This design comes from an exercise in tuning for small area on the open sky130 flow, not from production work.
In this exercise RTL edits were held to simulation tests only and were not proved equivalent to the original.
The series may have gaps, and a smaller design here may also do less where the tests do not look.
No activity file was given, so power comes from the tool's default toggle rates.

Fig. 1: run 1, gate-type map
(1.5 px per um)
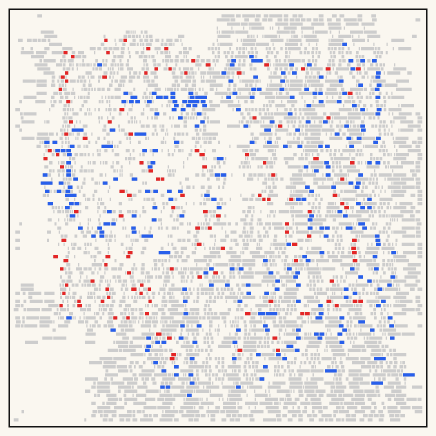
Fig. 2: run 1, clock wiring as the flow saved it
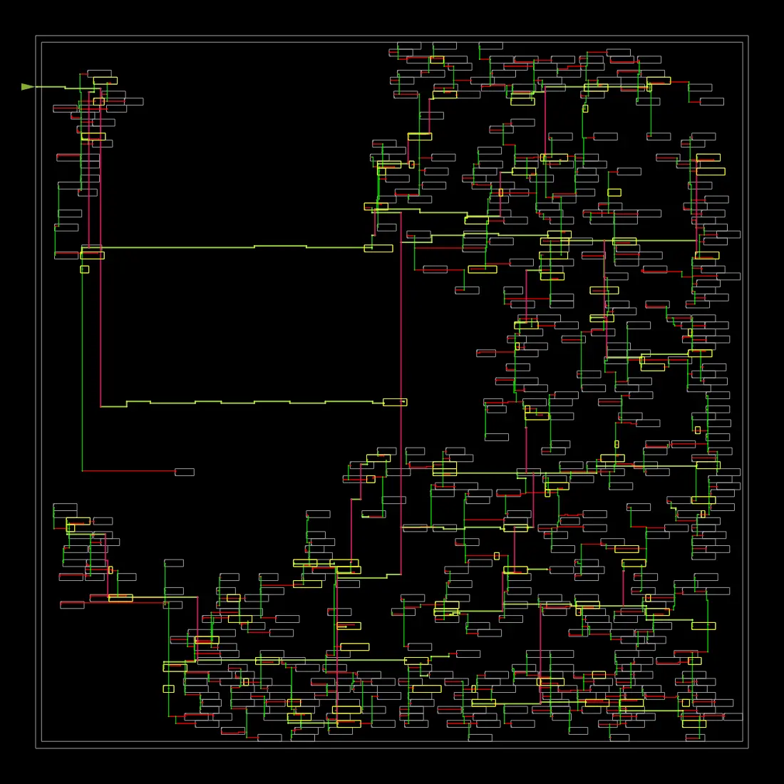
Fig. 3: run 1, routed clock nets over the placement
(1.5 px per um)
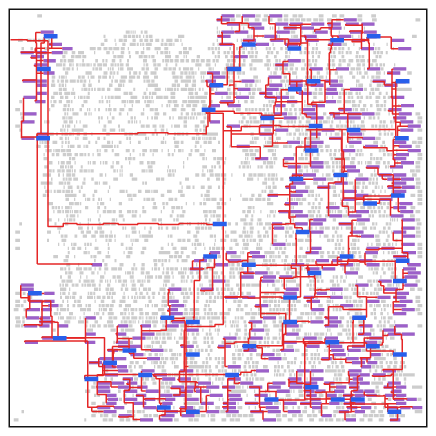
`flow/run.sh`:
```
#!/bin/bash
# synth_recipe.tcl (not shown) runs the flow's synth.tcl, then flattens the netlist and writes it again
# the make line also repeats each setting of config.mk as NAME=value (left out here)
make -C /OpenROAD-flow-scripts/flow DESIGN_CONFIG=/design/flow/config.mk WORK_HOME=/design/flow/orfs CLKGATE_MAP_FILE= SYNTH_SCRIPT=/design/flow/synth_recipe.tcl finish
```
`flow/config.mk`:
```
export PLATFORM = sky130hd
export DESIGN_NAME = MIPS
export DESIGN_NICKNAME = MIPS
export VERILOG_FILES = /design/flow/design.v
export SDC_FILE = /design/flow/constraint.sdc
export NUM_CORES = 4
export LEC_CHECK = 0
export CAP_MARGIN = 20
export CORE_MARGIN = 2
export CORE_UTILIZATION = 40
export SLEW_MARGIN = 20
```
`flow/constraint.sdc`:
```
create_clock -name core_clock -period 6.5 [get_ports {clk}]
set_input_delay 1.3000 -clock core_clock [delete_from_list [all_inputs] [get_ports {clk}]]
set_output_delay 1.3000 -clock core_clock [all_outputs]
set_load 0.01 [all_outputs]
```
`flow/design.v`:
```
module MIPS(
    clk,
    rst_n,
    in_valid,
    instruction,
	output_reg,
    out_valid,
    out_1,
	out_2,
	out_3,
	out_4,
	instruction_fail
);
input clk;
input rst_n;
input in_valid;
input [31:0] instruction;
input [19:0] output_reg;
output logic out_valid, instruction_fail;
output logic [31:0] out_1, out_2, out_3, out_4;
logic out_valid_comb;
logic [31:0] out_1_comb, out_2_comb, out_3_comb, out_4_comb;
logic instruction_fail_comb;
logic [31:0] judge;
logic [31:0] address[0:5], address_reg[0:5];
logic [31:0] ins_reg1, ins_reg1_comb, ins_reg2;
logic [31:0] write_value, write_value_reg, rt, rs, write_value1, write_value2;
logic [2:0] write_address, write_address_reg, rs_index, rt_index, rd_index;
logic [19:0] out_reg1, out_reg1_comb, out_reg2, out_reg3;
logic fail, fail_reg, in_valid1, in_valid1_comb, in_valid2, in_valid3;
logic func_judge;
assign judge = 32'b10000000100001110000000100000000;
assign ins_reg1_comb = (in_valid) ? instruction : 0;
assign out_reg1_comb = (in_valid) ? output_reg : 0;
always_ff @(posedge clk or negedge rst_n) begin
    if(!rst_n) 
        ins_reg1 <= 0;
    else
        ins_reg1 <= ins_reg1_comb;
end
always_ff @(posedge clk ) begin
    out_reg1 <= out_reg1_comb;
end
always_ff @(posedge clk or negedge rst_n) begin
    if(!rst_n) 
        in_valid1 <= 0;
    else
        in_valid1 <= in_valid;
end
always_ff @(posedge clk ) begin
    ins_reg2 <= ins_reg1;
end
always_ff @(posedge clk) begin
    out_reg2 <= out_reg1;
end
always_ff @(posedge clk or negedge rst_n) begin
    if(!rst_n) 
        in_valid2 <= 0;
    else
        in_valid2 <= in_valid1;
end
always_ff @(posedge clk or negedge rst_n) begin
    if(!rst_n) 
        out_valid_comb <= 0;
    else
        out_valid_comb <= in_valid2;
end
assign rs_index = {ins_reg2[25]^ins_reg2[21],ins_reg2[24],ins_reg2[22]};
assign rt_index = {ins_reg2[20]^ins_reg2[16],ins_reg2[19],ins_reg2[17]};
assign rd_index = {ins_reg2[15]^ins_reg2[11],ins_reg2[14],ins_reg2[12]};
assign rs = address[rs_index];
assign rt = address[rt_index];
assign write_value1 = rs + ins_reg2[15:0];
always_comb begin
    func_judge = 0;
    case(ins_reg2[5:0])
        6'b100000: begin write_value2 = rs + rt; end
        6'b100100: begin write_value2 = rs & rt; end
        6'b100101: begin write_value2 = rs | rt; end
        6'b100111: begin write_value2 = ~(rs | rt); end
        6'b000000: begin write_value2 = rt << ins_reg2[10:6]; end
        6'b000010: begin write_value2 = rt >> ins_reg2[10:6]; end
        default: begin write_value2 = 0; func_judge = 1; end
    endcase
end
assign fail = ((ins_reg2[31:30] || ins_reg2[28:26]) || (!(judge[ins_reg2[25:21]] && judge[ins_reg2[20:16]]))) || ((!(ins_reg2[29] || judge[ins_reg2[15:11]]))||(!ins_reg2[29] && func_judge) );
assign write_value = (ins_reg2[29]) ? write_value1 : write_value2;
assign write_address = (ins_reg2[29]) ? rt_index : rd_index;
always_ff @(posedge clk) begin
    fail_reg <= fail;
end
always_ff @(posedge clk) begin
    write_address_reg <= write_address;
end
always_ff @(posedge clk) begin
    write_value_reg <= write_value;
end
always_ff @(posedge clk) begin
    out_reg3 <= out_reg2;
end
always_comb begin
    for (int k=0;k<6;k++) address[k] = address_reg[k];
    if(out_valid_comb && !fail_reg)
        address[write_address_reg] = write_value_reg;
end
always_ff @(posedge clk or negedge rst_n) begin
    if(!rst_n)
        for (int k=0;k<6;k++) address_reg[k] <= 0;
    else
        for (int k=0;k<6;k++) address_reg[k] <= address[k];
end
assign instruction_fail_comb = (out_valid_comb) ? fail_reg : 0;
assign out_1_comb = (fail_reg) ? 0 : address[{out_reg3[4]^out_reg3[0],out_reg3[3],out_reg3[1]}];
assign out_2_comb = (fail_reg) ? 0 : address[{out_reg3[9]^out_reg3[5],out_reg3[8],out_reg3[6]}];
assign out_3_comb = (fail_reg) ? 0 : address[{out_reg3[14]^out_reg3[10],out_reg3[13],out_reg3[11]}];
assign out_4_comb = (fail_reg) ? 0 : address[{out_reg3[19]^out_reg3[15],out_reg3[18],out_reg3[16]}];
always_ff @(posedge clk or negedge rst_n) begin
    if(!rst_n)
        out_valid <= 0;
    else 
        out_valid <= out_valid_comb;
end
always_ff @(posedge clk or negedge rst_n) begin
    if(!rst_n)
        out_1 <= 0;
    else 
        out_1 <= out_1_comb;
end
always_ff @(posedge clk or negedge rst_n) begin
    if(!rst_n)
        out_2 <= 0;
    else 
        out_2 <= out_2_comb;
end
always_ff @(posedge clk or negedge rst_n) begin
    if(!rst_n)
        out_3 <= 0;
    else 
        out_3 <= out_3_comb;
end
always_ff @(posedge clk or negedge rst_n) begin
    if(!rst_n)
        out_4 <= 0;
    else 
        out_4 <= out_4_comb;
end
always_ff @(posedge clk or negedge rst_n) begin
    if(!rst_n)
        instruction_fail <= 0;
    else 
        instruction_fail <= instruction_fail_comb;
end
endmodule
```
==> flow_metrics.py, run 1 <==
metrics = {
    "status": {
        "status": "complete, no violations",
    },
    "detailed_routing": {
        "drtIter0Drc": 4945,
        "vias": 32100,
        "post-route-drc-count": 0,
        "firstDrtPassIters": 12,
        "wl_per_cell_um": 31.5,
        "vias_per_cell": 6.76,
        "drt.antenna.violating_nets": 0,
    },
    "yosys": {
        "avgSynthCellArea_um2": 8.72,
        "synth_top_flop_cell": "dfrtp_1",
        "yosysWarnings": 3,
        "synth_cells": 3425,
        "yosys.cell_types.count": 89,
        "syn_area_um2": 29900,
        "seq_area_frac_synth_pct": 37.7,
        "synth_area_leaders": "dfrtp_1 (30%), o22ai_1 (10%), mux2i_1 (8.5%)",
        "netlist_top_cells_count": "o22ai_1 (500), dfrtp_1 (357), nor2_1 (295), inv_1 (255), mux2i_1 (255)",
        "synth_top_cell_area_share_pct": 29.9,
        "synth.most_common_cell": "o22ai_1",
        "yosys_register_bits": 473,
    },
    "sta": {
        "fin_crit_ns": 5.94,
        "rsz0062_at_grt": "false",
        "timing.hold.ws_ns": 0.321,
        "final-setup-viol-count": 0,
        "fmaxAchievable_mhz": 168,
        "relSlewSlack_pct": 17.8,
        "worst_slew_pin_slew_ns": 1.22,
        "hold_viol": 0,
        "drv_slew": 0,
        "finalCritPeriodShare_pct": 91.4,
    },
    "clock_tree": {
        "postCtsHoldBufs": 0,
        "root_buffer": "clkbuf_16",
        "cts_num_sinks": 473,
        "clk_pin_slew_ns": 0.06,
        "postCtsSetupBuffers": 0,
        "clk_latency_ns": 0.67,
        "cts.repair.resized": 0,
        "htree_levels": 2,
        "cts_tree": "yes",
    },
    "place": {
        "dp_hpwl_mm": 101,
        "portBuffers": 180,
        "routabilityCongestion": 1.09,
    },
    "global_routing": {
        "grt_pass1_wl_mm": 213,
        "gr-total-overflow": 0,
        "grt_max_degree": 136,
    },
    "pwr": {
        "total_power_w": 0.00863,
        "comb-power_w": 0.00217,
        "vdd_drop_max_v": 0.000232,
        "p_sw_share_pct": 33.8,
        "p_clk_share_pct": 39.0,
        "p_leak_nw": 16.7,
        "intPower_w": 0.00571,
        "power_density_nw_per_um2": 236,
    },
    "hold_path": {
        "holdCritStartpoint": "out_reg2[4]",
        "hold_path.class": "reg -> reg",
        "min_path_cells": 0,
    },
    "setup_path": {
        "critical_path.startpoint_type": "register",
        "crit_type": "reg -> reg",
        "r2r-start": "out_valid_comb",
        "startpoint": "out_valid_comb",
        "path_cells": "nor3b_4 -> and3b_2 -> buf_12 -> mux2i_1 -> o22ai_1 -> or4_1 -> a21boi_0 -> buf_4 -> fa_1 -> a211oi_1 -> nor4_1 -> nor2_1 -> a21oi_1 -> buf_4 -> o211ai_1 -> a211oi_1 -> buf_4 -> a311oi_1 -> a21oi_1 -> xnor2_1 -> o311ai_1",
        "max_stage_delay_ns": 0.69,
        "cp-end-kind": "register",
        "crit_family": "compound AO/OA/AOI/OAI gates",
        "timing.rr.end": "write_value_reg[28]",
        "cp_slowest_cell": "a311oi_1",
        "worstSetupEndpoint": "write_value_reg[28]",
        "critPathMaxFanout": 23,
    },
    "floorplan": {
        "die_w_um": 277,
        "placementRows": 100,
        "coreArea_um2": 74200,
        "io_pins": 185,
        "initial_core_util_pct": 40.3,
        "die_area_um2": 76900,
        "die_h_um": 277,
    },
    "final_layout": {
        "drive_gt1_share_pct": 13.8,
        "area_growth_syn_to_layout_pct": 22.1,
        "final_cell_mix": "o22ai_1 (500), dfrtp_1 (357), buf_4 (311), nor2_1 (291), inv_1 (254)",
        "fillerInstances": 7107,
    },
    "job": {
        "maxCapViolCount": 0,
    },
}
-- Fig. 1 (at the start) --
legend:
  mux cells:
    colour: blue
    cells: 291
    most_used: mux2i_1
  non-inverting ao/oa cells:
    colour: red
    cells: 125
    most_used: o32a_1

-- Fig. 2 (at the start) --
Clock Skew: 0.0643 ns
clock buffers: 72
CTS Buf Count: 54

-- Fig. 3 (at the start) --
legend:
  clock-net drivers:
    colour: blue
    count: 54
  clock wires:
    colour: red
    length: 6380 um
  flip-flops:
    colour: purple
    count: 473
routed clock nets: 55

## run 1: metrics by stage
step	utilization, %	instance area [um2]	instances	worst slack (ns)
global route	49.2	36500	4742	0.338
CTS	49.2	36500	4742	0.729
detailed placement	46.5	34500	4641	0.762
floorplan	-	29900	3425	1.46
global placement	46.5	34500	4641	0.812
finish	49.2	36500	4743	0.556
## run 1: final cells by class
| cell class | instances | area share (%) |
|---|---|---|
| Sequential cell | 473 | 30.9 |
| Inverter | 274 | 2.82 |
| Clock buffer | 72 | 4.23 |
| Clock inverter | 29 | 1.23 |
| Antenna cell | 1 | 0.00686 |
| Multi-Input combinational cell | 2425 | 45.7 |
| Timing Repair Buffer | 500 | 11.8 |
| Tap cell | 969 | 3.32 |
## run 1: logic make-up after synthesis
kind of cell	synth area share [%]
compound gates	25.3
simple gates	13.5
buf+inv	6.95
flops	37.7
mux	10.4
xor+xnor	2.67
fa+ha+maj	3.48
## run 1: per-layer routing
| metal | vias up | wire length (um) | track usage, % |
|---|---|---|---|
| li1 | 13400 | - | - |
| met1 | 15200 | 56400 | 48.9 |
| met2 | 2796 | 60800 | 53.5 |
| met3 | 672 | 21400 | 13.1 |
| met4 | 6 | 10500 | 21.5 |
| met5 | - | 128 | 0 |
--- run 2 (diff from run 1) ---
==> flow/design.v (replaced) <==
module MIPS(
    clk,
    rst_n,
    in_valid,
    instruction,
    output_reg,
    out_valid,
    out_1,
    out_2,
    out_3,
    out_4,
    instruction_fail
);
input clk;
input rst_n;
input in_valid;
input [31:0] instruction;
input [19:0] output_reg;
output logic out_valid, instruction_fail;
output logic [31:0] out_1, out_2, out_3, out_4;
function automatic [5:0] dec(input [2:0] c);
    dec[0] = ~c[2] & ~c[1] & ~c[0];
    dec[1] = ~c[2] & ~c[1] &  c[0];
    dec[2] = ~c[2] &  c[1] & ~c[0];
    dec[3] = ~c[2] &  c[1] &  c[0];
    dec[4] =  c[2] & ~c[0];
    dec[5] =  c[2] &  c[0];
endfunction
function automatic legal_reg(input [4:0] r);
    legal_reg = (r == 5'd8) || (r == 5'd16) || (r == 5'd17) ||
                (r == 5'd18) || (r == 5'd23) || (r == 5'd31);
endfunction
logic is_r, is_i, funct_ok, legal_r, legal_i;
logic [1:0] st0;
always_comb begin
    is_r = instruction[31:26] == 6'b000000;
    is_i = instruction[31:26] == 6'b001000;
    case (instruction[5:0])
        6'b100000, 6'b100100, 6'b100101, 6'b100111, 6'b000000, 6'b000010: funct_ok = 1'b1;
        default: funct_ok = 1'b0;
    endcase
    legal_i = is_i & legal_reg(instruction[25:21]) & legal_reg(instruction[20:16]);
    legal_r = is_r & legal_reg(instruction[25:21]) & legal_reg(instruction[20:16]) &
              legal_reg(instruction[15:11]) & funct_ok;
    st0[1] = in_valid & (legal_r | legal_i);
    st0[0] = in_valid & ~legal_r;
end
logic [1:0] st1, st2, st3, st4;
logic [2:0] rs1, rs2, rs3, rt1, rt2, rt3;
logic [15:0] imm1, imm2, imm3;
logic [11:0] or1, or2, or3, or4;
always_ff @(posedge clk or negedge rst_n) begin
    if (!rst_n) begin
        st1 <= 2'b00;
        st2 <= 2'b00;
        st3 <= 2'b00;
        st4 <= 2'b00;
    end else begin
        st1 <= st0;
        st2 <= st1;
        st3 <= st2;
        st4 <= st3;
    end
end
always_ff @(posedge clk) begin
    rs1  <= {instruction[24], instruction[22], instruction[21]};
    rt1  <= {instruction[19], instruction[17], instruction[16]};
    imm1 <= instruction[15:0];
    or1  <= {output_reg[18], output_reg[16], output_reg[15],
             output_reg[13], output_reg[11], output_reg[10],
             output_reg[8],  output_reg[6],  output_reg[5],
             output_reg[3],  output_reg[1],  output_reg[0]};
    rs2 <= rs1;  rt2 <= rt1;  imm2 <= imm1;  or2 <= or1;
    rs3 <= rs2;  rt3 <= rt2;  imm3 <= imm2;  or3 <= or2;
    or4 <= or3;
end
logic [31:0] rf [0:5];
logic [5:0] wr;    
logic is_addi3, we3;
logic [5:0] rs_sel, rt_sel, wsel;
logic [31:0] a, b, rtv, sum, lg, shx, shy, wdata;
logic [4:0] shamt;
logic [2:0] dst;
always_comb begin
    is_addi3 = st3[1] & st3[0];
    we3 = st3[1];
    rs_sel = dec(rs3) & wr;
    rt_sel = dec(rt3) & wr & {6{~st3[0]}};
    a = 32'd0;
    rtv = 32'd0;
    for (int i = 0; i < 6; i++) begin
        a   = a   | (rf[i] & {32{rs_sel[i]}});
        rtv = rtv | (rf[i] & {32{rt_sel[i]}});
    end
    b = rtv | {16'd0, imm3 & {16{st3[0]}}};
    sum = a + b;
    if (imm3[1])
        lg = ~(a | rtv);
    else if (imm3[0])
        lg = a | rtv;
    else
        lg = a & rtv;
    shamt = imm3[10:6];
    for (int i = 0; i < 32; i++)
        shx[i] = imm3[1] ? rtv[i] : rtv[31 - i];
    shy = shx >> shamt;
    if (st3[0] | (imm3[5] & ~imm3[2]))
        wdata = sum;
    else if (imm3[5])
        wdata = lg;
    else
        for (int i = 0; i < 32; i++)
            wdata[i] = imm3[1] ? shy[i] : shy[31 - i];
    dst = st3[0] ? rt3 : {imm3[14], imm3[12], imm3[11]};
    wsel = dec(dst) & {6{we3}};
end
always_ff @(posedge clk or negedge rst_n) begin
    if (!rst_n)
        wr <= 6'd0;
    else
        wr <= wr | wsel;
end
always_ff @(posedge clk) begin
    for (int i = 0; i < 6; i++)
        if (wsel[i])
            rf[i] <= wdata;
end
logic [5:0] s1, s2, s3, s4;
logic oe;
always_comb begin
    oe = st4[1];
    s1 = dec(or4[2:0])  & wr & {6{oe}};
    s2 = dec(or4[5:3])  & wr & {6{oe}};
    s3 = dec(or4[8:6])  & wr & {6{oe}};
    s4 = dec(or4[11:9]) & wr & {6{oe}};
    out_1 = 32'd0;
    out_2 = 32'd0;
    out_3 = 32'd0;
    out_4 = 32'd0;
    for (int i = 0; i < 6; i++) begin
        out_1 = out_1 | (rf[i] & {32{s1[i]}});
        out_2 = out_2 | (rf[i] & {32{s2[i]}});
        out_3 = out_3 | (rf[i] & {32{s3[i]}});
        out_4 = out_4 | (rf[i] & {32{s4[i]}});
    end
    out_valid = st4[1] | st4[0];
    instruction_fail = ~st4[1] & st4[0];
end
endmodule
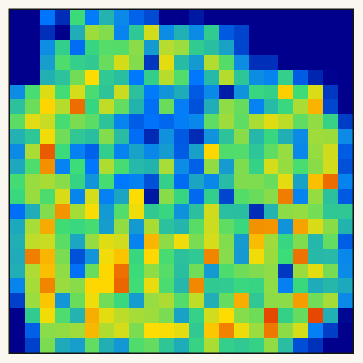
Fig. 4. Cell area per tile (run 2).
(1.5 px per um) The die is cut into 23 by 23 equal tiles; dark blue is low, red is high, 0 to 100% covered.
mean over tiles: 44%
tiles over 75% full: 7.8%
fullest tile: 92%
emptiest ninth of the die: north-east
nearly empty tiles: 10%

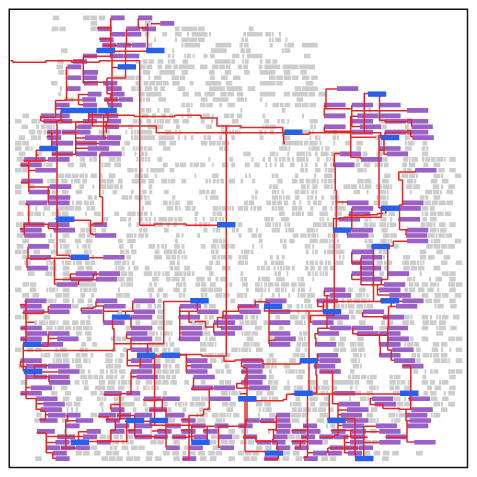
Fig. 5. Routed clock nets over the placement (run 2).
(2 px per um)
legend:
  clock wires:
    colour: red
    length: 4110 um
  clock-net drivers:
    colour: blue
    count: 36
  flip-flops:
    colour: purple
    count: 320
flops lie: widely spread
routed clock nets: 37

==> flow_metrics.py, run 2 <==
metrics = {
    "floorplan": {
        "placementRows": 82,
        "coreArea_um2": 50000,
        "die_w_um": 228,
        "io_pins": 185,
    },
    "setup_path": {
        "path_cells": "nor2_1 -> and4b_1 -> nand2_1 -> nand3_1 -> a21o_1 -> ha_1 -> inv_1 -> fa_1 -> nor2b_1 -> o21ai_0 -> a211oi_1 -> nor3_1 -> nor4_1 -> o21a_1 -> o21ai_0 -> o31a_1 -> o21ai_0",
        "crit_type": "reg -> reg",
        "crit_family": "simple AND/OR/NAND/NOR gates",
        "cp_slowest_cell": "and4b_1",
        "critical_path.startpoint_type": "register",
    },
    "yosys": {
        "synth_cells": 1992,
        "netlist_top_cells_count": "a222oi_1 (291), nand2_1 (228), edfxtp_1 (192), clkbuf_1 (158), a22oi_1 (134)",
        "yosys_register_bits": 320,
        "synthSimpleGateAreaFrac_pct": 11.7,
        "synth_top_flop_cell": "edfxtp_1",
        "yosysWarnings": 2,
        "synth_area_leaders": "edfxtp_1 (29%), a222oi_1 (14%), dfxtp_1 (11%)",
        "synth.most_common_cell": "a222oi_1",
        "synth_compound_area_share_pct": 29.9,
    },
    "pwr": {
        "p_sw_share_pct": 24.1,
    },
    "status": {
        "status": "complete, no violations",
    },
    "place": {
        "routabilityCongestion": 1.06,
        "dp_hpwl_mm": 62.5,
        "place_ws_ns": 0.899,
    },
    "sta": {
        "fin_ws_ns": 0.628,
        "rsz0062_at_grt": "false",
        "fmaxAchievable_mhz": 170,
        "timing.hold.ws_ns": 0.301,
        "finalCritPeriodShare_pct": 90.3,
    },
    "clock_tree": {
        "postCtsSetupBuffers": 0,
        "cts_tree": "yes",
        "htree_levels": 2,
    },
    "detailed_routing": {
        "vias": 21200,
        "drt.antenna.violating_nets": 0,
        "firstDrtPassIters": 22,
        "post-route-drc-count": 0,
        "wl_per_cell_um": 34.2,
        "wl_met1_mm": 33.4,
    },
    "final_layout": {
        "fillerInstances": 4537,
        "final_cells": 2791,
        "final_cell_mix": "a222oi_1 (291), nand2_1 (228), edfxtp_1 (192), clkdlybuf4s50_1 (176), a22oi_1 (134)",
        "drive_gt1_share_pct": 11.7,
    },
    "hold_path": {
        "hold_path.class": "reg -> reg",
    },
    "global_routing": {
        "gr-total-overflow": 0,
        "grt_pass1_wl_mm": 137,
    },
}
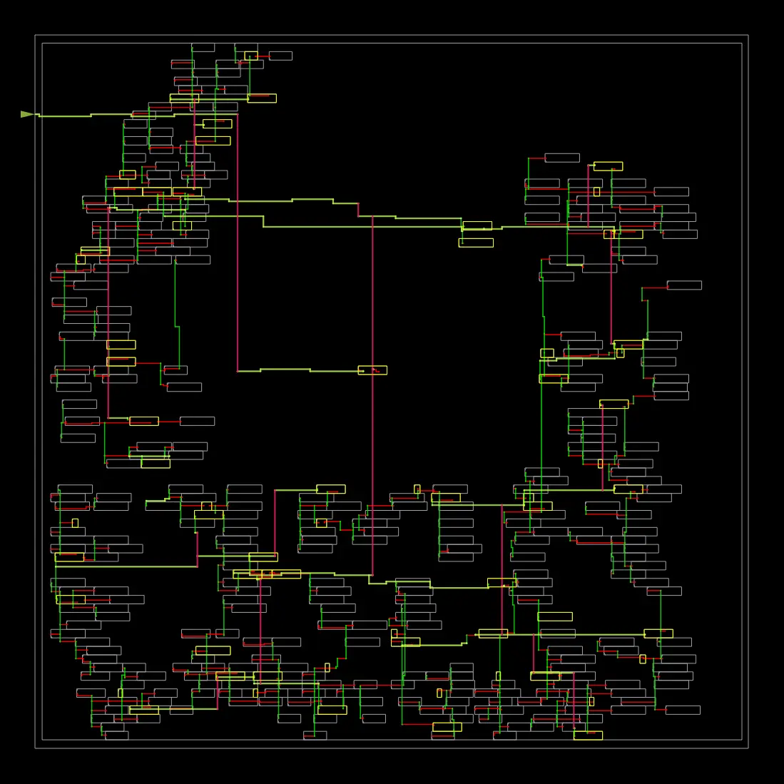
Fig. 6. Clock wiring as the flow saved it (run 2).
CTS Buf Count: 36
Sink Count: 320
Clock Skew: 0.0465 ns
Clk. pwr: 0.00213 W
flip-flop and latch count: 320

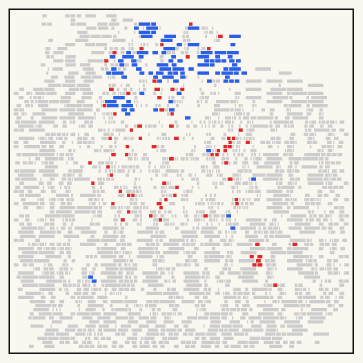
Fig. 7. Gate-type map (run 2).
(1.5 px per um)
legend:
  non-inverting ao/oa cells:
    colour: red
    cells: 72
    most_used: a21o_1
  mux cells:
    colour: blue
    cells: 97
    most_used: mux2i_1
    where: north

## run 2: final timing paths
check / startpoint / endpoint / slack [ns] / cells after the start
min in group asynchronous: rst_n / wr[3] / 1.14 / 1
max: rt3[2] / rf[1][20] / 0.63 / 17
max reg2reg: rt3[2] / rf[1][20] / 0.63 / 17
min: imm1[13] / imm2[13] / 0.30 / 0
min reg2reg: imm1[13] / imm2[13] / 0.30 / 0
max in group asynchronous: rst_n / st1[1] / 4.94 / 1
## run 2: logic make-up (layout without fill, tap and decap cells)
| family | after synthesis | after routing |
|---|---|---|
| AOI/OAI and AO/OA | 739 | 739 |
| xor gates and xnor gates | 23 | 23 |
| adders and majority gates | 64 | 64 |
| buffers and inverters | 245 | 371 |
| DFF | 320 | 320 |
| muxes | 97 | 97 |
| other | 0 | 1 |
| and+or+nand+nor | 504 | 504 |
## run 2: final cells by class
class,count,area share [%]
tap,672,3.52
antenna,1,0.0105
multi-input combinational,1427,45.5
timing repair buffer,252,9.75
sequential,320,35.1
clock inverter,20,1.01
clock buffer,46,4.25
inverter,53,0.832
## run 2: routing by layer
layer  vias up  global-route usage, %
met2      2105                   52.7
met4         0                   21.6
met1      9986                   43.2
li1       8548                      -
met3       543                   11.4
met5         -                      0
--- run 3 (diff from run 2) ---
==> flow/flow/run.sh (new file) <==
#!/bin/bash
# The standard layout (standard.sh), with two changes:
#  - ports are buffered with the smallest buffer (buf_1) instead of the default;
#  - CTS uses small clock buffers and inserts no dummy loads.
set -euo pipefail
export BUFFER_PORTS_ARGS="-buffer_cell sky130_fd_sc_hd__buf_1"
export CTS_ARGS="-sink_clustering_enable -repair_clock_nets -dont_use_dummy_load -buf_list {sky130_fd_sc_hd__clkbuf_2 sky130_fd_sc_hd__clkbuf_4}"
bash standard.sh > standard.log 2>&1
==> flow/standard.sh (new file) <==
#!/bin/bash
# synth_recipe.tcl (not shown) runs the flow's synth.tcl, then flattens the netlist and writes it again
# the make line also repeats each setting of config.mk as NAME=value (left out here)
make -C /OpenROAD-flow-scripts/flow DESIGN_CONFIG=/design/flow/config.mk WORK_HOME=/design/flow/orfs CLKGATE_MAP_FILE= SYNTH_SCRIPT=/design/flow/synth_recipe.tcl "${@:-finish}"
removed: flow/run.sh
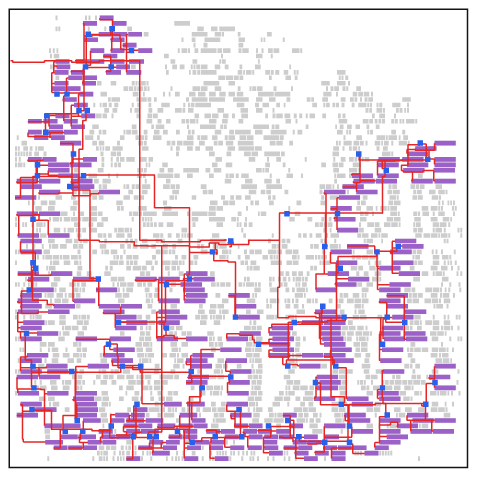
Fig. 8. Routed clock nets over the placement (run 3).
(2 px per um)
legend:
  flip-flops:
    colour: purple
    count: 320
  clock wires:
    colour: red
    length: 4300 um
  clock-net drivers:
    colour: blue
    count: 83
routed clock nets: 84

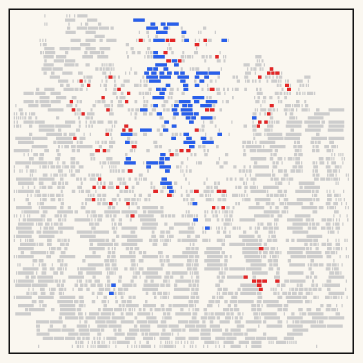
Fig. 9. Gate-type map (run 3).
(1.5 px per um)
legend:
  non-inverting ao/oa cells:
    colour: red
    cells: 72
    most_used: a21o_1
  mux cells:
    colour: blue
    cells: 97
    most_used: mux2i_1

==> flow_metrics.py, run 3 <==
metrics = {
    "status": {
        "status": "complete, no violations",
    },
    "place": {
        "routabilityCongestion": 1.01,
        "place_ws_ns": 0.708,
        "dp_hpwl_mm": 63.6,
    },
    "detailed_routing": {
        "drt.antenna.violating_nets": 0,
        "wl_per_cell_um": 34.3,
        "firstDrtPassIters": 13,
        "vias": 21300,
        "wl_met1_mm": 33.6,
    },
    "clock_tree": {
        "htree_levels": 3,
        "cts_tree": "yes",
        "postCtsSetupBuffers": 0,
        "cts_num_sinks": 320,
    },
    "yosys": {
        "synth.most_common_cell": "a222oi_1",
        "yosys_register_bits": 320,
        "synth_cells": 1992,
        "yosysWarnings": 2,
        "synth_area_leaders": "edfxtp_1 (29%), a222oi_1 (14%), dfxtp_1 (11%)",
        "synth_top_cell_by_area": "edfxtp_1",
        "netlist_top_cells_count": "a222oi_1 (291), nand2_1 (228), edfxtp_1 (192), clkbuf_1 (158), a22oi_1 (134)",
    },
    "final_layout": {
        "final_cells": 2819,
        "fillerInstances": 4850,
        "drive_gt1_share_pct": 13.2,
    },
    "hold_path": {
        "worstHoldEndpoint": "rt3[1]",
        "min_path_cells": 0,
        "holdCritStartpoint": "rt2[1]",
        "hold_path.class": "reg -> reg",
    },
    "floorplan": {
        "placementRows": 82,
        "io_pins": 185,
        "coreArea_um2": 50000,
    },
    "sta": {
        "fin_ws_ns": 0.573,
        "rsz0062_at_grt": "false",
        "timing.hold.ws_ns": 0.312,
        "fmaxAchievable_mhz": 169,
        "finalCritPeriodShare_pct": 91.2,
    },
    "setup_path": {
        "cp_slowest_cell": "o21ai_0",
        "timing.rr.end": "rf[0][30]",
        "path_cells": "nor2_1 -> and3_1 -> a222oi_1 -> nand3_1 -> a21o_1 -> ha_1 -> inv_1 -> fa_1 -> nor2b_1 -> o21ai_0 -> a211oi_1 -> nor3_1 -> or4_1 -> a31oi_1 -> nor3_1 -> nor2_1 -> a22oi_1 -> o21ai_0",
        "crit_type": "reg -> reg",
        "r2r_setup_slack_ns": 0.57,
        "startpoint": "st3[0]",
        "r2r-start": "st3[0]",
        "r2r_cells": 18,
        "cp.depth": 18,
        "critical_path.startpoint_type": "register",
    },
    "global_routing": {
        "gr-total-overflow": 0,
        "grt_pass1_wl_mm": 138,
    },
}
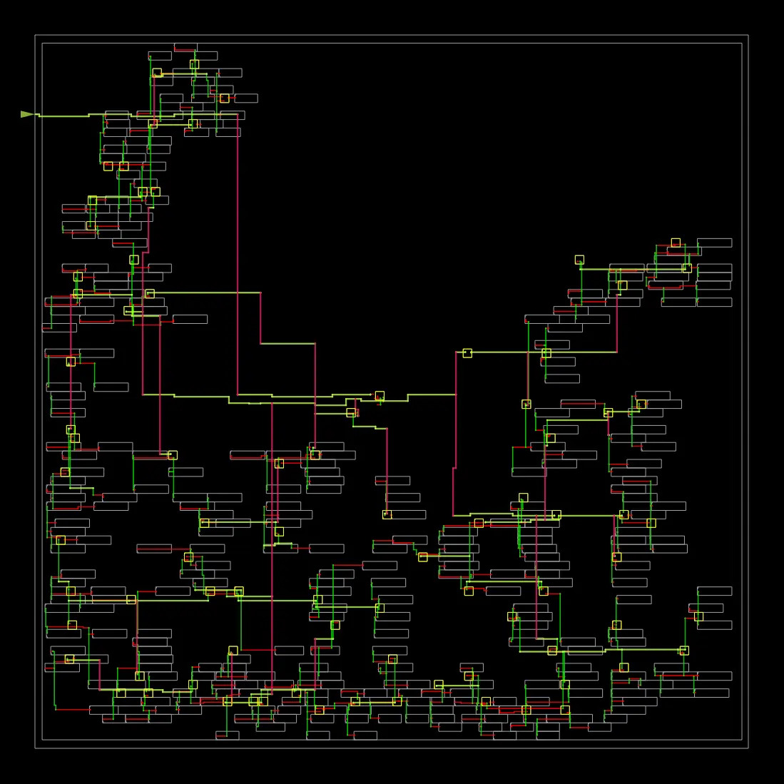
Fig. 10. Clock wiring as the flow saved it (run 3).
CTS Buf Count: 83
Clock Latency Late Sink: 0.83 ns
Clock Skew: 0.0963 ns
clock buffers: 83
Clk. pwr: 0.00130 W

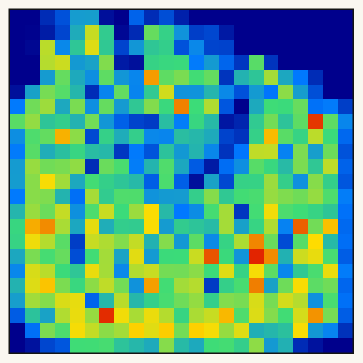
Fig. 11. Cell area per tile (run 3).
(1.5 px per um) The die is cut into 23 by 23 equal tiles; dark blue is low, red is high, 0 to 100% covered.
mean over tiles: 41%
densest ninth of the die: south
emptiest ninth of the die: north-east
nearly empty tiles: 10%
fullest tile: 96%

run 3: report_power, final:
part	switching [W]	internal [W]
clock network	0.000726	0.000576
registers	0.0000248	0.00220
logic	0.000248	0.000111
run 3: layout make-up:
class                   count  area [um2]  share of cell area [%]
inverters                  53         199                   0.893
clock buffers              83         623                    2.80
multi-input cells        1427       10900                    48.9
repair buffers            261        1310                    5.89
well taps                 672         841                    3.78
flip-flops and latches    320        8400                    37.7
diodes                      3        7.51                  0.0337
run 3: kinds of logic (layout without fill, tap and decap cells):
logic type / after synthesis / in the layout / synth area share (%)
compound gates: 739 / 739 / 29.9
xor+xnor: 23 / 23 / 1.00
fa+ha+maj: 64 / 64 / 3.83
buf+inv: 245 / 397 / 5.02
flops: 320 / 320 / 41.7
mux: 97 / 97 / 6.78
other cells: 0 / 3 / 0
simple gates: 504 / 504 / 11.7
run 3: per-layer routing:
metal	vias up	global-route usage, %
met1	10000	43.9
li1	8649	-
met5	-	0.735
met2	2083	54.3
met3	530	11.0
met4	0	23.4
--- run 4 (diff from run 3) ---
--- a/flow/design.v
+++ b/flow/design.v
@@ -81,4 +81,5 @@
 logic [31:0] a, b, rtv, sum, lg, shx, shy, wdata;
 logic [4:0] shamt;
+logic [31:0] g, p, gg, pp;
 logic [2:0] dst;
 always_comb begin
@@ -94,5 +95,16 @@
     end
     b = rtv | {16'd0, imm3 & {16{st3[0]}}};
-    sum = a + b;
+    g = a & b;
+    p = a ^ b;
+    gg = g; pp = p;
+    for (int l = 0; l < 5; l++)
+        for (int i = 0; i < 32; i++)
+            if ((i >> l) % 2 == 1) begin
+                gg[i] = gg[i] | (pp[i] & gg[((i >> l) << l) - 1]);
+                pp[i] = pp[i] & pp[((i >> l) << l) - 1];
+            end
+    sum[0] = p[0];
+    for (int i = 1; i < 32; i++)
+        sum[i] = p[i] ^ gg[i - 1];
     if (imm3[1])
         lg = ~(a | rtv);
--- a/flow/config.mk
+++ b/flow/config.mk
@@ -9,3 +9,4 @@
 export CORE_MARGIN = 2
 export CORE_UTILIZATION = 40
+export PLACE_DENSITY = 0.45
 export SLEW_MARGIN = 20
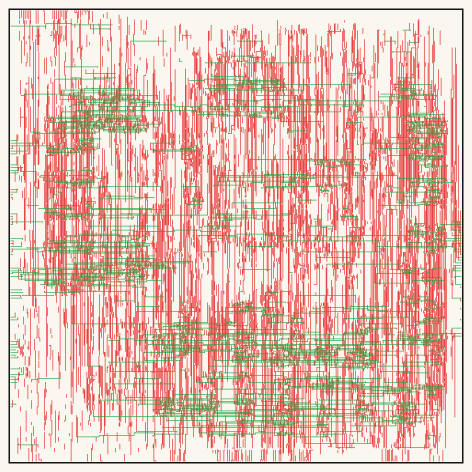
Fig. 12. Routed metal, one colour a layer (run 4).
(2 px per um) Two of the layers only.
legend:
  M3:
    colour: green
    wire_length: 11100 um
  M2:
    colour: red
    wire_length: 43.4 mm

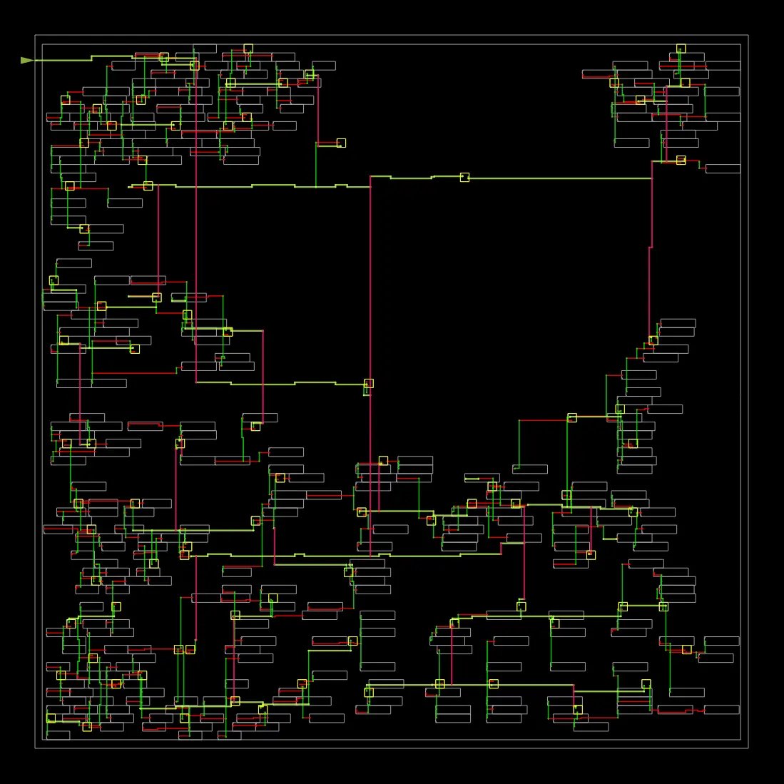
Fig. 13. Clock wiring as the flow saved it (run 4).
Clock Latency Late Sink: 0.88 ns
Clk. pwr: 0.00136 W
clock buffers: 88
CTS Buf Count: 88

==> flow_metrics.py, run 4 <==
metrics = {
    "setup_path": {
        "critical_path_arrival_ns": 6.29,
        "cp_slowest_cell": "and2_0",
        "critPathBufInv": 1,
        "startpoint": "st3[0]",
        "critical_path.startpoint_type": "register",
        "worstSetupEndpoint": "rf[1][22]",
        "timing.rr.end": "rf[1][22]",
        "cp-end-kind": "register",
        "r2r_cells": 16,
        "crit_type": "reg -> reg",
        "critPathMaxFanout": 20,
        "cp.depth": 16,
        "r2r_setup_slack_ns": 0.72,
        "crit_required_ns": 7.01,
        "r2r-start": "st3[0]",
        "crit_family": "compound AO/OA/AOI/OAI gates",
        "path_cells": "and4bb_4 -> buf_4 -> a222oi_1 -> and2_0 -> nand2_1 -> ha_1 -> a21o_1 -> a2111oi_0 -> and3b_1 -> a21oi_1 -> o41ai_1 -> o21bai_1 -> a21o_1 -> a21oi_1 -> xor2_1 -> o211ai_1",
    },
    "clock_tree": {
        "postCtsSetupBuffers": 0,
        "postCtsHoldBufs": 0,
        "root_buffer": "clkbuf_4",
        "cts_tree": "yes",
        "cts_num_sinks": 320,
        "htree_levels": 3,
        "cts.repair.resized": 0,
        "clockBufferDepth": 3,
    },
    "yosys": {
        "syn_area_um2": 19700,
        "synth_cells": 1930,
        "synth_edf_count": 192,
        "synth_area_leaders": "edfxtp_1 (29%), a222oi_1 (15%), dfxtp_1 (12%)",
        "synth.net_count": 2037,
        "avgSynthCellArea_um2": 10.2,
        "synth_top_cell_area_share_pct": 29.2,
        "async_reset_ff_share_pct": 4.38,
        "synth.most_common_cell": "a222oi_1",
        "yosys.cell_types.count": 81,
        "seq_area_frac_synth_pct": 42.6,
        "synth_top_cell_by_area": "edfxtp_1",
        "yosys_register_bits": 320,
        "netlist_top_cells_count": "a222oi_1 (294), nand2_1 (215), edfxtp_1 (192), clkbuf_1 (159), a22oi_1 (137)",
        "yosysWarnings": 2,
    },
    "global_routing": {
        "grtUsageTotal_pct": 37.6,
        "grt_pass1_vias": 19900,
        "grt_pass1_wl_mm": 138,
        "grt_max_degree": 47,
        "antenna_found_initial": 3,
        "gr-total-overflow": 0,
    },
    "pwr": {
        "p_clk_share_pct": 34.6,
        "power_density_nw_per_um2": 180,
        "p_comb_share_pct": 8.6,
        "intPower_w": 0.00292,
        "pwr-share-seq_pct": 56.8,
        "total_power_w": 0.00393,
        "switchingPower_w": 0.00101,
        "p_leak_nw": 8.39,
        "p_sw_share_pct": 25.6,
    },
    "final_layout": {
        "drive_gt1_share_pct": 11.9,
        "fin_nets": 2188,
        "area_growth_syn_to_layout_pct": 10.9,
        "fillerInstances": 4717,
        "largest_reg_flops": 192,
        "layout_commonest_cell": "a222oi_1",
        "fin_area_um2": 21900,
        "final_cell_mix": "a222oi_1 (294), nand2_1 (215), edfxtp_1 (192), buf_1 (176), a22oi_1 (137)",
    },
    "floorplan": {
        "placementRows": 81,
        "die_area_um2": 51100,
        "die_w_um": 226,
        "io_pins": 185,
        "coreArea_um2": 48700,
        "die_h_um": 226,
        "initial_core_util_pct": 40.4,
    },
    "hold_path": {
        "hold_path.class": "reg -> reg",
        "min_path_cells": 0,
        "holdCritStartpoint": "rs1[0]",
        "worstHoldEndpoint": "rs2[0]",
    },
    "sta": {
        "fmaxAchievable_mhz": 173,
        "hold_viol": 0,
        "drv_slew": 0,
        "timing.hold.ws_ns": 0.298,
        "rsz0062_at_grt": "false",
        "clock_skew_ns": 0.178,
        "final-setup-viol-count": 0,
        "finalCritPeriodShare_pct": 88.9,
        "relSlewSlack_pct": 16.6,
        "worst_slew_pin_slew_ns": 1.24,
    },
    "place": {
        "place_ws_ns": 0.810,
        "dpl.cell_count": 2655,
        "portBuffers": 176,
        "routabilityCongestion": 1.03,
        "dp_hpwl_mm": 63.9,
        "place_area_um2": 21200,
    },
    "detailed_routing": {
        "wl_per_cell_um": 35.2,
        "vias_per_cell": 7.44,
        "drt_wl_total_mm": 96.6,
        "drt.antenna.violating_nets": 0,
        "vias": 20400,
        "post-route-drc-count": 0,
        "drtIter0Drc": 5035,
        "firstDrtPassIters": 14,
    },
    "job": {
        "maxCapViolCount": 0,
    },
    "status": {
        "status": "complete, no violations",
    },
}
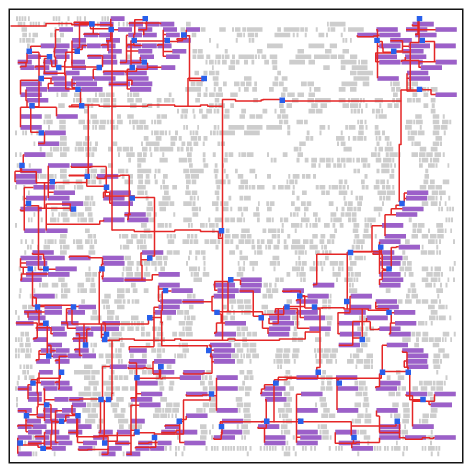
Fig. 14. Routed clock nets over the placement (run 4).
(2 px per um)
legend:
  flip-flops:
    colour: purple
    count: 320
  clock-net drivers:
    colour: blue
    count: 88
  clock wires:
    colour: red
    length: 4630 um
routed clock nets: 89

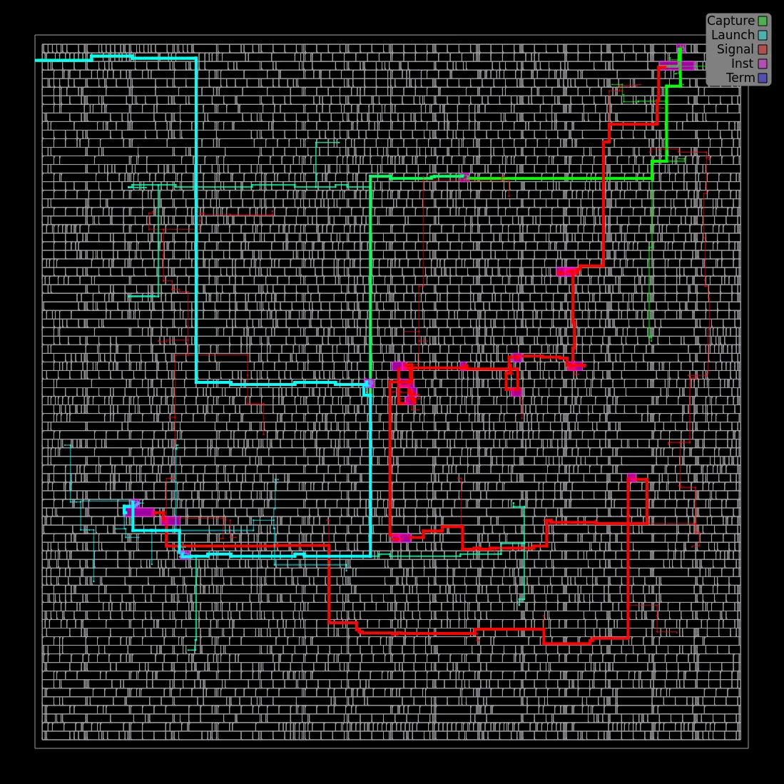
Fig. 15. Path with the least slack (run 4).
post-route minimum period: 5.78 ns
non-filler cells, final: 2747
Final Util: 44.8%
fin worst setup slack: 0.720 ns
setup TNS: 0 ns

==> run 4: power by group through the flow <==
stage	Combinational (W)	Clock [W]	Sequential (W)
after floorplan	0.000205	0	0.00225
after global placement	0.000330	0	0.00227
after detailed placement	0.000329	0	0.00227
after CTS	0.000331	0.00140	0.00223
after global routing	0.000361	0.00150	0.00223
final	0.000338	0.00136	0.00223
==> run 4: metal layers <==
| layer | wire length [um] | global-route usage, % |
|---|---|---|
| met1 | 35700 | 46.2 |
| met2 | 43400 | 58.3 |
| met3 | 11100 | 10.7 |
| met4 | 6390 | 22.9 |
| met5 | 0 | 0.293 |
==> run 4: cells by family after synthesis <==
group	count (synthesis)	synth area share (%)
AOI/OAI and AO/OA	739	30.8
xor gates and xnor gates	25	1.11
adders and majority gates	68	4.30
and+or+nand+nor	464	11.3
buffers and inverters	248	5.03
DFF	320	42.6
muxes	66	4.87
==> run 4: final cells by class <==
class	count	area (um2)	area share, %
antenna	4	10.0	0.0458
clock buffer	88	661	3.02
inverter	59	221	1.01
multi-input combinational	1362	10500	48.1
sequential	320	8400	38.4
tap	664	831	3.80
timing repair buffer	250	1220	5.56
--- run 5 (diff from run 4) ---
==> flow/flow/run.sh (replaced) <==
#!/bin/bash
# The standard layout (standard.sh), with these changes:
#  - ports are buffered with the smallest buffer (buf_1) instead of the default;
#  - CTS uses clkbuf_8 with sink clusters of up to 20 and inserts no dummy loads.
set -euo pipefail
export BUFFER_PORTS_ARGS="-buffer_cell sky130_fd_sc_hd__buf_1"
export CTS_ARGS="-sink_clustering_enable -repair_clock_nets -dont_use_dummy_load -buf_list {sky130_fd_sc_hd__clkbuf_8} -sink_clustering_size 20 -sink_clustering_max_diameter 60"
bash standard.sh > standard.log 2>&1
--- a/flow/config.mk
+++ b/flow/config.mk
@@ -6,7 +6,9 @@
 export NUM_CORES = 4
 export LEC_CHECK = 0
-export CAP_MARGIN = 20
+export CAP_MARGIN = 10
+export CELL_PAD_IN_SITES_DETAIL_PLACEMENT = 1
+export CELL_PAD_IN_SITES_GLOBAL_PLACEMENT = 1
 export CORE_MARGIN = 2
 export CORE_UTILIZATION = 40
 export PLACE_DENSITY = 0.45
-export SLEW_MARGIN = 20
+export SLEW_MARGIN = 10
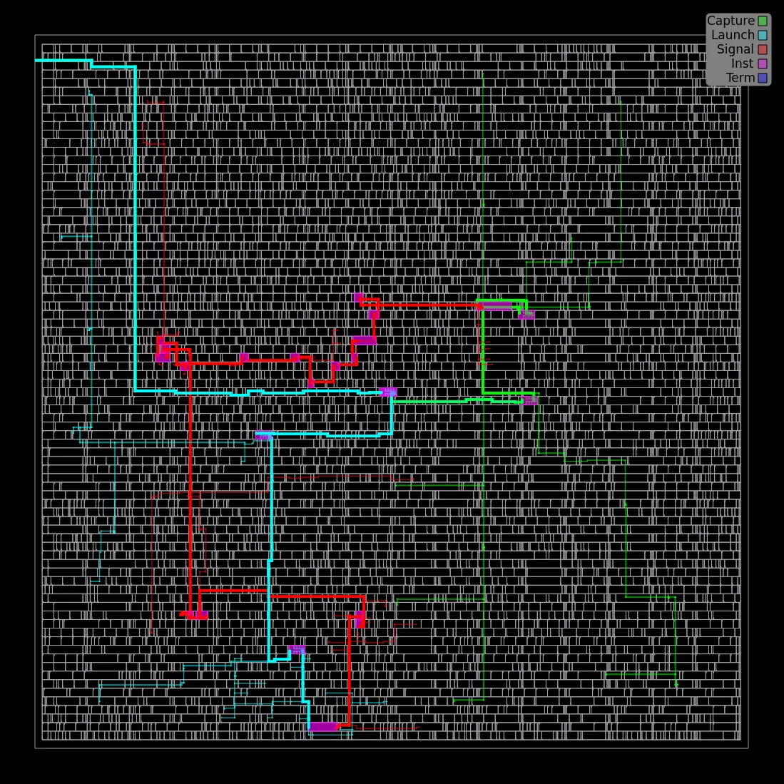
Fig. 16. Path with the least slack (run 5).
fin worst setup slack: 0.492 ns
non-filler cells, final: 2693

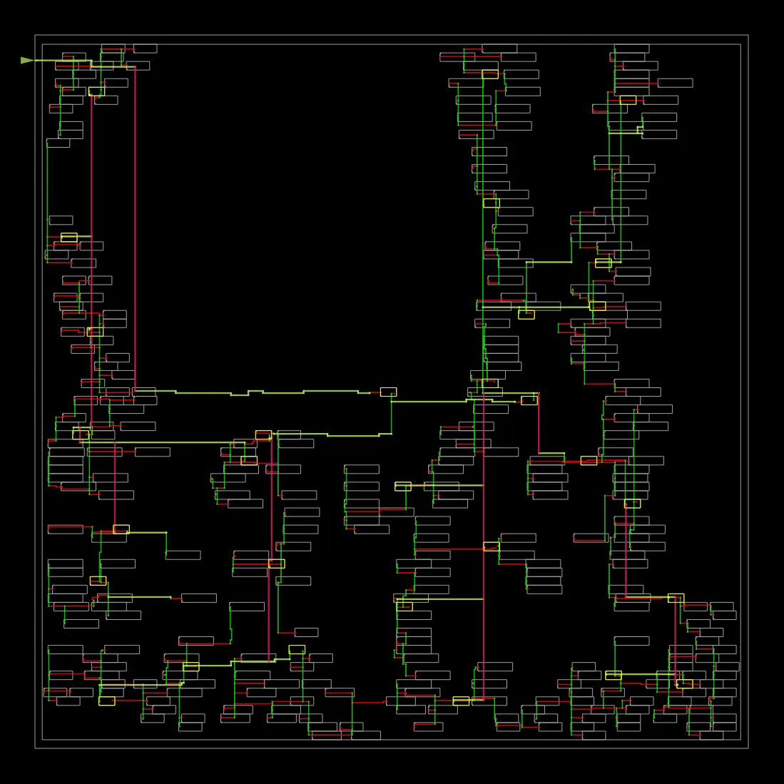
Fig. 17. Clock wiring as the flow saved it (run 5).
Clock Skew: 0.139 ns
Clock Latency Late Sink: 0.69 ns
Clk. pwr: 0.00104 W

==> flow_metrics.py, run 5 <==
metrics = {
    "final_layout": {
        "fillerInstances": 5420,
        "fin_area_um2": 21700,
        "multi_input_area_um2": 10500,
        "layout_commonest_cell": "a222oi_1",
        "area_growth_syn_to_layout_pct": 9.85,
        "diodes": 0,
        "largest_reg_flops": 192,
        "fin_nets": 2138,
        "post-route-util_pct": 44.4,
        "register_area_um2": 8400,
        "drive_gt1_share_pct": 9.76,
        "final_cell_mix": "a222oi_1 (294), nand2_1 (215), edfxtp_1 (192), buf_1 (176), a22oi_1 (137)",
    },
    "yosys": {
        "synth.net_count": 2037,
        "synth.most_common_cell": "a222oi_1",
        "synth_edf_count": 192,
        "avgSynthCellArea_um2": 10.2,
        "synth_cells": 1930,
        "seq_area_frac_synth_pct": 42.6,
        "synth_top_cell_area_share_pct": 29.2,
        "synth_top_flop_cell": "edfxtp_1",
        "synth_top_cell_by_area": "edfxtp_1",
        "syn_area_um2": 19700,
        "async_reset_ff_share_pct": 4.38,
        "synth_area_leaders": "edfxtp_1 (29%), a222oi_1 (15%), dfxtp_1 (12%)",
        "yosys.cell_types.count": 81,
        "yosysWarnings": 2,
        "yosys_register_bits": 320,
        "netlist_top_cells_count": "a222oi_1 (294), nand2_1 (215), edfxtp_1 (192), clkbuf_1 (159), a22oi_1 (137)",
    },
    "setup_path": {
        "critical_path.startpoint_type": "register",
        "worstSetupEndpoint": "rf[3][16]",
        "crit_type": "reg -> reg",
        "crit_required_ns": 6.84,
        "critPathMaxFanout": 10,
        "critical_path_arrival_ns": 6.34,
        "cp_slowest_cell": "a211oi_1",
        "max_stage_delay_ns": 0.66,
        "crit_family": "compound AO/OA/AOI/OAI gates",
        "r2r-start": "st3[0]",
        "timing.rr.end": "rf[3][16]",
        "startpoint": "st3[0]",
        "path_cells": "nor2b_1 -> and3_1 -> a222oi_1 -> nand3_1 -> a21o_1 -> ha_1 -> and3_1 -> o31a_1 -> o211ai_1 -> nand3b_1 -> o21ai_0 -> o211ai_1 -> a21oi_1 -> fa_1 -> a22o_1 -> a211oi_1",
        "cp-end-kind": "register",
        "cp.depth": 16,
        "r2r_setup_slack_ns": 0.49,
        "r2r_cells": 16,
        "critPathBufInv": 0,
    },
    "global_routing": {
        "grt_pass1_vias": 19800,
        "gr-total-overflow": 0,
        "antenna_found_initial": 0,
        "grtUsageTotal_pct": 37.1,
        "grt_pass1_wl_mm": 139,
        "grt_max_degree": 47,
    },
    "sta": {
        "drv_slew": 0,
        "relSlewSlack_pct": 15.3,
        "timing.hold.ws_ns": 0.289,
        "final-setup-viol-count": 0,
        "worst_slew_pin_slew_ns": 1.26,
        "fin_crit_ns": 6.01,
        "hold_viol": 0,
        "finalSetupTns_ns": 0,
        "rsz0062_at_grt": "false",
        "fmaxAchievable_mhz": 166,
        "finalCritPeriodShare_pct": 92.4,
    },
    "pwr": {
        "total_power_w": 0.00361,
        "power_density_nw_per_um2": 167,
        "vdd_drop_max_v": 0.000176,
        "p_leak_nw": 8.23,
    },
    "floorplan": {
        "io_pins": 185,
        "placementRows": 81,
        "die_h_um": 226,
        "coreArea_um2": 48700,
        "initial_core_util_pct": 40.4,
        "die_area_um2": 51100,
        "die_w_um": 226,
    },
    "detailed_routing": {
        "post-route-drc-count": 0,
        "drtIter0Drc": 4159,
        "wl_per_cell_um": 36.1,
        "drt.antenna.violating_nets": 0,
        "vias": 20300,
        "drt_wl_total_mm": 97.2,
        "vias_per_cell": 7.53,
        "firstDrtPassIters": 14,
    },
    "clock_tree": {
        "postCtsHoldBufs": 0,
        "clockBufferDepth": 3,
        "root_buffer": "clkbuf_8",
        "htree_levels": 1,
        "cts_tree": "yes",
        "numCtsBuffers": 30,
        "clk_pin_slew_ns": 0.12,
        "postCtsSetupBuffers": 0,
        "cts_num_sinks": 320,
        "cts.repair.resized": 0,
    },
    "place": {
        "routabilityCongestion": 1.02,
        "dp_hpwl_mm": 66.6,
        "place_area_um2": 21200,
        "portBuffers": 176,
        "dpl.cell_count": 2663,
        "place_ws_ns": 0.682,
    },
    "hold_path": {
        "holdCritStartpoint": "imm2[1]",
        "min_path_cells": 0,
        "hold_path.class": "reg -> reg",
        "worstHoldEndpoint": "imm3[1]",
    },
    "status": {
        "status": "complete, no violations",
    },
    "job": {
        "maxCapViolCount": 0,
    },
}
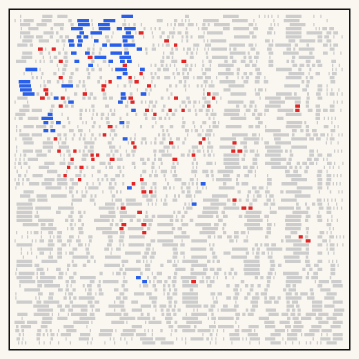
Fig. 18. Gate-type map (run 5).
(1.5 px per um)
legend:
  non-inverting ao/oa cells:
    colour: red
    cells: 75
    most_used: a21o_1
  mux cells:
    colour: blue
    cells: 66
    most_used: mux2i_1

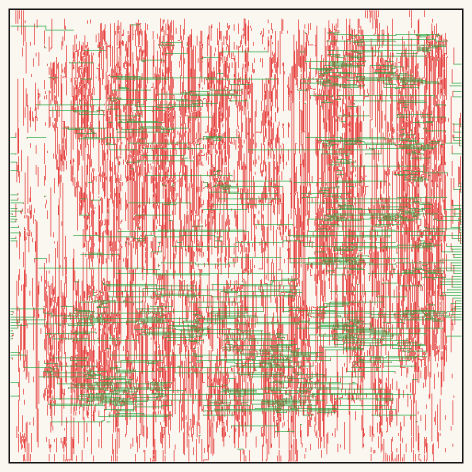
Fig. 19. Routed metal, one colour a layer (run 5).
(2 px per um) Two of the layers only.
legend:
  M3:
    colour: green
    wire_length: 10900 um
  M2:
    colour: red
    wire_length: 43.6 mm

run 5: cell counts after synthesis:
No cell type changed its count.
run 5: routing by layer:
metal	track usage, %	part of all wire, %	up-vias
met5	0	0	-
met2	58.6	45	1561
li1	-	-	8259
met1	49.9	39	10200
met4	16.6	4.8	0
met3	6.44	11	311
run 5: kinds of logic (layout without fill, tap and decap cells):
family                   count (synthesis)  in the layout  share of synthesized area (%)
buffers and inverters                  248            347                           5.03
adder cells (fa/ha/maj)                 68             68                           4.30
XOR/XNOR                                25             25                           1.11
flip-flops                             320            320                           42.6
AO/OA/AOI/OAI                          739            739                           30.8
AND/OR/NAND/NOR                        464            464                           11.3
multiplexers                            66             66                           4.87
run 5: final cells by class:
type / instances / share of cell area (%)
Clock buffer: 30 / 1.91
Inverter: 59 / 1.02
Multi-Input combinational cell: 1362 / 48.4
Sequential cell: 320 / 38.8
Tap cell: 664 / 3.84
Timing Repair Buffer: 258 / 6.01
run 5: where the power goes:
part	total, W	switching [W]	internal, W
registers	0.00222	0.0000249	0.00220
logic	0.000347	0.000237	0.000110
clock network	0.00104	0.000634	0.000407
--- run 6 (diff from run 5) ---
==> flow/flow/run.sh (replaced) <==
#!/bin/bash
# The standard layout (standard.sh), with these changes:
#  - ports are buffered with the smallest buffer (buf_1) instead of the default;
#  - CTS uses clkbuf_4 with sink clusters of up to 10 and inserts no dummy loads.
set -euo pipefail
export BUFFER_PORTS_ARGS="-buffer_cell sky130_fd_sc_hd__buf_1"
export CTS_ARGS="-sink_clustering_enable -repair_clock_nets -dont_use_dummy_load -buf_list {sky130_fd_sc_hd__clkbuf_4} -sink_clustering_size 10 -sink_clustering_max_diameter 50"
bash standard.sh > standard.log 2>&1
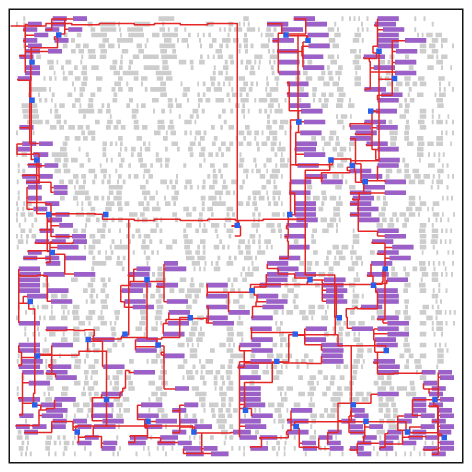
Fig. 20. Routed clock nets over the placement (run 6).
(2 px per um)
legend:
  clock wires:
    colour: red
    length: 4020 um
  clock-net drivers:
    colour: blue
    count: 45
  flip-flops:
    colour: purple
    count: 320
routed clock nets: 46

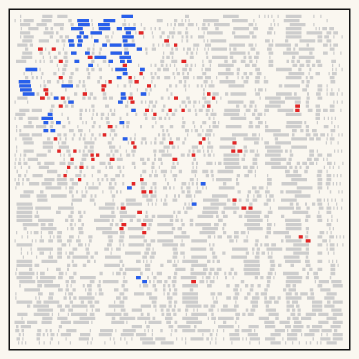
Fig. 21. Gate-type map (run 6).
(1.5 px per um)
legend:
  non-inverting ao/oa cells:
    colour: red
    cells: 75
    most_used: a21o_1
  mux cells:
    colour: blue
    cells: 66
    most_used: mux2i_1

==> flow_metrics.py, run 6 <==
metrics = {
    "global_routing": {
        "antenna_found_initial": 1,
        "met1_usage_pct": 49.9,
        "grt_util_met2_pct": 57.8,
        "gr-total-overflow": 0,
        "use_met3_pct": 7.27,
    },
    "clock_tree": {
        "cts.repair.resized": 0,
        "clockBufferDepth": 3,
        "root_buffer": "clkbuf_4",
        "cts_num_sinks": 320,
    },
    "yosys": {
        "synth_compound_area_share_pct": 30.8,
        "synth.most_common_cell": "a222oi_1",
        "synth_xor_xnor_area_share_pct": 1.11,
        "avgSynthCellArea_um2": 10.2,
        "seq_area_frac_synth_pct": 42.6,
        "synth_top_flop_cell": "edfxtp_1",
        "syn_area_um2": 19700,
    },
    "setup_path": {
        "r2r_cells": 16,
        "r2r_setup_slack_ns": 0.40,
        "crit_type": "reg -> reg",
        "startpoint": "st3[0]",
        "cp-end-kind": "register",
    },
    "sta": {
        "finalSetupTns_ns": 0,
        "finalCritPeriodShare_pct": 93.8,
        "fmaxAchievable_mhz": 164,
        "relSlewSlack_pct": 10.6,
        "clock_skew_ns": 0.224,
    },
    "pwr": {
        "power_density_nw_per_um2": 164,
        "vdd_drop_max_v": 0.000120,
        "p_leak_nw": 8.22,
    },
    "final_layout": {
        "area_growth_syn_to_layout_pct": 9.50,
        "fin_nets": 2153,
        "final_cells": 2710,
    },
    "hold_path": {
        "min_path_cells": 0,
        "holdCritStartpoint": "imm2[12]",
    },
    "floorplan": {
        "initial_core_util_pct": 40.4,
        "die_area_um2": 51100,
        "die_h_um": 226,
    },
    "detailed_routing": {
        "detailroute.wirelength.met2_mm": 43.3,
        "drt.antenna.violating_nets": 0,
        "wl_met1_mm": 37.8,
        "drt_wl_total_mm": 97.5,
    },
    "place": {
        "place_ws_ns": 0.682,
        "routabilityCongestion": 1.02,
        "dp_hpwl_mm": 66.6,
        "portBuffers": 176,
    },
    "job": {
        "maxCapViolCount": 0,
    },
    "status": {
        "status": "complete, no violations",
    },
}
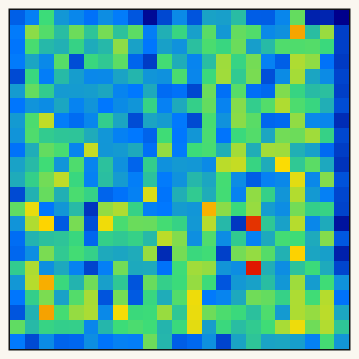
Fig. 22. Cell area per tile (run 6).
(1.5 px per um) The die is cut into 23 by 23 equal tiles; dark blue is low, red is high, 0 to 100% covered.
nearly empty tiles: 0.20%
fullest tile: 97%
mean over tiles: 41%

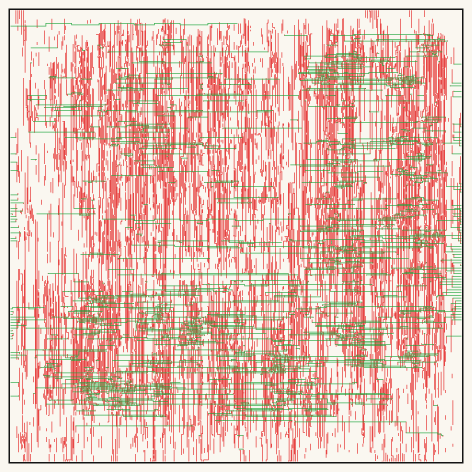
Fig. 23. Routed metal, one colour a layer (run 6).
(2 px per um) Two of the layers only.
legend:
  M3:
    colour: green
    wire_length: 11100 um
  M2:
    colour: red
    wire_length: 43.3 mm

-- run 6: logic make-up after synthesis --
family          Yosys count
simple gates            464
compound gates          739
flops                   320
fa+ha+maj                68
xor+xnor                 25
buf+inv                 248
mux                      66
-- run 6: final cells by class --
cell class	count	area, um2
repair buffers	258	1300
inverters	59	221
multi-input cells	1362	10500
diodes	2	5.00
fillers	5430	27200
well taps	664	831
clock buffers	45	338
flip-flops and latches	320	8400
-- run 6: worst max-delay path, cell delays in order, from the launching register on --
cell      delay, ns
dfrtp_1        0.58
nor2b_1        0.12
and3_1         0.44
a222oi_1       0.43
nand3_1        0.44
a21o_1         0.31
ha_1           0.33
and3_1         0.21
o31a_1         0.31
o211ai_1       0.34
nand3b_1       0.20
o21ai_0        0.26
o211ai_1       0.16
a21oi_1        0.24
fa_1           0.42
a22o_1         0.22
a211oi_1       0.70
-- run 6: power groups by stage --
stage	logic (W)	clock network (W)	registers, W
2_1_floorplan	0.000205	0	0.00225
3_3_place_gp	0.000334	0	0.00227
3_5_place_dp	0.000338	0	0.00227
4_1_cts	0.000339	0.000999	0.00222
5_1_grt	0.000367	0.00107	0.00223
6_report	0.000347	0.000969	0.00222
--- run 7 (diff from run 6) ---
--- a/flow/config.mk
+++ b/flow/config.mk
@@ -10,5 +10,5 @@
 export CELL_PAD_IN_SITES_GLOBAL_PLACEMENT = 1
 export CORE_MARGIN = 2
-export CORE_UTILIZATION = 40
-export PLACE_DENSITY = 0.45
+export CORE_UTILIZATION = 50
+export PLACE_DENSITY = 0.55
 export SLEW_MARGIN = 10
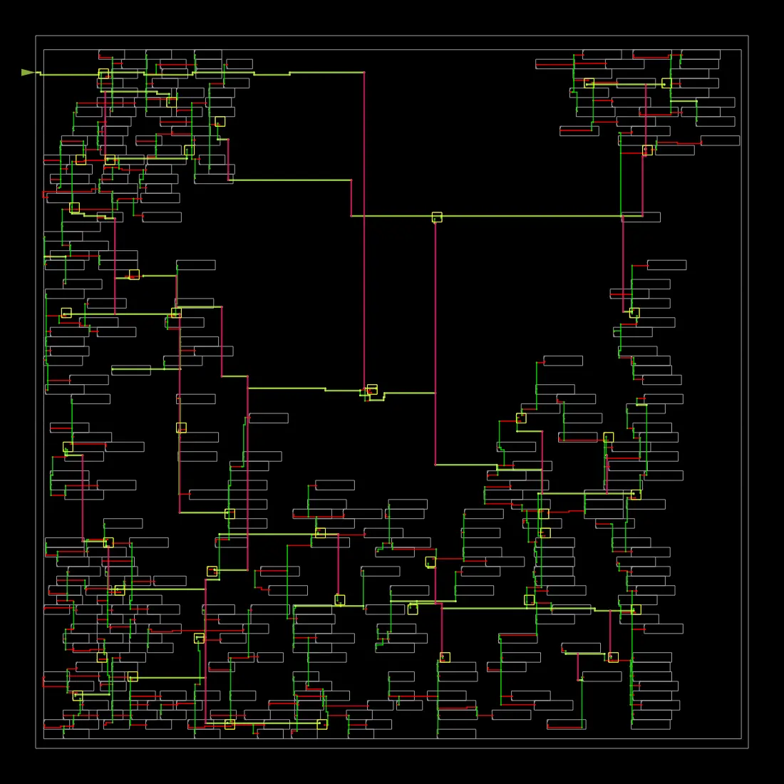
Fig. 24. Clock wiring as the flow saved it (run 7).
Clk. pwr: 0.000944 W
CTS Buf Count: 41
clock buffers: 41

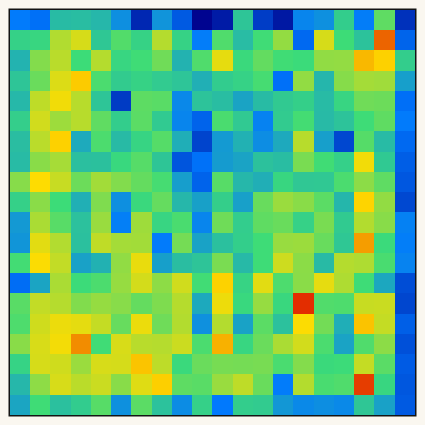
Fig. 25. Cell area per tile (run 7).
(2 px per um) The die is cut into 20 by 20 equal tiles; dark blue is low, red is high, 0 to 100% covered.
fullest tile: 95%
tiles over 75% full: 3.7%
nearly empty tiles: 0.30%
mean over tiles: 50%

==> flow_metrics.py, run 7 <==
metrics = {
    "detailed_routing": {
        "drt.antenna.violating_nets": 0,
        "drt_wl_total_mm": 93.9,
        "drtIter0Drc": 5172,
        "wl_per_cell_um": 37.1,
        "firstDrtPassIters": 16,
        "vias_per_cell": 8.18,
    },
    "yosys": {
        "yosys.area_share.adder_pct": 4.30,
        "seq_area_frac_synth_pct": 42.6,
        "avgSynthCellArea_um2": 10.2,
        "netlist_top_cells_count": "a222oi_1 (294), nand2_1 (215), edfxtp_1 (192), clkbuf_1 (159), a22oi_1 (137)",
        "synth.net_count": 2037,
        "synth_cells": 1930,
        "synth_top_cell_area_share_pct": 29.2,
        "yosys_register_bits": 320,
        "synth_xor_xnor_area_share_pct": 1.11,
        "synth_top_cell_by_area": "edfxtp_1",
        "synth_top_flop_cell": "edfxtp_1",
        "syn_area_um2": 19700,
        "synth.most_common_cell": "a222oi_1",
        "synth_compound_area_share_pct": 30.8,
        "synthMuxAreaShare_pct": 4.87,
        "synth_area_leaders": "edfxtp_1 (29%), a222oi_1 (15%), dfxtp_1 (12%)",
        "synth_edf_count": 192,
    },
    "setup_path": {
        "crit_family": "compound AO/OA/AOI/OAI gates",
        "cp_common_cell": "o21ai_0",
        "max_stage_delay_ns": 0.53,
        "crit_required_ns": 6.85,
        "crit_type": "reg -> reg",
        "path_cells": "and4b_1 -> buf_12 -> a222oi_1 -> and2_0 -> nand2_1 -> ha_1 -> a21o_1 -> a2111oi_0 -> and3b_1 -> a211oi_1 -> o21ai_0 -> o21ai_0 -> xnor2_1 -> a222oi_1 -> o21ai_0",
        "cp-end-kind": "register",
        "critPathBufInv": 1,
        "startpoint": "st3[0]",
        "cp.depth": 15,
        "timing.rr.end": "rf[1][29]",
        "cp_slowest_cell": "dfrtp_1",
        "r2r_cells": 15,
        "r2r_setup_slack_ns": 0.53,
    },
    "global_routing": {
        "grt_max_degree": 67,
        "use_met3_pct": 12.9,
        "gr-total-overflow": 0,
        "met1_usage_pct": 54.7,
        "antenna_found_initial": 2,
        "grt_util_met2_pct": 67.8,
    },
    "final_layout": {
        "multi_input_area_um2": 10500,
        "multi_input_cells": 1362,
        "layout_commonest_cell": "a222oi_1",
        "area_share_clock_buf_inv_pct": 1.45,
        "n_all_buffers": 231,
        "fillerInstances": 4320,
        "largest_class": "multi-input gates",
        "register_area_um2": 8400,
        "design.seq.count": 320,
        "n_all_inverters": 59,
        "diodes": 3,
        "fin_nets": 2122,
        "seq_area_share_pct": 39.7,
        "area_growth_syn_to_layout_pct": 7.39,
        "bufAreaShareNonClock_pct": 5.13,
        "multi_input_area_share_pct": 49.6,
        "final_cells": 2534,
        "final_cell_mix": "a222oi_1 (294), nand2_1 (215), edfxtp_1 (192), buf_1 (176), a22oi_1 (137)",
    },
    "hold_path": {
        "worstHoldEndpoint": "or3[9]",
        "holdCritStartpoint": "or2[9]",
        "min_path_cells": 0,
    },
    "clock_tree": {
        "root_buffer": "clkbuf_4",
        "cts.repair.resized": 0,
        "clockBufferDepth": 3,
        "cts_num_sinks": 320,
    },
    "floorplan": {
        "die_area_um2": 41000,
        "tap_cells": 518,
        "coreArea_um2": 38800,
        "placementRows": 72,
        "die_w_um": 203,
        "die_h_um": 203,
        "initial_core_util_pct": 50.8,
    },
    "place": {
        "place_ws_ns": 0.647,
        "portBuffers": 176,
        "routabilityCongestion": 1.03,
        "dp_hpwl_mm": 60.8,
    },
    "sta": {
        "finalCritPeriodShare_pct": 91.8,
        "relSlewSlack_pct": 17.8,
        "finalSetupTns_ns": 0,
        "clock_skew_ns": 0.102,
        "worst_slew_pin_slew_ns": 1.23,
        "fmaxAchievable_mhz": 168,
        "drv_slew": 0,
    },
    "status": {
        "status": "complete, no violations",
    },
    "pwr": {
        "pwr-share-seq_pct": 63.8,
        "p_clk_share_pct": 27.0,
        "vdd_drop_max_v": 0.000220,
        "power_density_nw_per_um2": 165,
        "p_leak_nw": 8.07,
    },
    "job": {
        "maxCapViolCount": 0,
    },
}
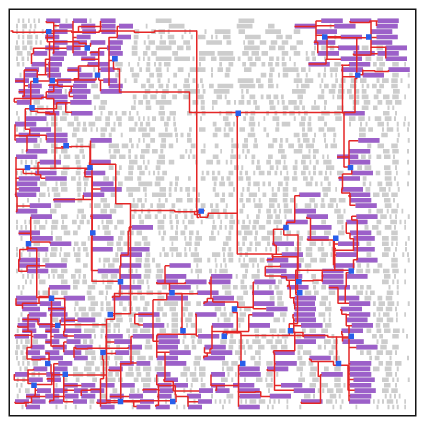
Fig. 26. Routed clock nets over the placement (run 7).
(2 px per um)
legend:
  clock wires:
    colour: red
    length: 3880 um
  clock-net drivers:
    colour: blue
    count: 41
  flip-flops:
    colour: purple
    count: 320
routed clock nets: 42
flops lie: widely spread

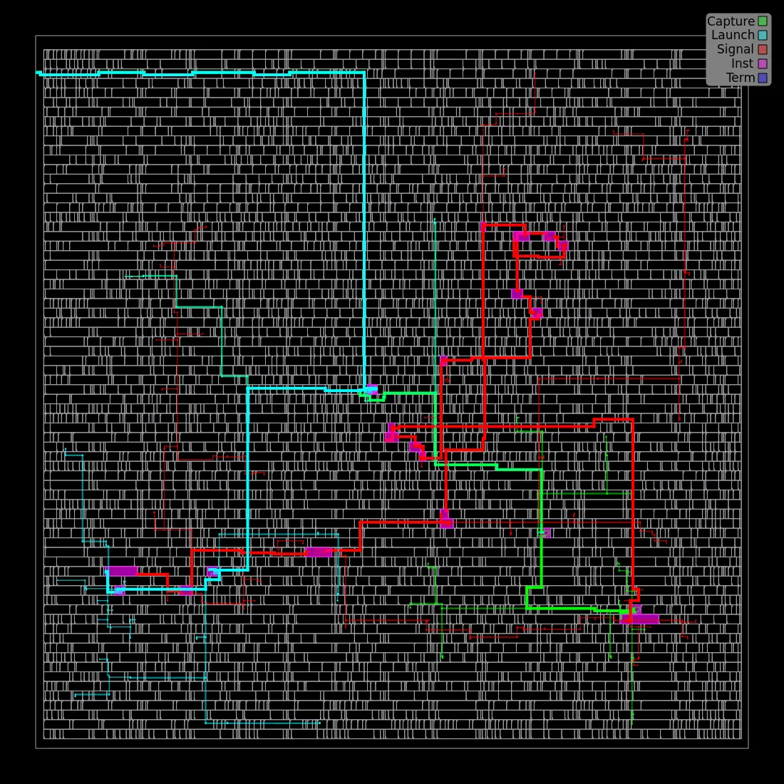
Fig. 27. Path with the least slack (run 7).
post-route minimum period: 5.97 ns
Final Util: 54.5%

run 7: cell count changes in the layout (fill, tap and decap cells not counted), sizes merged:
| cell | delta |
|---|---|
| clkbuf | -4 |
| diode | +1 |
| buf | -27 |
run 7: cell families after synthesis:
family          after synthesis
flops                       320
simple gates                464
fa+ha+maj                    68
compound gates              739
mux                          66
xor+xnor                     25
buf+inv                     248
run 7: worst reg2reg max path, delay by kind of cell (launching register included):
kind	cells	cell delay, ns
compound gates	8	2.65
xor+xnor	1	0.16
fa+ha+maj	1	0.40
flops	1	0.53
buf+inv	1	0.31
simple gates	4	1.47
run 7: per-layer routing:
metal / wire length, um / vias up
met4: 7200 / 0
li1: - / 8244
met2: 41200 / 2042
met1: 31600 / 9871
met3: 13900 / 568
met5: 0 / -
run 7: power by group through the flow:
stage / clock network (W) / registers [W] / logic (W)
6_report: 0.000944 / 0.00223 / 0.000323
2_1_floorplan: 0 / 0.00225 / 0.000205
3_3_place_gp: 0 / 0.00228 / 0.000303
3_5_place_dp: 0 / 0.00228 / 0.000308
4_1_cts: 0.000957 / 0.00223 / 0.000310
5_1_grt: 0.00102 / 0.00224 / 0.000338
--- run 8 (diff from run 7) ---
--- a/flow/design.v
+++ b/flow/design.v
@@ -77,5 +77,5 @@
 logic [31:0] rf [0:5];
 logic [5:0] wr;    
-logic is_addi3, we3;
+logic is_addi3, we3, sll3, srl3;
 logic [5:0] rs_sel, rt_sel, wsel;
 logic [31:0] a, b, rtv, sum, lg, shx, shy, wdata;
@@ -86,6 +86,8 @@
     is_addi3 = st3[1] & st3[0];
     we3 = st3[1];
-    rs_sel = dec(rs3) & wr;
-    rt_sel = dec(rt3) & wr & {6{~st3[0]}};
+    sll3 = ~st3[0] & ~imm3[5] & ~imm3[1];
+    srl3 = ~st3[0] & ~imm3[5] &  imm3[1];
+    rs_sel = dec(sll3 ? rt3 : rs3) & wr & {6{~srl3}};
+    rt_sel = dec(rt3) & wr & {6{~st3[0] & ~sll3}};
     a = 32'd0;
     rtv = 32'd0;
@@ -115,5 +117,5 @@
     shamt = imm3[10:6];
     for (int i = 0; i < 32; i++)
-        shx[i] = imm3[1] ? rtv[i] : rtv[31 - i];
+        shx[i] = rtv[i] | a[31 - i];
     shy = shx >> shamt;
     if (st3[0] | (imm3[5] & ~imm3[2]))
--- a/flow/config.mk
+++ b/flow/config.mk
@@ -10,5 +10,5 @@
 export CELL_PAD_IN_SITES_GLOBAL_PLACEMENT = 1
 export CORE_MARGIN = 2
-export CORE_UTILIZATION = 50
-export PLACE_DENSITY = 0.55
+export CORE_UTILIZATION = 40
+export PLACE_DENSITY = 0.45
 export SLEW_MARGIN = 10
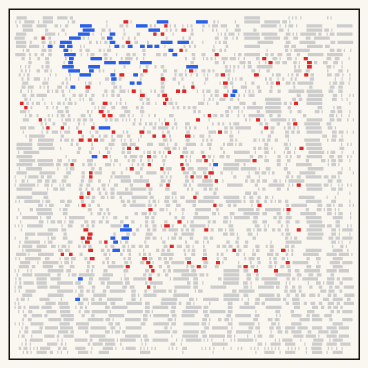
Fig. 28. Gate-type map (run 8).
(1.5 px per um)
legend:
  non-inverting ao/oa cells:
    colour: red
    cells: 125
    most_used: a21o_1
  mux cells:
    colour: blue
    cells: 57
    most_used: mux2i_1

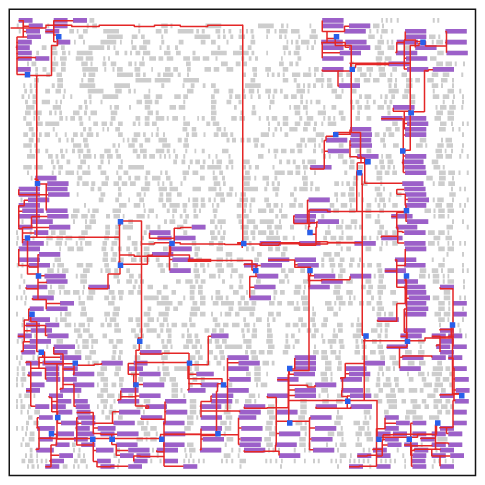
Fig. 29. Routed clock nets over the placement (run 8).
(2 px per um)
legend:
  flip-flops:
    colour: purple
    count: 320
  clock wires:
    colour: red
    length: 4130 um
  clock-net drivers:
    colour: blue
    count: 45
flops lie: widely spread
routed clock nets: 46

==> flow_metrics.py, run 8 <==
metrics = {
    "status": {
        "status": "complete, no violations",
    },
    "floorplan": {
        "coreArea_um2": 51400,
        "io_pins": 185,
        "placementRows": 83,
        "die_h_um": 232,
        "die_area_um2": 54000,
        "die_w_um": 232,
        "initial_core_util_pct": 40.6,
    },
    "final_layout": {
        "area_growth_syn_to_layout_pct": 11.1,
        "register_area_um2": 8400,
        "largest_reg_flops": 192,
        "multi_input_area_um2": 11600,
        "final_cell_mix": "a222oi_1 (260), nand2_1 (245), edfxtp_1 (192), buf_1 (176), buf_4 (152)",
        "fillerInstances": 5847,
        "fin_nets": 2382,
        "layout_commonest_cell": "a222oi_1",
    },
    "detailed_routing": {
        "detailroute.wirelength.met2_mm": 48.9,
        "top_layer_used": "met5",
        "wl_per_cell_um": 38.2,
        "vias_per_cell": 7.69,
        "routed-wl-met3_mm": 14.4,
        "firstDrtPassIters": 13,
        "drt_wl_total_mm": 113,
        "vias": 22700,
        "drt.antenna.violating_nets": 0,
        "drtIter0Drc": 5152,
        "wl_met1_mm": 42.2,
        "post-route-drc-count": 0,
    },
    "clock_tree": {
        "clk_latency_ns": 0.82,
        "postCtsSetupBuffers": 0,
        "clockBufferDepth": 3,
        "root_buffer": "clkbuf_4",
        "numCtsBuffers": 45,
        "postCtsHoldBufs": 0,
        "cts.repair.resized": 0,
        "cts_num_sinks": 320,
        "cts_tree": "yes",
    },
    "sta": {
        "worst_slew_pin_slew_ns": 1.16,
        "fmaxAchievable_mhz": 163,
        "hold_viol": 0,
        "finalSetupTns_ns": 0,
        "fin_crit_ns": 6.14,
        "drv_slew": 0,
        "clock_skew_ns": 0.0967,
        "finalCritPeriodShare_pct": 94.4,
        "relSlewSlack_pct": 22.6,
    },
    "yosys": {
        "avgSynthCellArea_um2": 9.90,
        "synth_area_leaders": "edfxtp_1 (28%), a222oi_1 (12%), dfxtp_1 (11%)",
        "seq_area_frac_synth_pct": 40.3,
        "synth_top_cell_by_area": "edfxtp_1",
        "synth_xor_xnor_area_share_pct": 0.924,
        "synth_top_flop_cell": "edfxtp_1",
        "synthSimpleGateAreaFrac_pct": 12.9,
        "syn_area_um2": 20900,
        "synth_top_family_by_area": "compound AO/OA/AOI/OAI gates",
        "synth_top_cell_area_share_pct": 27.6,
        "synth.most_common_cell": "a222oi_1",
        "netlist_top_cells_count": "a222oi_1 (260), nand2_1 (245), edfxtp_1 (192), clkbuf_1 (162), dfxtp_1 (114)",
        "synth_cells": 2107,
        "yosys.area_share.adder_pct": 4.02,
        "synth_edf_count": 192,
        "yosys_register_bits": 320,
        "yosys.cell_types.count": 94,
        "synthMuxAreaShare_pct": 4.18,
        "yosysWarnings": 2,
        "synth.net_count": 2214,
        "synth_compound_area_share_pct": 32.5,
    },
    "global_routing": {
        "grt_max_degree": 44,
        "grt_pass1_vias": 22300,
        "antenna_found_initial": 3,
        "grt_pass1_wl_mm": 160,
        "gr-total-overflow": 0,
        "use_met3_pct": 11.1,
        "grt_util_met2_pct": 62.2,
        "met1_usage_pct": 51.9,
        "grtUsageTotal_pct": 40.8,
    },
    "hold_path": {
        "hold_path.class": "reg -> reg",
    },
    "setup_path": {
        "crit_family": "compound AO/OA/AOI/OAI gates",
        "crit_required_ns": 6.94,
        "path_cells": "buf_4 -> nor4b_1 -> o21a_1 -> buf_4 -> a31oi_1 -> a21oi_1 -> nor2_1 -> inv_1 -> ha_1 -> nand4_1 -> nor3_1 -> a221oi_1 -> a21bo_2 -> o21ai_0 -> a31oi_1 -> o21bai_1 -> a21oi_1 -> xnor2_1 -> a221o_1",
        "crit_type": "reg -> reg",
        "cp-end-kind": "register",
        "max_stage_delay_ns": 0.69,
        "critical_path_arrival_ns": 6.58,
        "cp_slowest_cell": "o21a_1",
        "critPathBufInv": 3,
    },
    "pwr": {
        "power_density_nw_per_um2": 170,
        "pwr-share-seq_pct": 57.2,
        "p_leak_nw": 8.62,
        "vdd_drop_max_v": 0.000125,
        "intPower_w": 0.00276,
        "p_comb_share_pct": 17.6,
        "pg_seq_w": 0.00225,
        "p_sw_share_pct": 29.8,
        "comb-power_w": 0.000692,
        "p_clk_share_pct": 25.2,
        "power_top_consumer": "sequential cells",
        "power_clock_w": 0.000993,
    },
    "place": {
        "dpl.cell_count": 2908,
        "portBuffers": 176,
        "routabilityCongestion": 0.995,
        "dp_hpwl_mm": 79.1,
    },
    "job": {
        "maxCapViolCount": 0,
    },
}
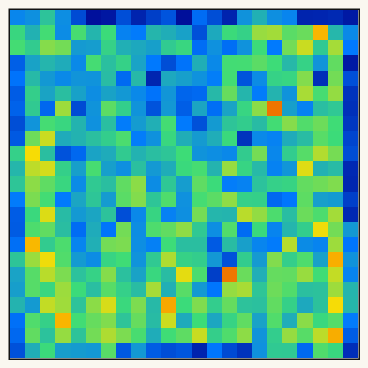
Fig. 30. Cell area per tile (run 8).
(1.5 px per um) The die is cut into 23 by 23 equal tiles; dark blue is low, red is high, 0 to 100% covered.
mean over tiles: 41%
tiles over 75% full: 1.5%
fullest tile: 87%
emptiest ninth of the die: north

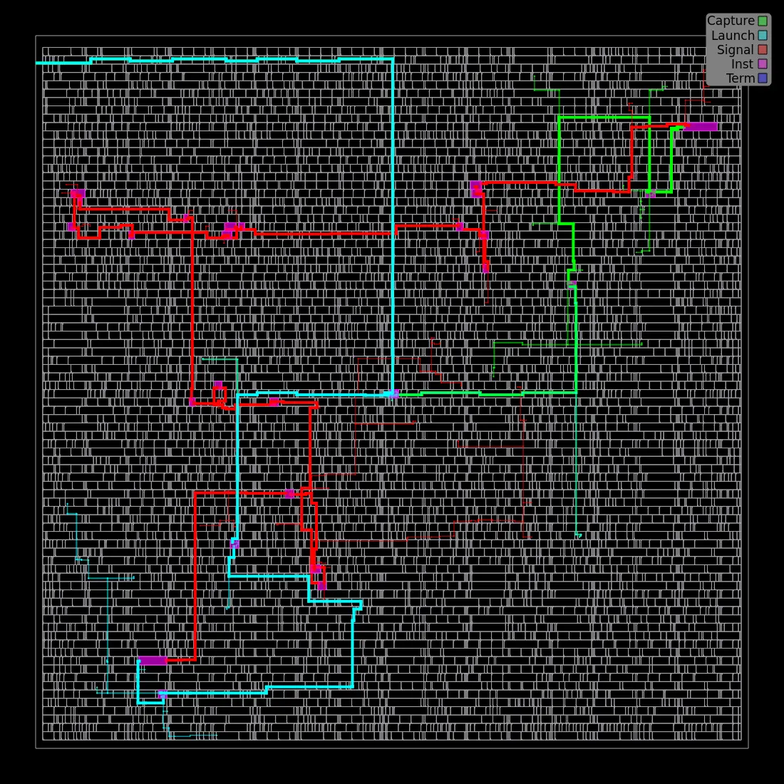
Fig. 31. Path with the least slack (run 8).
Final Util: 45.1%
fin worst setup slack: 0.364 ns
non-filler cells, final: 2955

[run 8: cell types whose count changed after synthesis, sizes merged, moves of 18 or more]
cell    before  now
a221oi       8   76
a22oi      137   71
a222oi     294  260
nor2        61   92
nand2      215  245
a31oi        5   30
nor3        19   38
a21oi       59   77
a22o        12   30
[run 8: cell type report]
class                   instances  share of cell area, %
multi-input cells            1526                   49.9
flip-flops and latches        320                   36.3
repair buffers                328                   7.78
well taps                     680                   3.67
clock buffers                  45                   1.46
inverters                      54                  0.875
diodes                          2                 0.0216
[run 8: final timing paths]
path,startpoint,end,slack [ns],depth (start not counted)
max in group asynchronous,rst_n,st2[0],5.23,1
setup / recovery,st3[0],rf[2][30],0.36,19
setup reg to reg,st3[0],rf[2][30],0.36,19
min in group asynchronous,rst_n,st1[1],0.65,1
hold / removal,imm2[11],imm3[11],0.28,0
hold reg to reg,imm2[11],imm3[11],0.28,0
[run 8: stage by stage]
stage               area, um2  setup WS [ns]  hold slack (ns)
floorplan               20900           1.52            0.310
global placement        22800          0.694            0.310
detailed placement      22800          0.561            0.313
CTS                     23200          0.481            0.283
global route            23200          0.106            0.282
finish                  23200          0.364            0.283
--- run 9 (diff from run 8) ---
--- a/flow/design.v
+++ b/flow/design.v
@@ -77,5 +77,5 @@
 logic [31:0] rf [0:5];
 logic [5:0] wr;    
-logic is_addi3, we3, sll3, srl3;
+logic is_addi3, we3;
 logic [5:0] rs_sel, rt_sel, wsel;
 logic [31:0] a, b, rtv, sum, lg, shx, shy, wdata;
@@ -86,8 +86,6 @@
     is_addi3 = st3[1] & st3[0];
     we3 = st3[1];
-    sll3 = ~st3[0] & ~imm3[5] & ~imm3[1];
-    srl3 = ~st3[0] & ~imm3[5] &  imm3[1];
-    rs_sel = dec(sll3 ? rt3 : rs3) & wr & {6{~srl3}};
-    rt_sel = dec(rt3) & wr & {6{~st3[0] & ~sll3}};
+    rs_sel = dec(rs3) & wr;
+    rt_sel = dec(rt3) & wr & {6{~st3[0]}};
     a = 32'd0;
     rtv = 32'd0;
@@ -117,5 +115,5 @@
     shamt = imm3[10:6];
     for (int i = 0; i < 32; i++)
-        shx[i] = rtv[i] | a[31 - i];
+        shx[i] = imm3[1] ? rtv[i] : rtv[31 - i];
     shy = shx >> shamt;
     if (st3[0] | (imm3[5] & ~imm3[2]))
==> flow/flow/run.sh (replaced) <==
#!/bin/bash
# The standard layout (standard.sh), with these changes:
#  - synthesis is the standard synthesis (synth_recipe.tcl) except that
#    ABC runs flow/abc_area.script: ORFS's abc_speed.script with its &nf
#    mapping steps allowed a 30% delay relaxation (&nf -R 30) to recover area.
#    Registers are mapped before ABC, so they are the standard synthesis's.
#  - ports are buffered with the smallest buffer (buf_1) instead of the default;
#  - CTS uses clkbuf_4 with sink clusters of up to 10 and inserts no dummy loads.
set -euo pipefail
rm -rf scripts_abc
cp -r "$FLOW_HOME/scripts" scripts_abc
cp flow/abc_area.script scripts_abc/abc_area.script
export BUFFER_PORTS_ARGS="-buffer_cell sky130_fd_sc_hd__buf_1"
export CTS_ARGS="-sink_clustering_enable -repair_clock_nets -dont_use_dummy_load -buf_list {sky130_fd_sc_hd__clkbuf_4} -sink_clustering_size 10 -sink_clustering_max_diameter 50"
SCRIPTS_DIR="$PWD/scripts_abc" ABC_AREA=1 bash standard.sh synth > synth.log 2>&1
bash standard.sh > standard.log 2>&1
==> flow/flow/abc_area.script (new file) <==
&get -n
&st
&dch
&nf -R 30
&st
&syn2
&if -g -K 6
&synch2
&nf -R 30
&st
&syn2
&if -g -K 6
&synch2
&nf -R 30
&st
&syn2
&if -g -K 6
&synch2
&nf -R 30
&st
&syn2
&if -g -K 6
&synch2
&nf -R 30
&st
&syn2
&if -g -K 6
&synch2
&nf -R 30
&put
buffer -c
topo
stime -c
upsize -c
dnsize -c
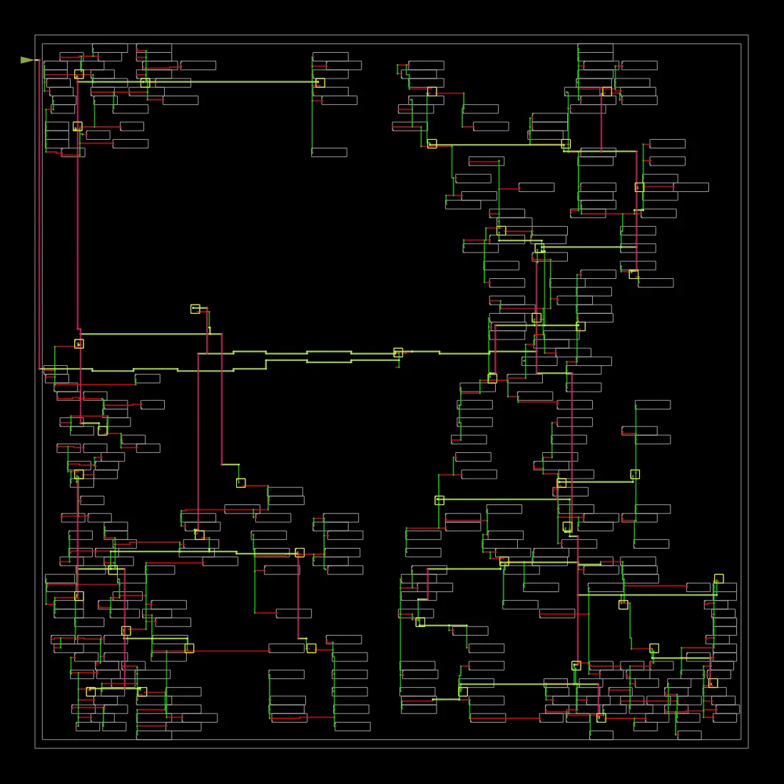
Fig. 32. Clock wiring as the flow saved it (run 9).
Clock Latency Late Sink: 0.85 ns
Clock Skew: 0.129 ns
Clk. pwr: 0.000972 W
clock buffers: 43
CTS Buf Count: 43

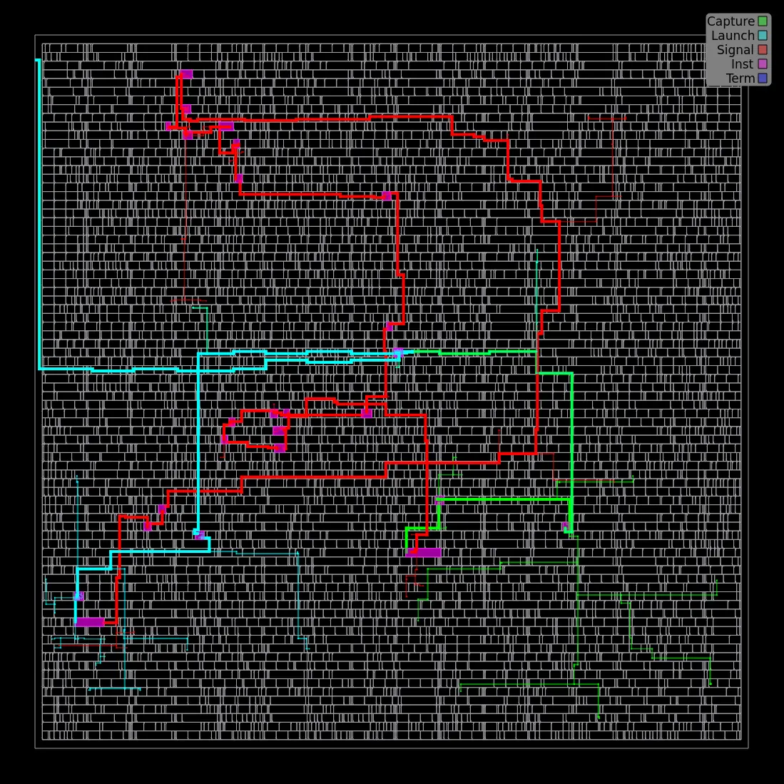
Fig. 33. Path with the least slack (run 9).
Final Util: 44.0%
non-filler cells, final: 2639

==> flow_metrics.py, run 9 <==
metrics = {
    "global_routing": {
        "grt_max_degree": 61,
        "gr-total-overflow": 0,
        "grtUsageTotal_pct": 37.6,
        "grt_pass1_wl_mm": 137,
        "antenna_found_initial": 2,
        "grt_pass1_vias": 19400,
    },
    "hold_path": {
        "worstHoldEndpoint": "imm3[15]",
        "holdCritStartpoint": "imm2[15]",
        "min_path_cells": 0,
        "hold_path.class": "reg -> reg",
    },
    "floorplan": {
        "placementRows": 80,
        "coreArea_um2": 47500,
        "io_pins": 185,
        "initial_core_util_pct": 40.4,
        "die_area_um2": 49800,
        "die_h_um": 223,
        "die_w_um": 223,
    },
    "setup_path": {
        "cp.depth": 18,
        "crit_required_ns": 6.93,
        "worstSetupEndpoint": "rf[2][29]",
        "critical_path_arrival_ns": 6.11,
        "cp_slowest_cell": "and3_1",
        "crit_family": "compound AO/OA/AOI/OAI gates",
        "max_stage_delay_ns": 0.94,
        "path_cells": "nor2b_1 -> and3_1 -> buf_4 -> a222oi_1 -> nand2_1 -> a21o_1 -> ha_1 -> a21oi_1 -> a31oi_1 -> o211ai_1 -> a21oi_1 -> a221oi_1 -> nor2b_1 -> nand3_1 -> o21ai_0 -> xor2_1 -> a222oi_1 -> o21ai_0",
        "startpoint": "st3[0]",
        "timing.rr.end": "rf[2][29]",
        "crit_type": "reg -> reg",
        "critPathBufInv": 1,
        "r2r-start": "st3[0]",
        "cp-end-kind": "register",
        "r2r_cells": 18,
        "r2r_setup_slack_ns": 0.82,
    },
    "sta": {
        "timing.hold.ws_ns": 0.301,
        "hold_viol": 0,
        "worst_slew_pin_slew_ns": 1.17,
        "finalCritPeriodShare_pct": 87.3,
        "fin_crit_ns": 5.68,
        "fmaxAchievable_mhz": 176,
        "relSlewSlack_pct": 22.3,
        "finalSetupTns_ns": 0,
        "drv_slew": 0,
    },
    "clock_tree": {
        "cts_tree": "yes",
        "root_buffer": "clkbuf_4",
        "postCtsHoldBufs": 0,
        "postCtsSetupBuffers": 0,
        "cts.repair.resized": 0,
        "clockBufferDepth": 3,
        "cts_num_sinks": 320,
    },
    "pwr": {
        "power_density_nw_per_um2": 171,
        "p_leak_nw": 7.95,
        "vdd_drop_max_v": 0.000155,
    },
    "detailed_routing": {
        "drtIter0Drc": 4704,
        "vias_per_cell": 7.62,
        "drt.antenna.violating_nets": 0,
        "wl_per_cell_um": 36.5,
        "drt_wl_total_mm": 96.3,
        "firstDrtPassIters": 15,
        "post-route-drc-count": 0,
        "vias": 20100,
    },
    "status": {
        "status": "complete, no violations",
    },
    "yosys": {
        "syn_area_um2": 19200,
        "seq_area_frac_synth_pct": 43.7,
        "synth.net_count": 2026,
        "synth_top_flop_cell": "edfxtp_1",
        "yosys.cell_types.count": 75,
        "synth_edf_count": 192,
        "netlist_top_cells_count": "a222oi_1 (308), nand2_1 (202), edfxtp_1 (192), clkbuf_1 (153), a22oi_1 (134)",
        "yosys_register_bits": 320,
        "avgSynthCellArea_um2": 10.0,
        "synth.most_common_cell": "a222oi_1",
        "synth_cells": 1919,
        "synth_top_cell_by_area": "edfxtp_1",
        "yosysWarnings": 2,
        "async_reset_ff_share_pct": 4.38,
        "synth_area_leaders": "edfxtp_1 (30%), a222oi_1 (16%), dfxtp_1 (12%)",
        "synth_top_cell_area_share_pct": 30.0,
    },
    "final_layout": {
        "fin_area_um2": 20900,
        "final_cell_mix": "a222oi_1 (308), nand2_1 (202), edfxtp_1 (192), buf_1 (176), a22oi_1 (134)",
        "fin_nets": 2131,
        "largest_reg_flops": 192,
        "layout_commonest_cell": "a222oi_1",
        "area_growth_syn_to_layout_pct": 8.87,
    },
    "job": {
        "maxCapViolCount": 0,
    },
    "place": {
        "portBuffers": 176,
        "routabilityCongestion": 0.986,
        "dp_hpwl_mm": 64.5,
        "place_area_um2": 20600,
    },
}
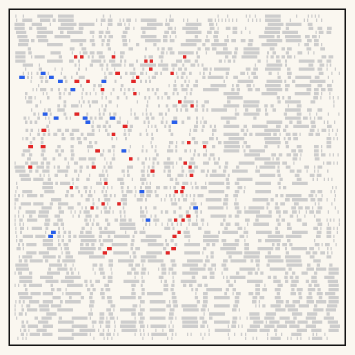
Fig. 34. Gate-type map (run 9).
(1.5 px per um)
legend:
  non-inverting ao/oa cells:
    colour: red
    cells: 50
    most_used: a21o_1
  mux cells:
    colour: blue
    cells: 18
    most_used: mux2i_1

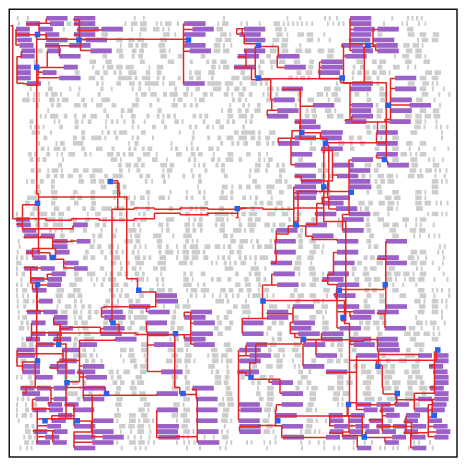
Fig. 35. Routed clock nets over the placement (run 9).
(2 px per um)
legend:
  clock wires:
    colour: red
    length: 4150 um
  clock-net drivers:
    colour: blue
    count: 43
  flip-flops:
    colour: purple
    count: 320
routed clock nets: 44

run 9: cell families after synthesis:
group	after synthesis	synth area share (%)
DFF	320	43.7
buffers and inverters	245	5.29
AOI/OAI and AO/OA	784	33.2
muxes	18	0.958
adders and majority gates	68	4.42
and+or+nand+nor	459	11.2
xor gates and xnor gates	25	1.14
run 9: area by class of cell:
class	count	area (um2)
diodes	2	5.00
clock buffers	43	323
fillers	5363	26600
inverters	52	195
multi-input cells	1354	9950
flip-flops and latches	320	8400
well taps	615	769
repair buffers	253	1250
run 9: routing by layer:
layer	part of all wire, %	vias to the layer above	GRT usage, %
met3	13	253	8.96
met2	42	1606	54.6
met4	4.0	0	16.1
li1	-	8202	-
met5	0	-	0
met1	41	10100	53.2
run 9: metrics by stage:
step	setup WS [ns]	instances
after floorplan	1.96	1919
after global placement	0.945	2594
after detailed placement	0.836	2594
after CTS	0.834	2637
after global routing	0.514	2638
final	0.823	2639
run 9: power by group:
part	leakage, nW	internal (W)	total [W]	switching [W]
Combinational	4.66	0.000110	0.000368	0.000258
Clock	0.198	0.000302	0.000972	0.000669
Sequential	3.09	0.00220	0.00223	0.0000279
Total	7.95	0.00261	0.00357	0.000955
--- run 10 (diff from run 9) ---
--- a/flow/config.mk
+++ b/flow/config.mk
@@ -10,5 +10,5 @@
 export CELL_PAD_IN_SITES_GLOBAL_PLACEMENT = 1
 export CORE_MARGIN = 2
-export CORE_UTILIZATION = 40
-export PLACE_DENSITY = 0.45
+export CORE_UTILIZATION = 50
+export PLACE_DENSITY = 0.55
 export SLEW_MARGIN = 10
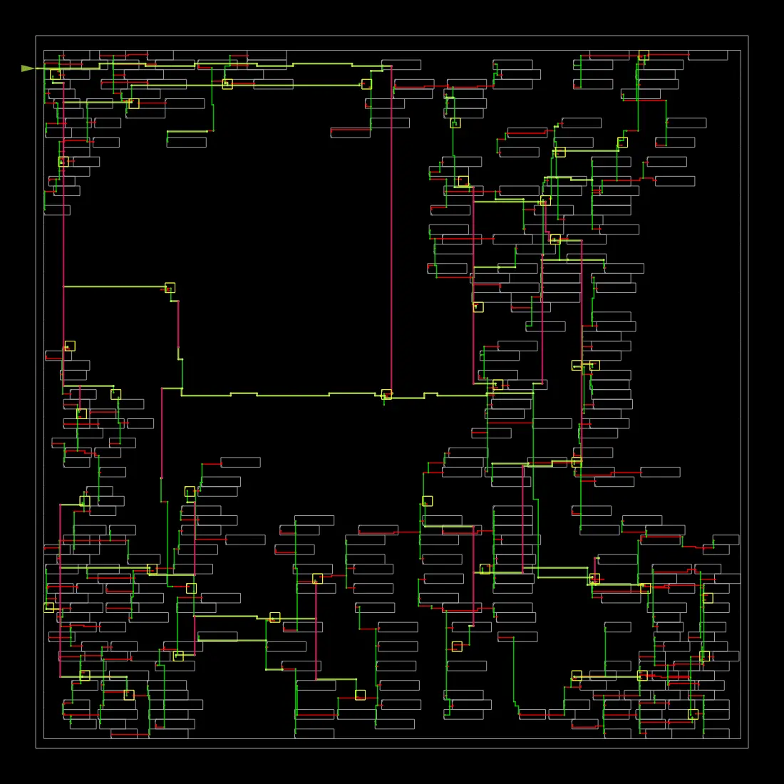
Fig. 36. Clock wiring as the flow saved it (run 10).
Clock Latency Late Sink: 0.84 ns
Clock Skew: 0.127 ns
Clk. pwr: 0.000960 W

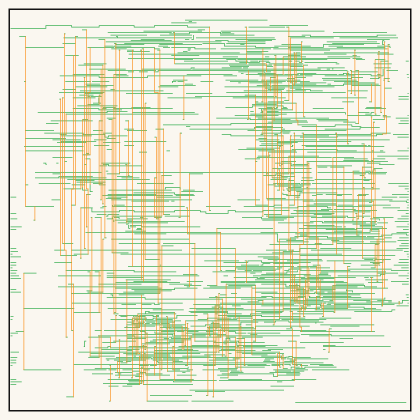
Fig. 37. Routed metal, one colour a layer (run 10).
(2 px per um) Two of the layers only.
legend:
  M4:
    colour: orange
    wire_length: 6650 um
  M3:
    colour: green
    wire_length: 14800 um

==> flow_metrics.py, run 10 <==
metrics = {
    "status": {
        "status": "complete, no violations",
    },
    "yosys": {
        "synth_xor_xnor_area_share_pct": 1.14,
        "synth_top_cell_by_area": "edfxtp_1",
        "netlist_top_cells_count": "a222oi_1 (308), nand2_1 (202), edfxtp_1 (192), clkbuf_1 (153), a22oi_1 (134)",
        "synth.most_common_cell": "a222oi_1",
        "yosys.cell_types.count": 75,
        "synthSimpleGateAreaFrac_pct": 11.2,
        "synth_area_leaders": "edfxtp_1 (30%), a222oi_1 (16%), dfxtp_1 (12%)",
        "yosys.area_share.adder_pct": 4.42,
    },
    "floorplan": {
        "coreArea_um2": 37800,
        "initial_core_util_pct": 50.8,
        "die_h_um": 200,
        "die_area_um2": 40000,
    },
    "detailed_routing": {
        "wl_per_cell_um": 36.3,
        "firstDrtPassIters": 17,
        "drt.antenna.violating_nets": 0,
        "vias": 20900,
    },
    "sta": {
        "drv_slew": 0,
        "fmaxAchievable_mhz": 163,
    },
    "setup_path": {
        "path_cells": "nor2b_1 -> and3_1 -> a222oi_1 -> nand2_1 -> a21o_1 -> ha_1 -> fa_1 -> nand3_1 -> a31oi_1 -> o211ai_1 -> a21oi_1 -> a221oi_1 -> nor2b_1 -> nand3_1 -> o21ai_0 -> a21o_1 -> a21oi_1 -> xor2_1 -> o21ai_0",
        "max_stage_delay_ns": 0.66,
        "cp.depth": 19,
        "cp_slowest_cell": "o21ai_0",
        "crit_type": "reg -> reg",
        "startpoint": "rt3[1]",
        "critical_path_arrival_ns": 6.64,
        "cp-end-kind": "register",
        "worstSetupEndpoint": "rf[4][31]",
        "crit_family": "compound AO/OA/AOI/OAI gates",
        "critPathBufInv": 0,
    },
    "global_routing": {
        "grtUsageTotal_pct": 45.4,
        "gr-total-overflow": 0,
        "top_usage_layer": "met2",
        "antenna_found_initial": 5,
        "grt_pass1_wl_mm": 133,
        "grt_max_degree": 68,
        "grt_pass1_vias": 20300,
        "grt_util_met2_pct": 64.4,
    },
    "pwr": {
        "p_leak_nw": 7.99,
    },
    "place": {
        "place_area_um2": 20500,
        "place_ws_ns": 0.656,
    },
    "final_layout": {
        "fillerInstances": 4215,
        "largest_reg_flops": 192,
        "multi_input_area_um2": 9950,
        "fin_nets": 2137,
        "register_area_um2": 8400,
    },
    "hold_path": {
        "hold_path.class": "reg -> reg",
        "min_path_cells": 0,
    },
    "clock_tree": {
        "cts_num_sinks": 320,
        "postCtsHoldBufs": 0,
        "postCtsSetupBuffers": 0,
    },
}
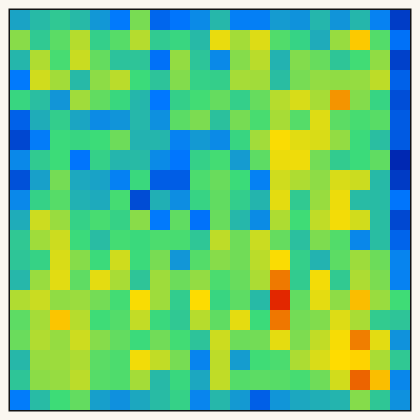
Fig. 38. Cell area per tile (run 10).
(2 px per um) The die is cut into 20 by 20 equal tiles; dark blue is low, red is high, 0 to 100% covered.
tiles over 75% full: 3.0%
mean over tiles: 51%
fullest tile: 96%

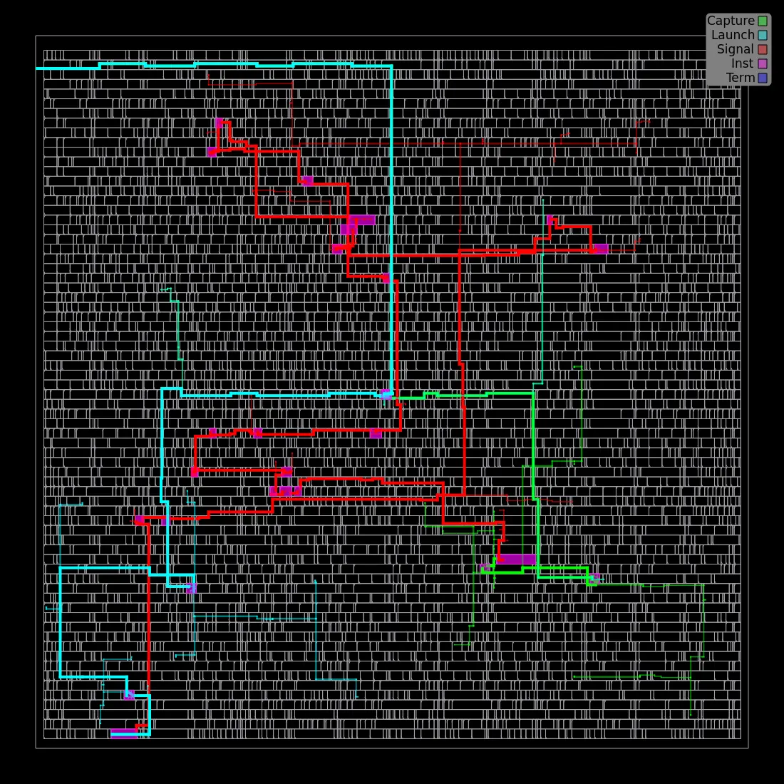
Fig. 39. Path with the least slack (run 10).
fin worst setup slack: 0.368 ns
post-route minimum period: 6.13 ns
Final Util: 55.2%
non-filler cells, final: 2546

[run 10: cell types whose count changed in the layout (fill, tap and decap cells not counted)]
cell / previous run / this run
nor2_1: 84 / 85
and3_2: 4 / 5
dfxtp_2: 2 / 1
o311ai_1: 0 / 1
buf_4: 76 / 81
and3_1: 11 / 10
nor2_2: 4 / 3
diode_2: 2 / 7
buf_12: 1 / 2
o311ai_0: 2 / 1
dfxtp_1: 112 / 113
[run 10: layout make-up]
class,instances,area share [%]
antenna,7,0.0841
clock buffer,43,1.55
inverter,52,0.937
multi-input combinational,1354,47.8
sequential,320,40.3
tap,511,3.07
timing repair buffer,259,6.28
[run 10: routing by layer]
| layer | routed length (um) | up-vias |
|---|---|---|
| met1 | 33100 | 10100 |
| li1 | - | 8242 |
| met5 | 68 | - |
| met2 | 37800 | 2072 |
| met3 | 14800 | 505 |
| met4 | 6650 | 2 |
[run 10: report_power, final]
group / switching, W / total [W] / internal, W
Sequential: 0.0000279 / 0.00223 / 0.00220
Clock: 0.000658 / 0.000960 / 0.000303
Combinational: 0.000254 / 0.000362 / 0.000108
Total: 0.000940 / 0.00355 / 0.00261
--- run 11 (diff from run 10) ---
--- a/flow/flow/run.sh
+++ b/flow/flow/run.sh
@@ -3,5 +3,6 @@
 #  - synthesis is the standard synthesis (synth_recipe.tcl) except that
 #    ABC runs flow/abc_area.script: ORFS's abc_speed.script with its &nf
-#    mapping steps allowed a 30% delay relaxation (&nf -R 30) to recover area.
+#    mapping steps allowed a 30% delay relaxation (&nf -R 30) to recover area
+#    and without its final upsize step.
 #    Registers are mapped before ABC, so they are the standard synthesis's.
 #  - ports are buffered with the smallest buffer (buf_1) instead of the default;
--- a/flow/flow/abc_area.script
+++ b/flow/flow/abc_area.script
@@ -32,4 +32,3 @@
 topo
 stime -c
-upsize -c
 dnsize -c
--- a/flow/config.mk
+++ b/flow/config.mk
@@ -10,5 +10,5 @@
 export CELL_PAD_IN_SITES_GLOBAL_PLACEMENT = 1
 export CORE_MARGIN = 2
-export CORE_UTILIZATION = 50
-export PLACE_DENSITY = 0.55
+export CORE_UTILIZATION = 40
+export PLACE_DENSITY = 0.45
 export SLEW_MARGIN = 10
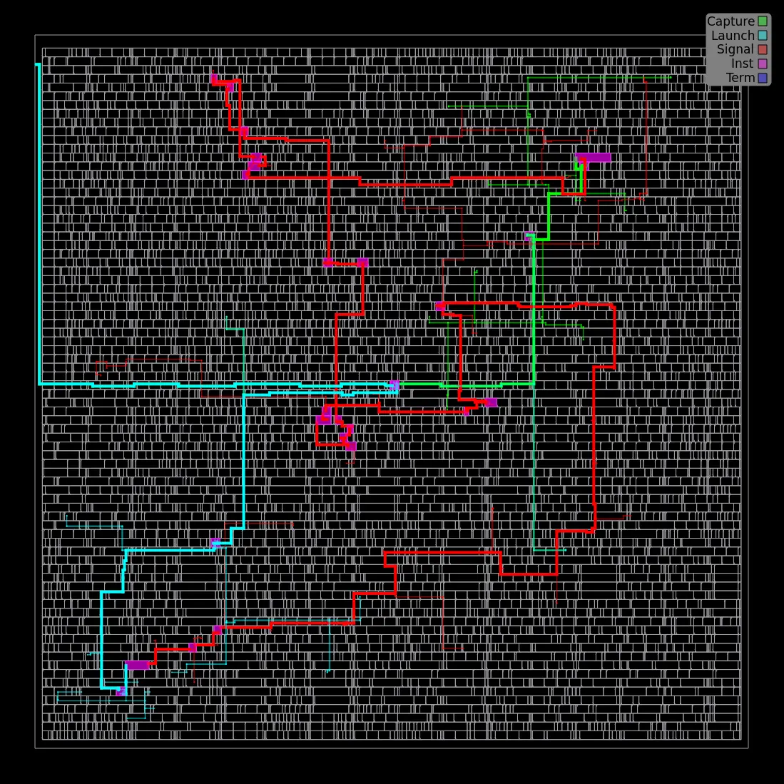
Fig. 40. Path with the least slack (run 11).
Final Util: 44.7%
non-filler cells, final: 2645
fin worst setup slack: 0.619 ns
post-route minimum period: 5.88 ns

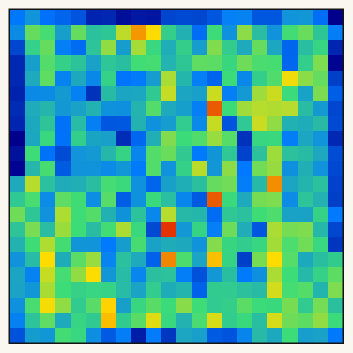
Fig. 41. Cell area per tile (run 11).
(1.5 px per um) The die is cut into 22 by 22 equal tiles; dark blue is low, red is high, 0 to 100% covered.
fullest tile: 94%
emptiest ninth of the die: north-west
mean over tiles: 41%
tiles over 75% full: 1.9%
nearly empty tiles: 0.80%

==> flow_metrics.py, run 11 <==
metrics = {
    "detailed_routing": {
        "vias": 20200,
        "top_layer_used": "met5",
        "detailroute.wirelength.met2_mm": 40.6,
        "firstDrtPassIters": 22,
        "vias_per_cell": 7.65,
        "drt.antenna.violating_nets": 0,
        "wl_met1_mm": 36.5,
        "wl_per_cell_um": 35.5,
        "routed-wl-met3_mm": 12.9,
    },
    "global_routing": {
        "antenna_found_initial": 4,
        "grt_max_degree": 75,
        "grtUsageTotal_pct": 36.8,
        "grt_pass1_vias": 19800,
        "grt_util_met2_pct": 55.9,
        "grt_pass1_wl_mm": 135,
        "gr-total-overflow": 0,
    },
    "pwr": {
        "p_clk_share_pct": 27.1,
        "intPower_w": 0.00261,
        "comb-power_w": 0.000357,
        "vdd_drop_max_v": 0.000141,
        "pg_seq_w": 0.00223,
        "p_sw_share_pct": 26.4,
        "switchingPower_w": 0.000935,
        "power_clock_w": 0.000962,
        "pwr-share-seq_pct": 62.8,
        "power_top_consumer": "sequential cells",
        "p_comb_share_pct": 10.1,
        "p_leak_nw": 7.98,
    },
    "floorplan": {
        "initial_core_util_pct": 40.6,
        "die_area_um2": 49100,
        "die_w_um": 222,
        "coreArea_um2": 46700,
        "die_h_um": 222,
    },
    "hold_path": {
        "hold_path.class": "reg -> reg",
        "holdCritStartpoint": "or2[8]",
        "min_path_cells": 0,
    },
    "setup_path": {
        "crit_type": "reg -> reg",
        "critical_path_arrival_ns": 6.21,
        "max_stage_delay_ns": 0.99,
        "cp.depth": 19,
        "critPathMaxFanout": 20,
        "cp_slowest_cell": "and3_1",
        "critPathBufInv": 2,
        "timing.rr.end": "rf[4][29]",
        "cp-end-kind": "register",
        "crit_required_ns": 6.83,
        "crit_family": "compound AO/OA/AOI/OAI gates",
        "r2r_setup_slack_ns": 0.62,
        "r2r_cells": 19,
        "path_cells": "nor2b_1 -> and3_1 -> buf_4 -> a222oi_1 -> nand2_1 -> a21o_1 -> ha_1 -> o2111ai_1 -> a31oi_1 -> o21ai_0 -> a21oi_1 -> a221oi_1 -> buf_4 -> nor2b_1 -> nand3_1 -> o21ai_0 -> xor2_1 -> a222oi_1 -> o21ai_0",
    },
    "sta": {
        "fmaxAchievable_mhz": 170,
        "drv_slew": 0,
        "hold_viol": 0,
    },
    "yosys": {
        "synth_top_cell_by_area": "edfxtp_1",
        "synth_area_leaders": "edfxtp_1 (30%), a222oi_1 (16%), dfxtp_1 (12%)",
        "yosys.area_share.adder_pct": 4.48,
        "synthSimpleGateAreaFrac_pct": 11.2,
        "synth_xor_xnor_area_share_pct": 1.16,
        "synth.most_common_cell": "a222oi_1",
        "yosys.cell_types.count": 60,
        "netlist_top_cells_count": "a222oi_1 (308), nand2_1 (202), edfxtp_1 (192), clkbuf_1 (181), a22oi_1 (135)",
    },
    "final_layout": {
        "largest_reg_flops": 192,
        "fin_nets": 2145,
        "final_cell_mix": "a222oi_1 (308), nand2_1 (202), edfxtp_1 (192), buf_1 (176), a22oi_1 (135)",
    },
    "clock_tree": {
        "postCtsHoldBufs": 0,
        "cts_num_sinks": 320,
        "numCtsBuffers": 43,
        "postCtsSetupBuffers": 0,
    },
    "place": {
        "portBuffers": 176,
        "place_ws_ns": 0.810,
    },
    "status": {
        "status": "complete, no violations",
    },
}
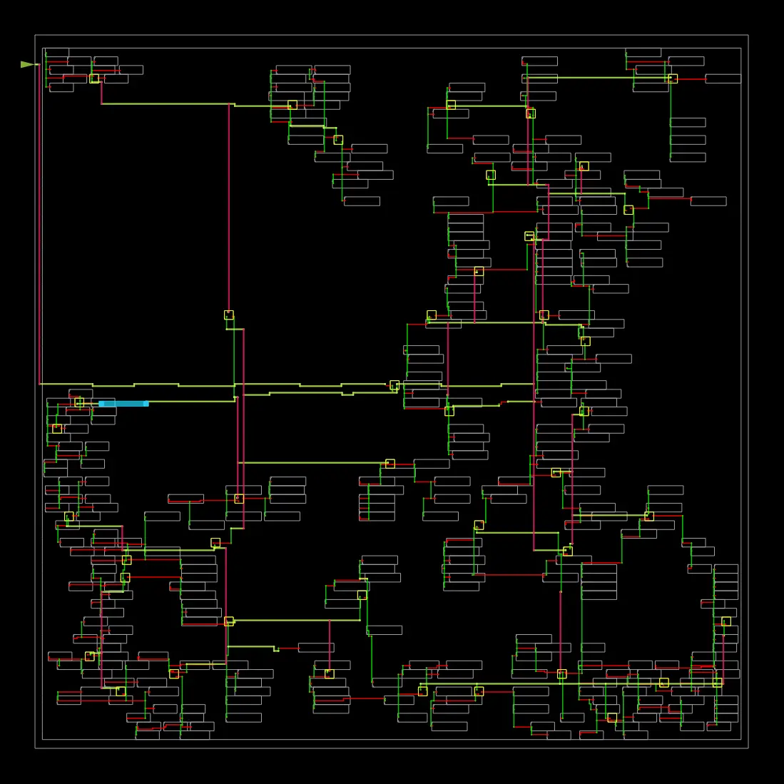
Fig. 42. Clock wiring as the flow saved it (run 11).
Clock Latency Late Sink: 0.81 ns
Clock Skew: 0.0903 ns

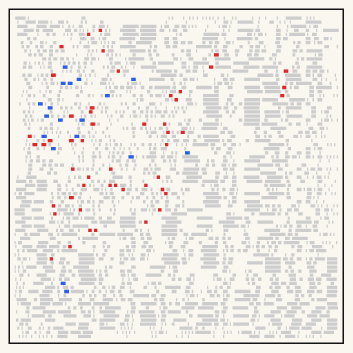
Fig. 43. Gate-type map (run 11).
(1.5 px per um)
legend:
  mux cells:
    colour: blue
    cells: 18
    most_used: mux2i_1
  non-inverting ao/oa cells:
    colour: red
    cells: 50
    most_used: a21o_1

[run 11: changes by cell type after synthesis, sizes merged]
cell	change
buf	-26
and4bb	-1
nor4bb	+1
clkbuf	+26
[run 11: stage by stage]
stage | hold slack (ns) | power, W | cell area (um2)
6_report | 0.322 | 0.00355 | 20900
5_1_grt | 0.332 | 0.00367 | 20900
4_1_cts | 0.324 | 0.00356 | 20900
3_5_place_dp | 0.313 | 0.00262 | 20500
3_3_place_gp | 0.310 | 0.00261 | 20500
2_1_floorplan | 0.310 | 0.00247 | 19000
[run 11: worst max path at each step]
stage | start | endpoint | slack, ns
floorplan | st3[0] | rf[0][21] | 1.79
global placement | rt3[0] | rf[4][29] | 0.88
detailed placement | rt3[0] | rf[0][29] | 0.81
CTS | rt3[0] | rf[4][29] | 0.79
global route | rt3[2] | rf[4][29] | 0.33
finish | rt3[0] | rf[4][29] | 0.62
[run 11: cell type report]
cell class              instances  area [um2]
diodes                          2        5.00
clock buffers                  43         323
fillers                      5282       25800
inverters                      52         195
multi-input cells            1354        9820
flip-flops and latches        320        8400
well taps                     607         759
repair buffers                267        1370
--- run 12 (diff from run 11) ---
--- a/flow/flow/run.sh
+++ b/flow/flow/run.sh
@@ -7,5 +7,5 @@
 #    Registers are mapped before ABC, so they are the standard synthesis's.
 #  - ports are buffered with the smallest buffer (buf_1) instead of the default;
-#  - CTS uses clkbuf_4 with sink clusters of up to 10 and inserts no dummy loads.
+#  - CTS uses clkbuf_4 with sink clusters of up to 8 and inserts no dummy loads.
 set -euo pipefail
 rm -rf scripts_abc
@@ -13,5 +13,5 @@
 cp flow/abc_area.script scripts_abc/abc_area.script
 export BUFFER_PORTS_ARGS="-buffer_cell sky130_fd_sc_hd__buf_1"
-export CTS_ARGS="-sink_clustering_enable -repair_clock_nets -dont_use_dummy_load -buf_list {sky130_fd_sc_hd__clkbuf_4} -sink_clustering_size 10 -sink_clustering_max_diameter 50"
+export CTS_ARGS="-sink_clustering_enable -repair_clock_nets -dont_use_dummy_load -buf_list {sky130_fd_sc_hd__clkbuf_4} -sink_clustering_size 8 -sink_clustering_max_diameter 40"
 SCRIPTS_DIR="$PWD/scripts_abc" ABC_AREA=1 bash standard.sh synth > synth.log 2>&1
 bash standard.sh > standard.log 2>&1
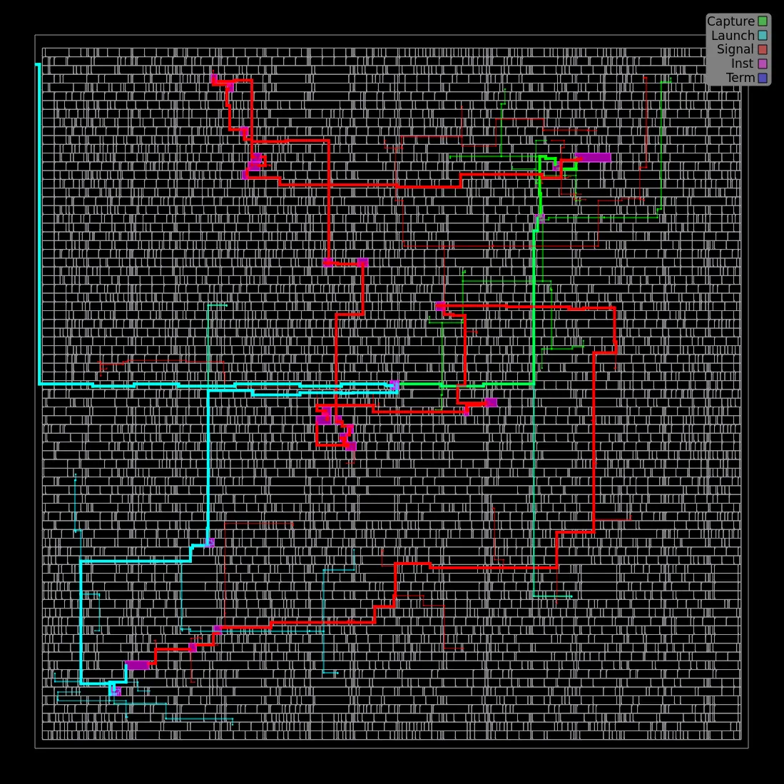
Fig. 44. Path with the least slack (run 12).
non-filler cells, final: 2658
post-route minimum period: 5.87 ns
fin worst setup slack: 0.634 ns
Final Util: 44.9%

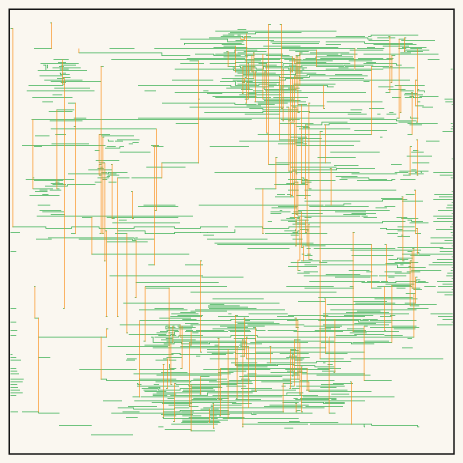
Fig. 45. Routed metal, one colour a layer (run 12).
(2 px per um) Two of the layers only.
legend:
  M4:
    colour: orange
    wire_length: 3750 um
  M3:
    colour: green
    wire_length: 12900 um

==> flow_metrics.py, run 12 <==
metrics = {
    "sta": {
        "timing.hold.ws_ns": 0.278,
        "drv_slew": 0,
        "fmaxAchievable_mhz": 170,
        "finalCritPeriodShare_pct": 90.2,
        "clock_skew_ns": 0.110,
        "hold_viol": 0,
    },
    "detailed_routing": {
        "drt_wl_total_mm": 94.0,
        "wl_per_cell_um": 35.4,
        "vias": 20300,
        "drt.antenna.violating_nets": 0,
        "firstDrtPassIters": 22,
        "vias_per_cell": 7.64,
    },
    "yosys": {
        "synth.most_common_cell": "a222oi_1",
        "yosys.area_share.adder_pct": 4.48,
        "synthSimpleGateAreaFrac_pct": 11.2,
        "netlist_top_cells_count": "a222oi_1 (308), nand2_1 (202), edfxtp_1 (192), clkbuf_1 (181), a22oi_1 (135)",
        "synth_xor_xnor_area_share_pct": 1.16,
        "yosys.cell_types.count": 60,
        "synth_area_leaders": "edfxtp_1 (30%), a222oi_1 (16%), dfxtp_1 (12%)",
        "yosys_register_bits": 320,
        "synth_top_family_by_area": "compound AO/OA/AOI/OAI gates",
        "async_reset_ff_share_pct": 4.38,
        "seq_area_frac_synth_pct": 44.3,
        "synth_compound_area_share_pct": 33.0,
        "yosysWarnings": 2,
        "synth_top_cell_by_area": "edfxtp_1",
    },
    "setup_path": {
        "cp_slowest_cell": "and3_1",
        "critPathMaxFanout": 20,
        "cp-end-kind": "register",
        "max_stage_delay_ns": 1.02,
        "critPathBufInv": 2,
        "path_cells": "nor2b_1 -> and3_1 -> buf_4 -> a222oi_1 -> nand2_1 -> a21o_1 -> ha_1 -> o2111ai_1 -> a31oi_1 -> o21ai_0 -> a21oi_1 -> a221oi_1 -> buf_4 -> nor2b_1 -> nand3_1 -> o21ai_0 -> xor2_1 -> a222oi_1 -> o21ai_0",
        "critical_path_arrival_ns": 6.27,
        "r2r_setup_slack_ns": 0.63,
        "worstSetupEndpoint": "rf[4][29]",
        "crit_required_ns": 6.90,
        "cp_common_cell": "o21ai_0",
        "timing.rr.end": "rf[4][29]",
        "cp.depth": 19,
        "crit_type": "reg -> reg",
        "startpoint": "rt3[0]",
        "r2r_cells": 19,
        "crit_family": "compound AO/OA/AOI/OAI gates",
    },
    "final_layout": {
        "design.seq.count": 320,
        "register_area_um2": 8400,
        "n_all_inverters": 52,
        "diodes": 2,
        "bufAreaShareNonClock_pct": 6.53,
        "fin_nets": 2158,
        "largest_reg_flops": 192,
        "layout_commonest_cell": "a222oi_1",
        "area_share_clock_buf_inv_pct": 2.01,
        "multi_input_area_um2": 9820,
        "multi_input_area_share_pct": 46.8,
        "seq_area_share_pct": 40.1,
        "largest_class": "multi-input gates",
        "final_cell_mix": "a222oi_1 (308), nand2_1 (202), edfxtp_1 (192), buf_1 (176), a22oi_1 (135)",
        "multi_input_cells": 1354,
        "fillerInstances": 5276,
        "n_all_buffers": 267,
    },
    "global_routing": {
        "grt_pass1_vias": 19800,
        "gr-total-overflow": 0,
        "grt_pass1_wl_mm": 135,
        "grt_max_degree": 75,
        "grtUsageTotal_pct": 36.8,
        "antenna_found_initial": 3,
    },
    "floorplan": {
        "die_w_um": 222,
        "tap_cells": 607,
        "die_h_um": 222,
        "initial_core_util_pct": 40.6,
        "die_area_um2": 49100,
        "io_pins": 185,
        "coreArea_um2": 46700,
    },
    "pwr": {
        "p_leak_nw": 8.04,
        "power_density_nw_per_um2": 174,
        "vdd_drop_max_v": 0.000136,
    },
    "status": {
        "status": "complete, no violations",
    },
    "hold_path": {
        "worstHoldEndpoint": "imm3[6]",
        "holdCritStartpoint": "imm2[6]",
        "hold_path.class": "reg -> reg",
        "min_path_cells": 0,
    },
    "clock_tree": {
        "postCtsSetupBuffers": 0,
        "postCtsHoldBufs": 0,
        "cts_num_sinks": 320,
    },
    "place": {
        "routabilityCongestion": 0.968,
        "portBuffers": 176,
        "dpl.cell_count": 2599,
    },
}
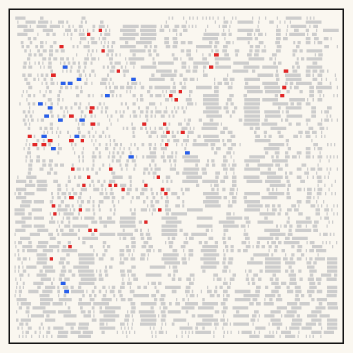
Fig. 46. Gate-type map (run 12).
(1.5 px per um)
legend:
  mux cells:
    colour: blue
    cells: 18
    most_used: mux2i_1
  non-inverting ao/oa cells:
    colour: red
    cells: 50
    most_used: a21o_1

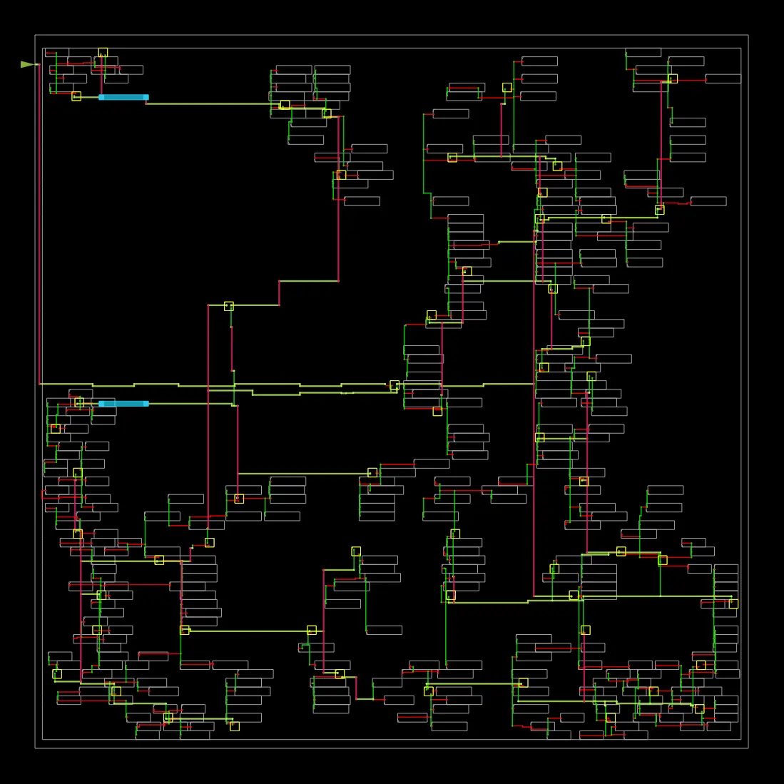
Fig. 47. Clock wiring as the flow saved it (run 12).
Clock Latency Late Sink: 0.87 ns
clock buffers: 56
Clk. pwr: 0.00107 W
CTS Buf Count: 56

-- run 12: cell count changes in the layout (fill, tap and decap cells not counted) --
| cell | before | now |
|---|---|---|
| clkbuf_4 | 43 | 56 |
-- run 12: where the power goes --
part | total [W] | switching [W] | internal, W
Clock | 0.00107 | 0.000679 | 0.000389
Sequential | 0.00223 | 0.0000297 | 0.00220
Combinational | 0.000356 | 0.000246 | 0.000110
-- run 12: per-layer routing --
| metal | share of wire [%] | vias up | GRT usage [%] |
|---|---|---|---|
| met5 | 0.039 | - | 0 |
| met4 | 4.0 | 6 | 14.3 |
| met3 | 14 | 329 | 9.94 |
| met2 | 43 | 1715 | 55.8 |
| met1 | 39 | 10000 | 50.1 |
| li1 | - | 8261 | - |
-- run 12: stage by stage --
| stage | area (um2) | setup slack, ns | total power [W] |
|---|---|---|---|
| finish | 21000 | 0.634 | 0.00365 |
| global route | 21000 | 0.303 | 0.00378 |
| CTS | 21000 | 0.780 | 0.00367 |
| detailed placement | 20500 | 0.810 | 0.00262 |
| global placement | 20500 | 0.877 | 0.00261 |
| floorplan | 19000 | 1.79 | 0.00247 |

-- what the ideal ports hide --
The flow's constraints put no driver on any port. The routed layouts listed below were extracted and timed again, unchanged, in two steps.
Step 1 assumes that a clkbuf_16 drives the clock port and a buf_2 every other input.
Step 2 adds t to the input delays and takes it off the output delays; t is the mean of the earliest and latest rising clock arrival at the registers after step 1. Input paths then give back, and output paths get back, about the clock's delay inside the block.
Slacks: ideal / step 1 / step 2; pairs: ideal / step 1.
run	shift t [ns]	slack for setup (ns)	worst register clock-pin slew, ns	worst slew at a driven data input, ns
run 1	0.703	0.556 / 0.556 / 0.556	0.07 / 0.07	0.05
run 2	0.614	0.628 / 0.628 / 0.628	0.07 / 0.07	0.04
run 3	0.835	0.573 / 0.573 / 0.573	0.07 / 0.07	0.04
run 4	0.851	0.720 / 0.720 / 0.720	0.07 / 0.07	0.05
run 5	0.677	0.492 / 0.492 / 0.492	0.12 / 0.12	0.06
run 6	0.786	0.403 / 0.403 / 0.403	0.11 / 0.11	0.06
run 7	0.811	0.533 / 0.533 / 0.533	0.12 / 0.12	0.04
run 8	0.834	0.364 / 0.364 / 0.364	0.12 / 0.12	0.05
run 9	0.839	0.823 / 0.823 / 0.823	0.12 / 0.12	0.05
run 10	0.830	0.368 / 0.368 / 0.368	0.12 / 0.12	0.05
run 11	0.812	0.619 / 0.619 / 0.619	0.11 / 0.11	0.05
run 12	0.861	0.634 / 0.634 / 0.634	0.09 / 0.09	0.05
After both steps setup and hold are still met in every run listed.
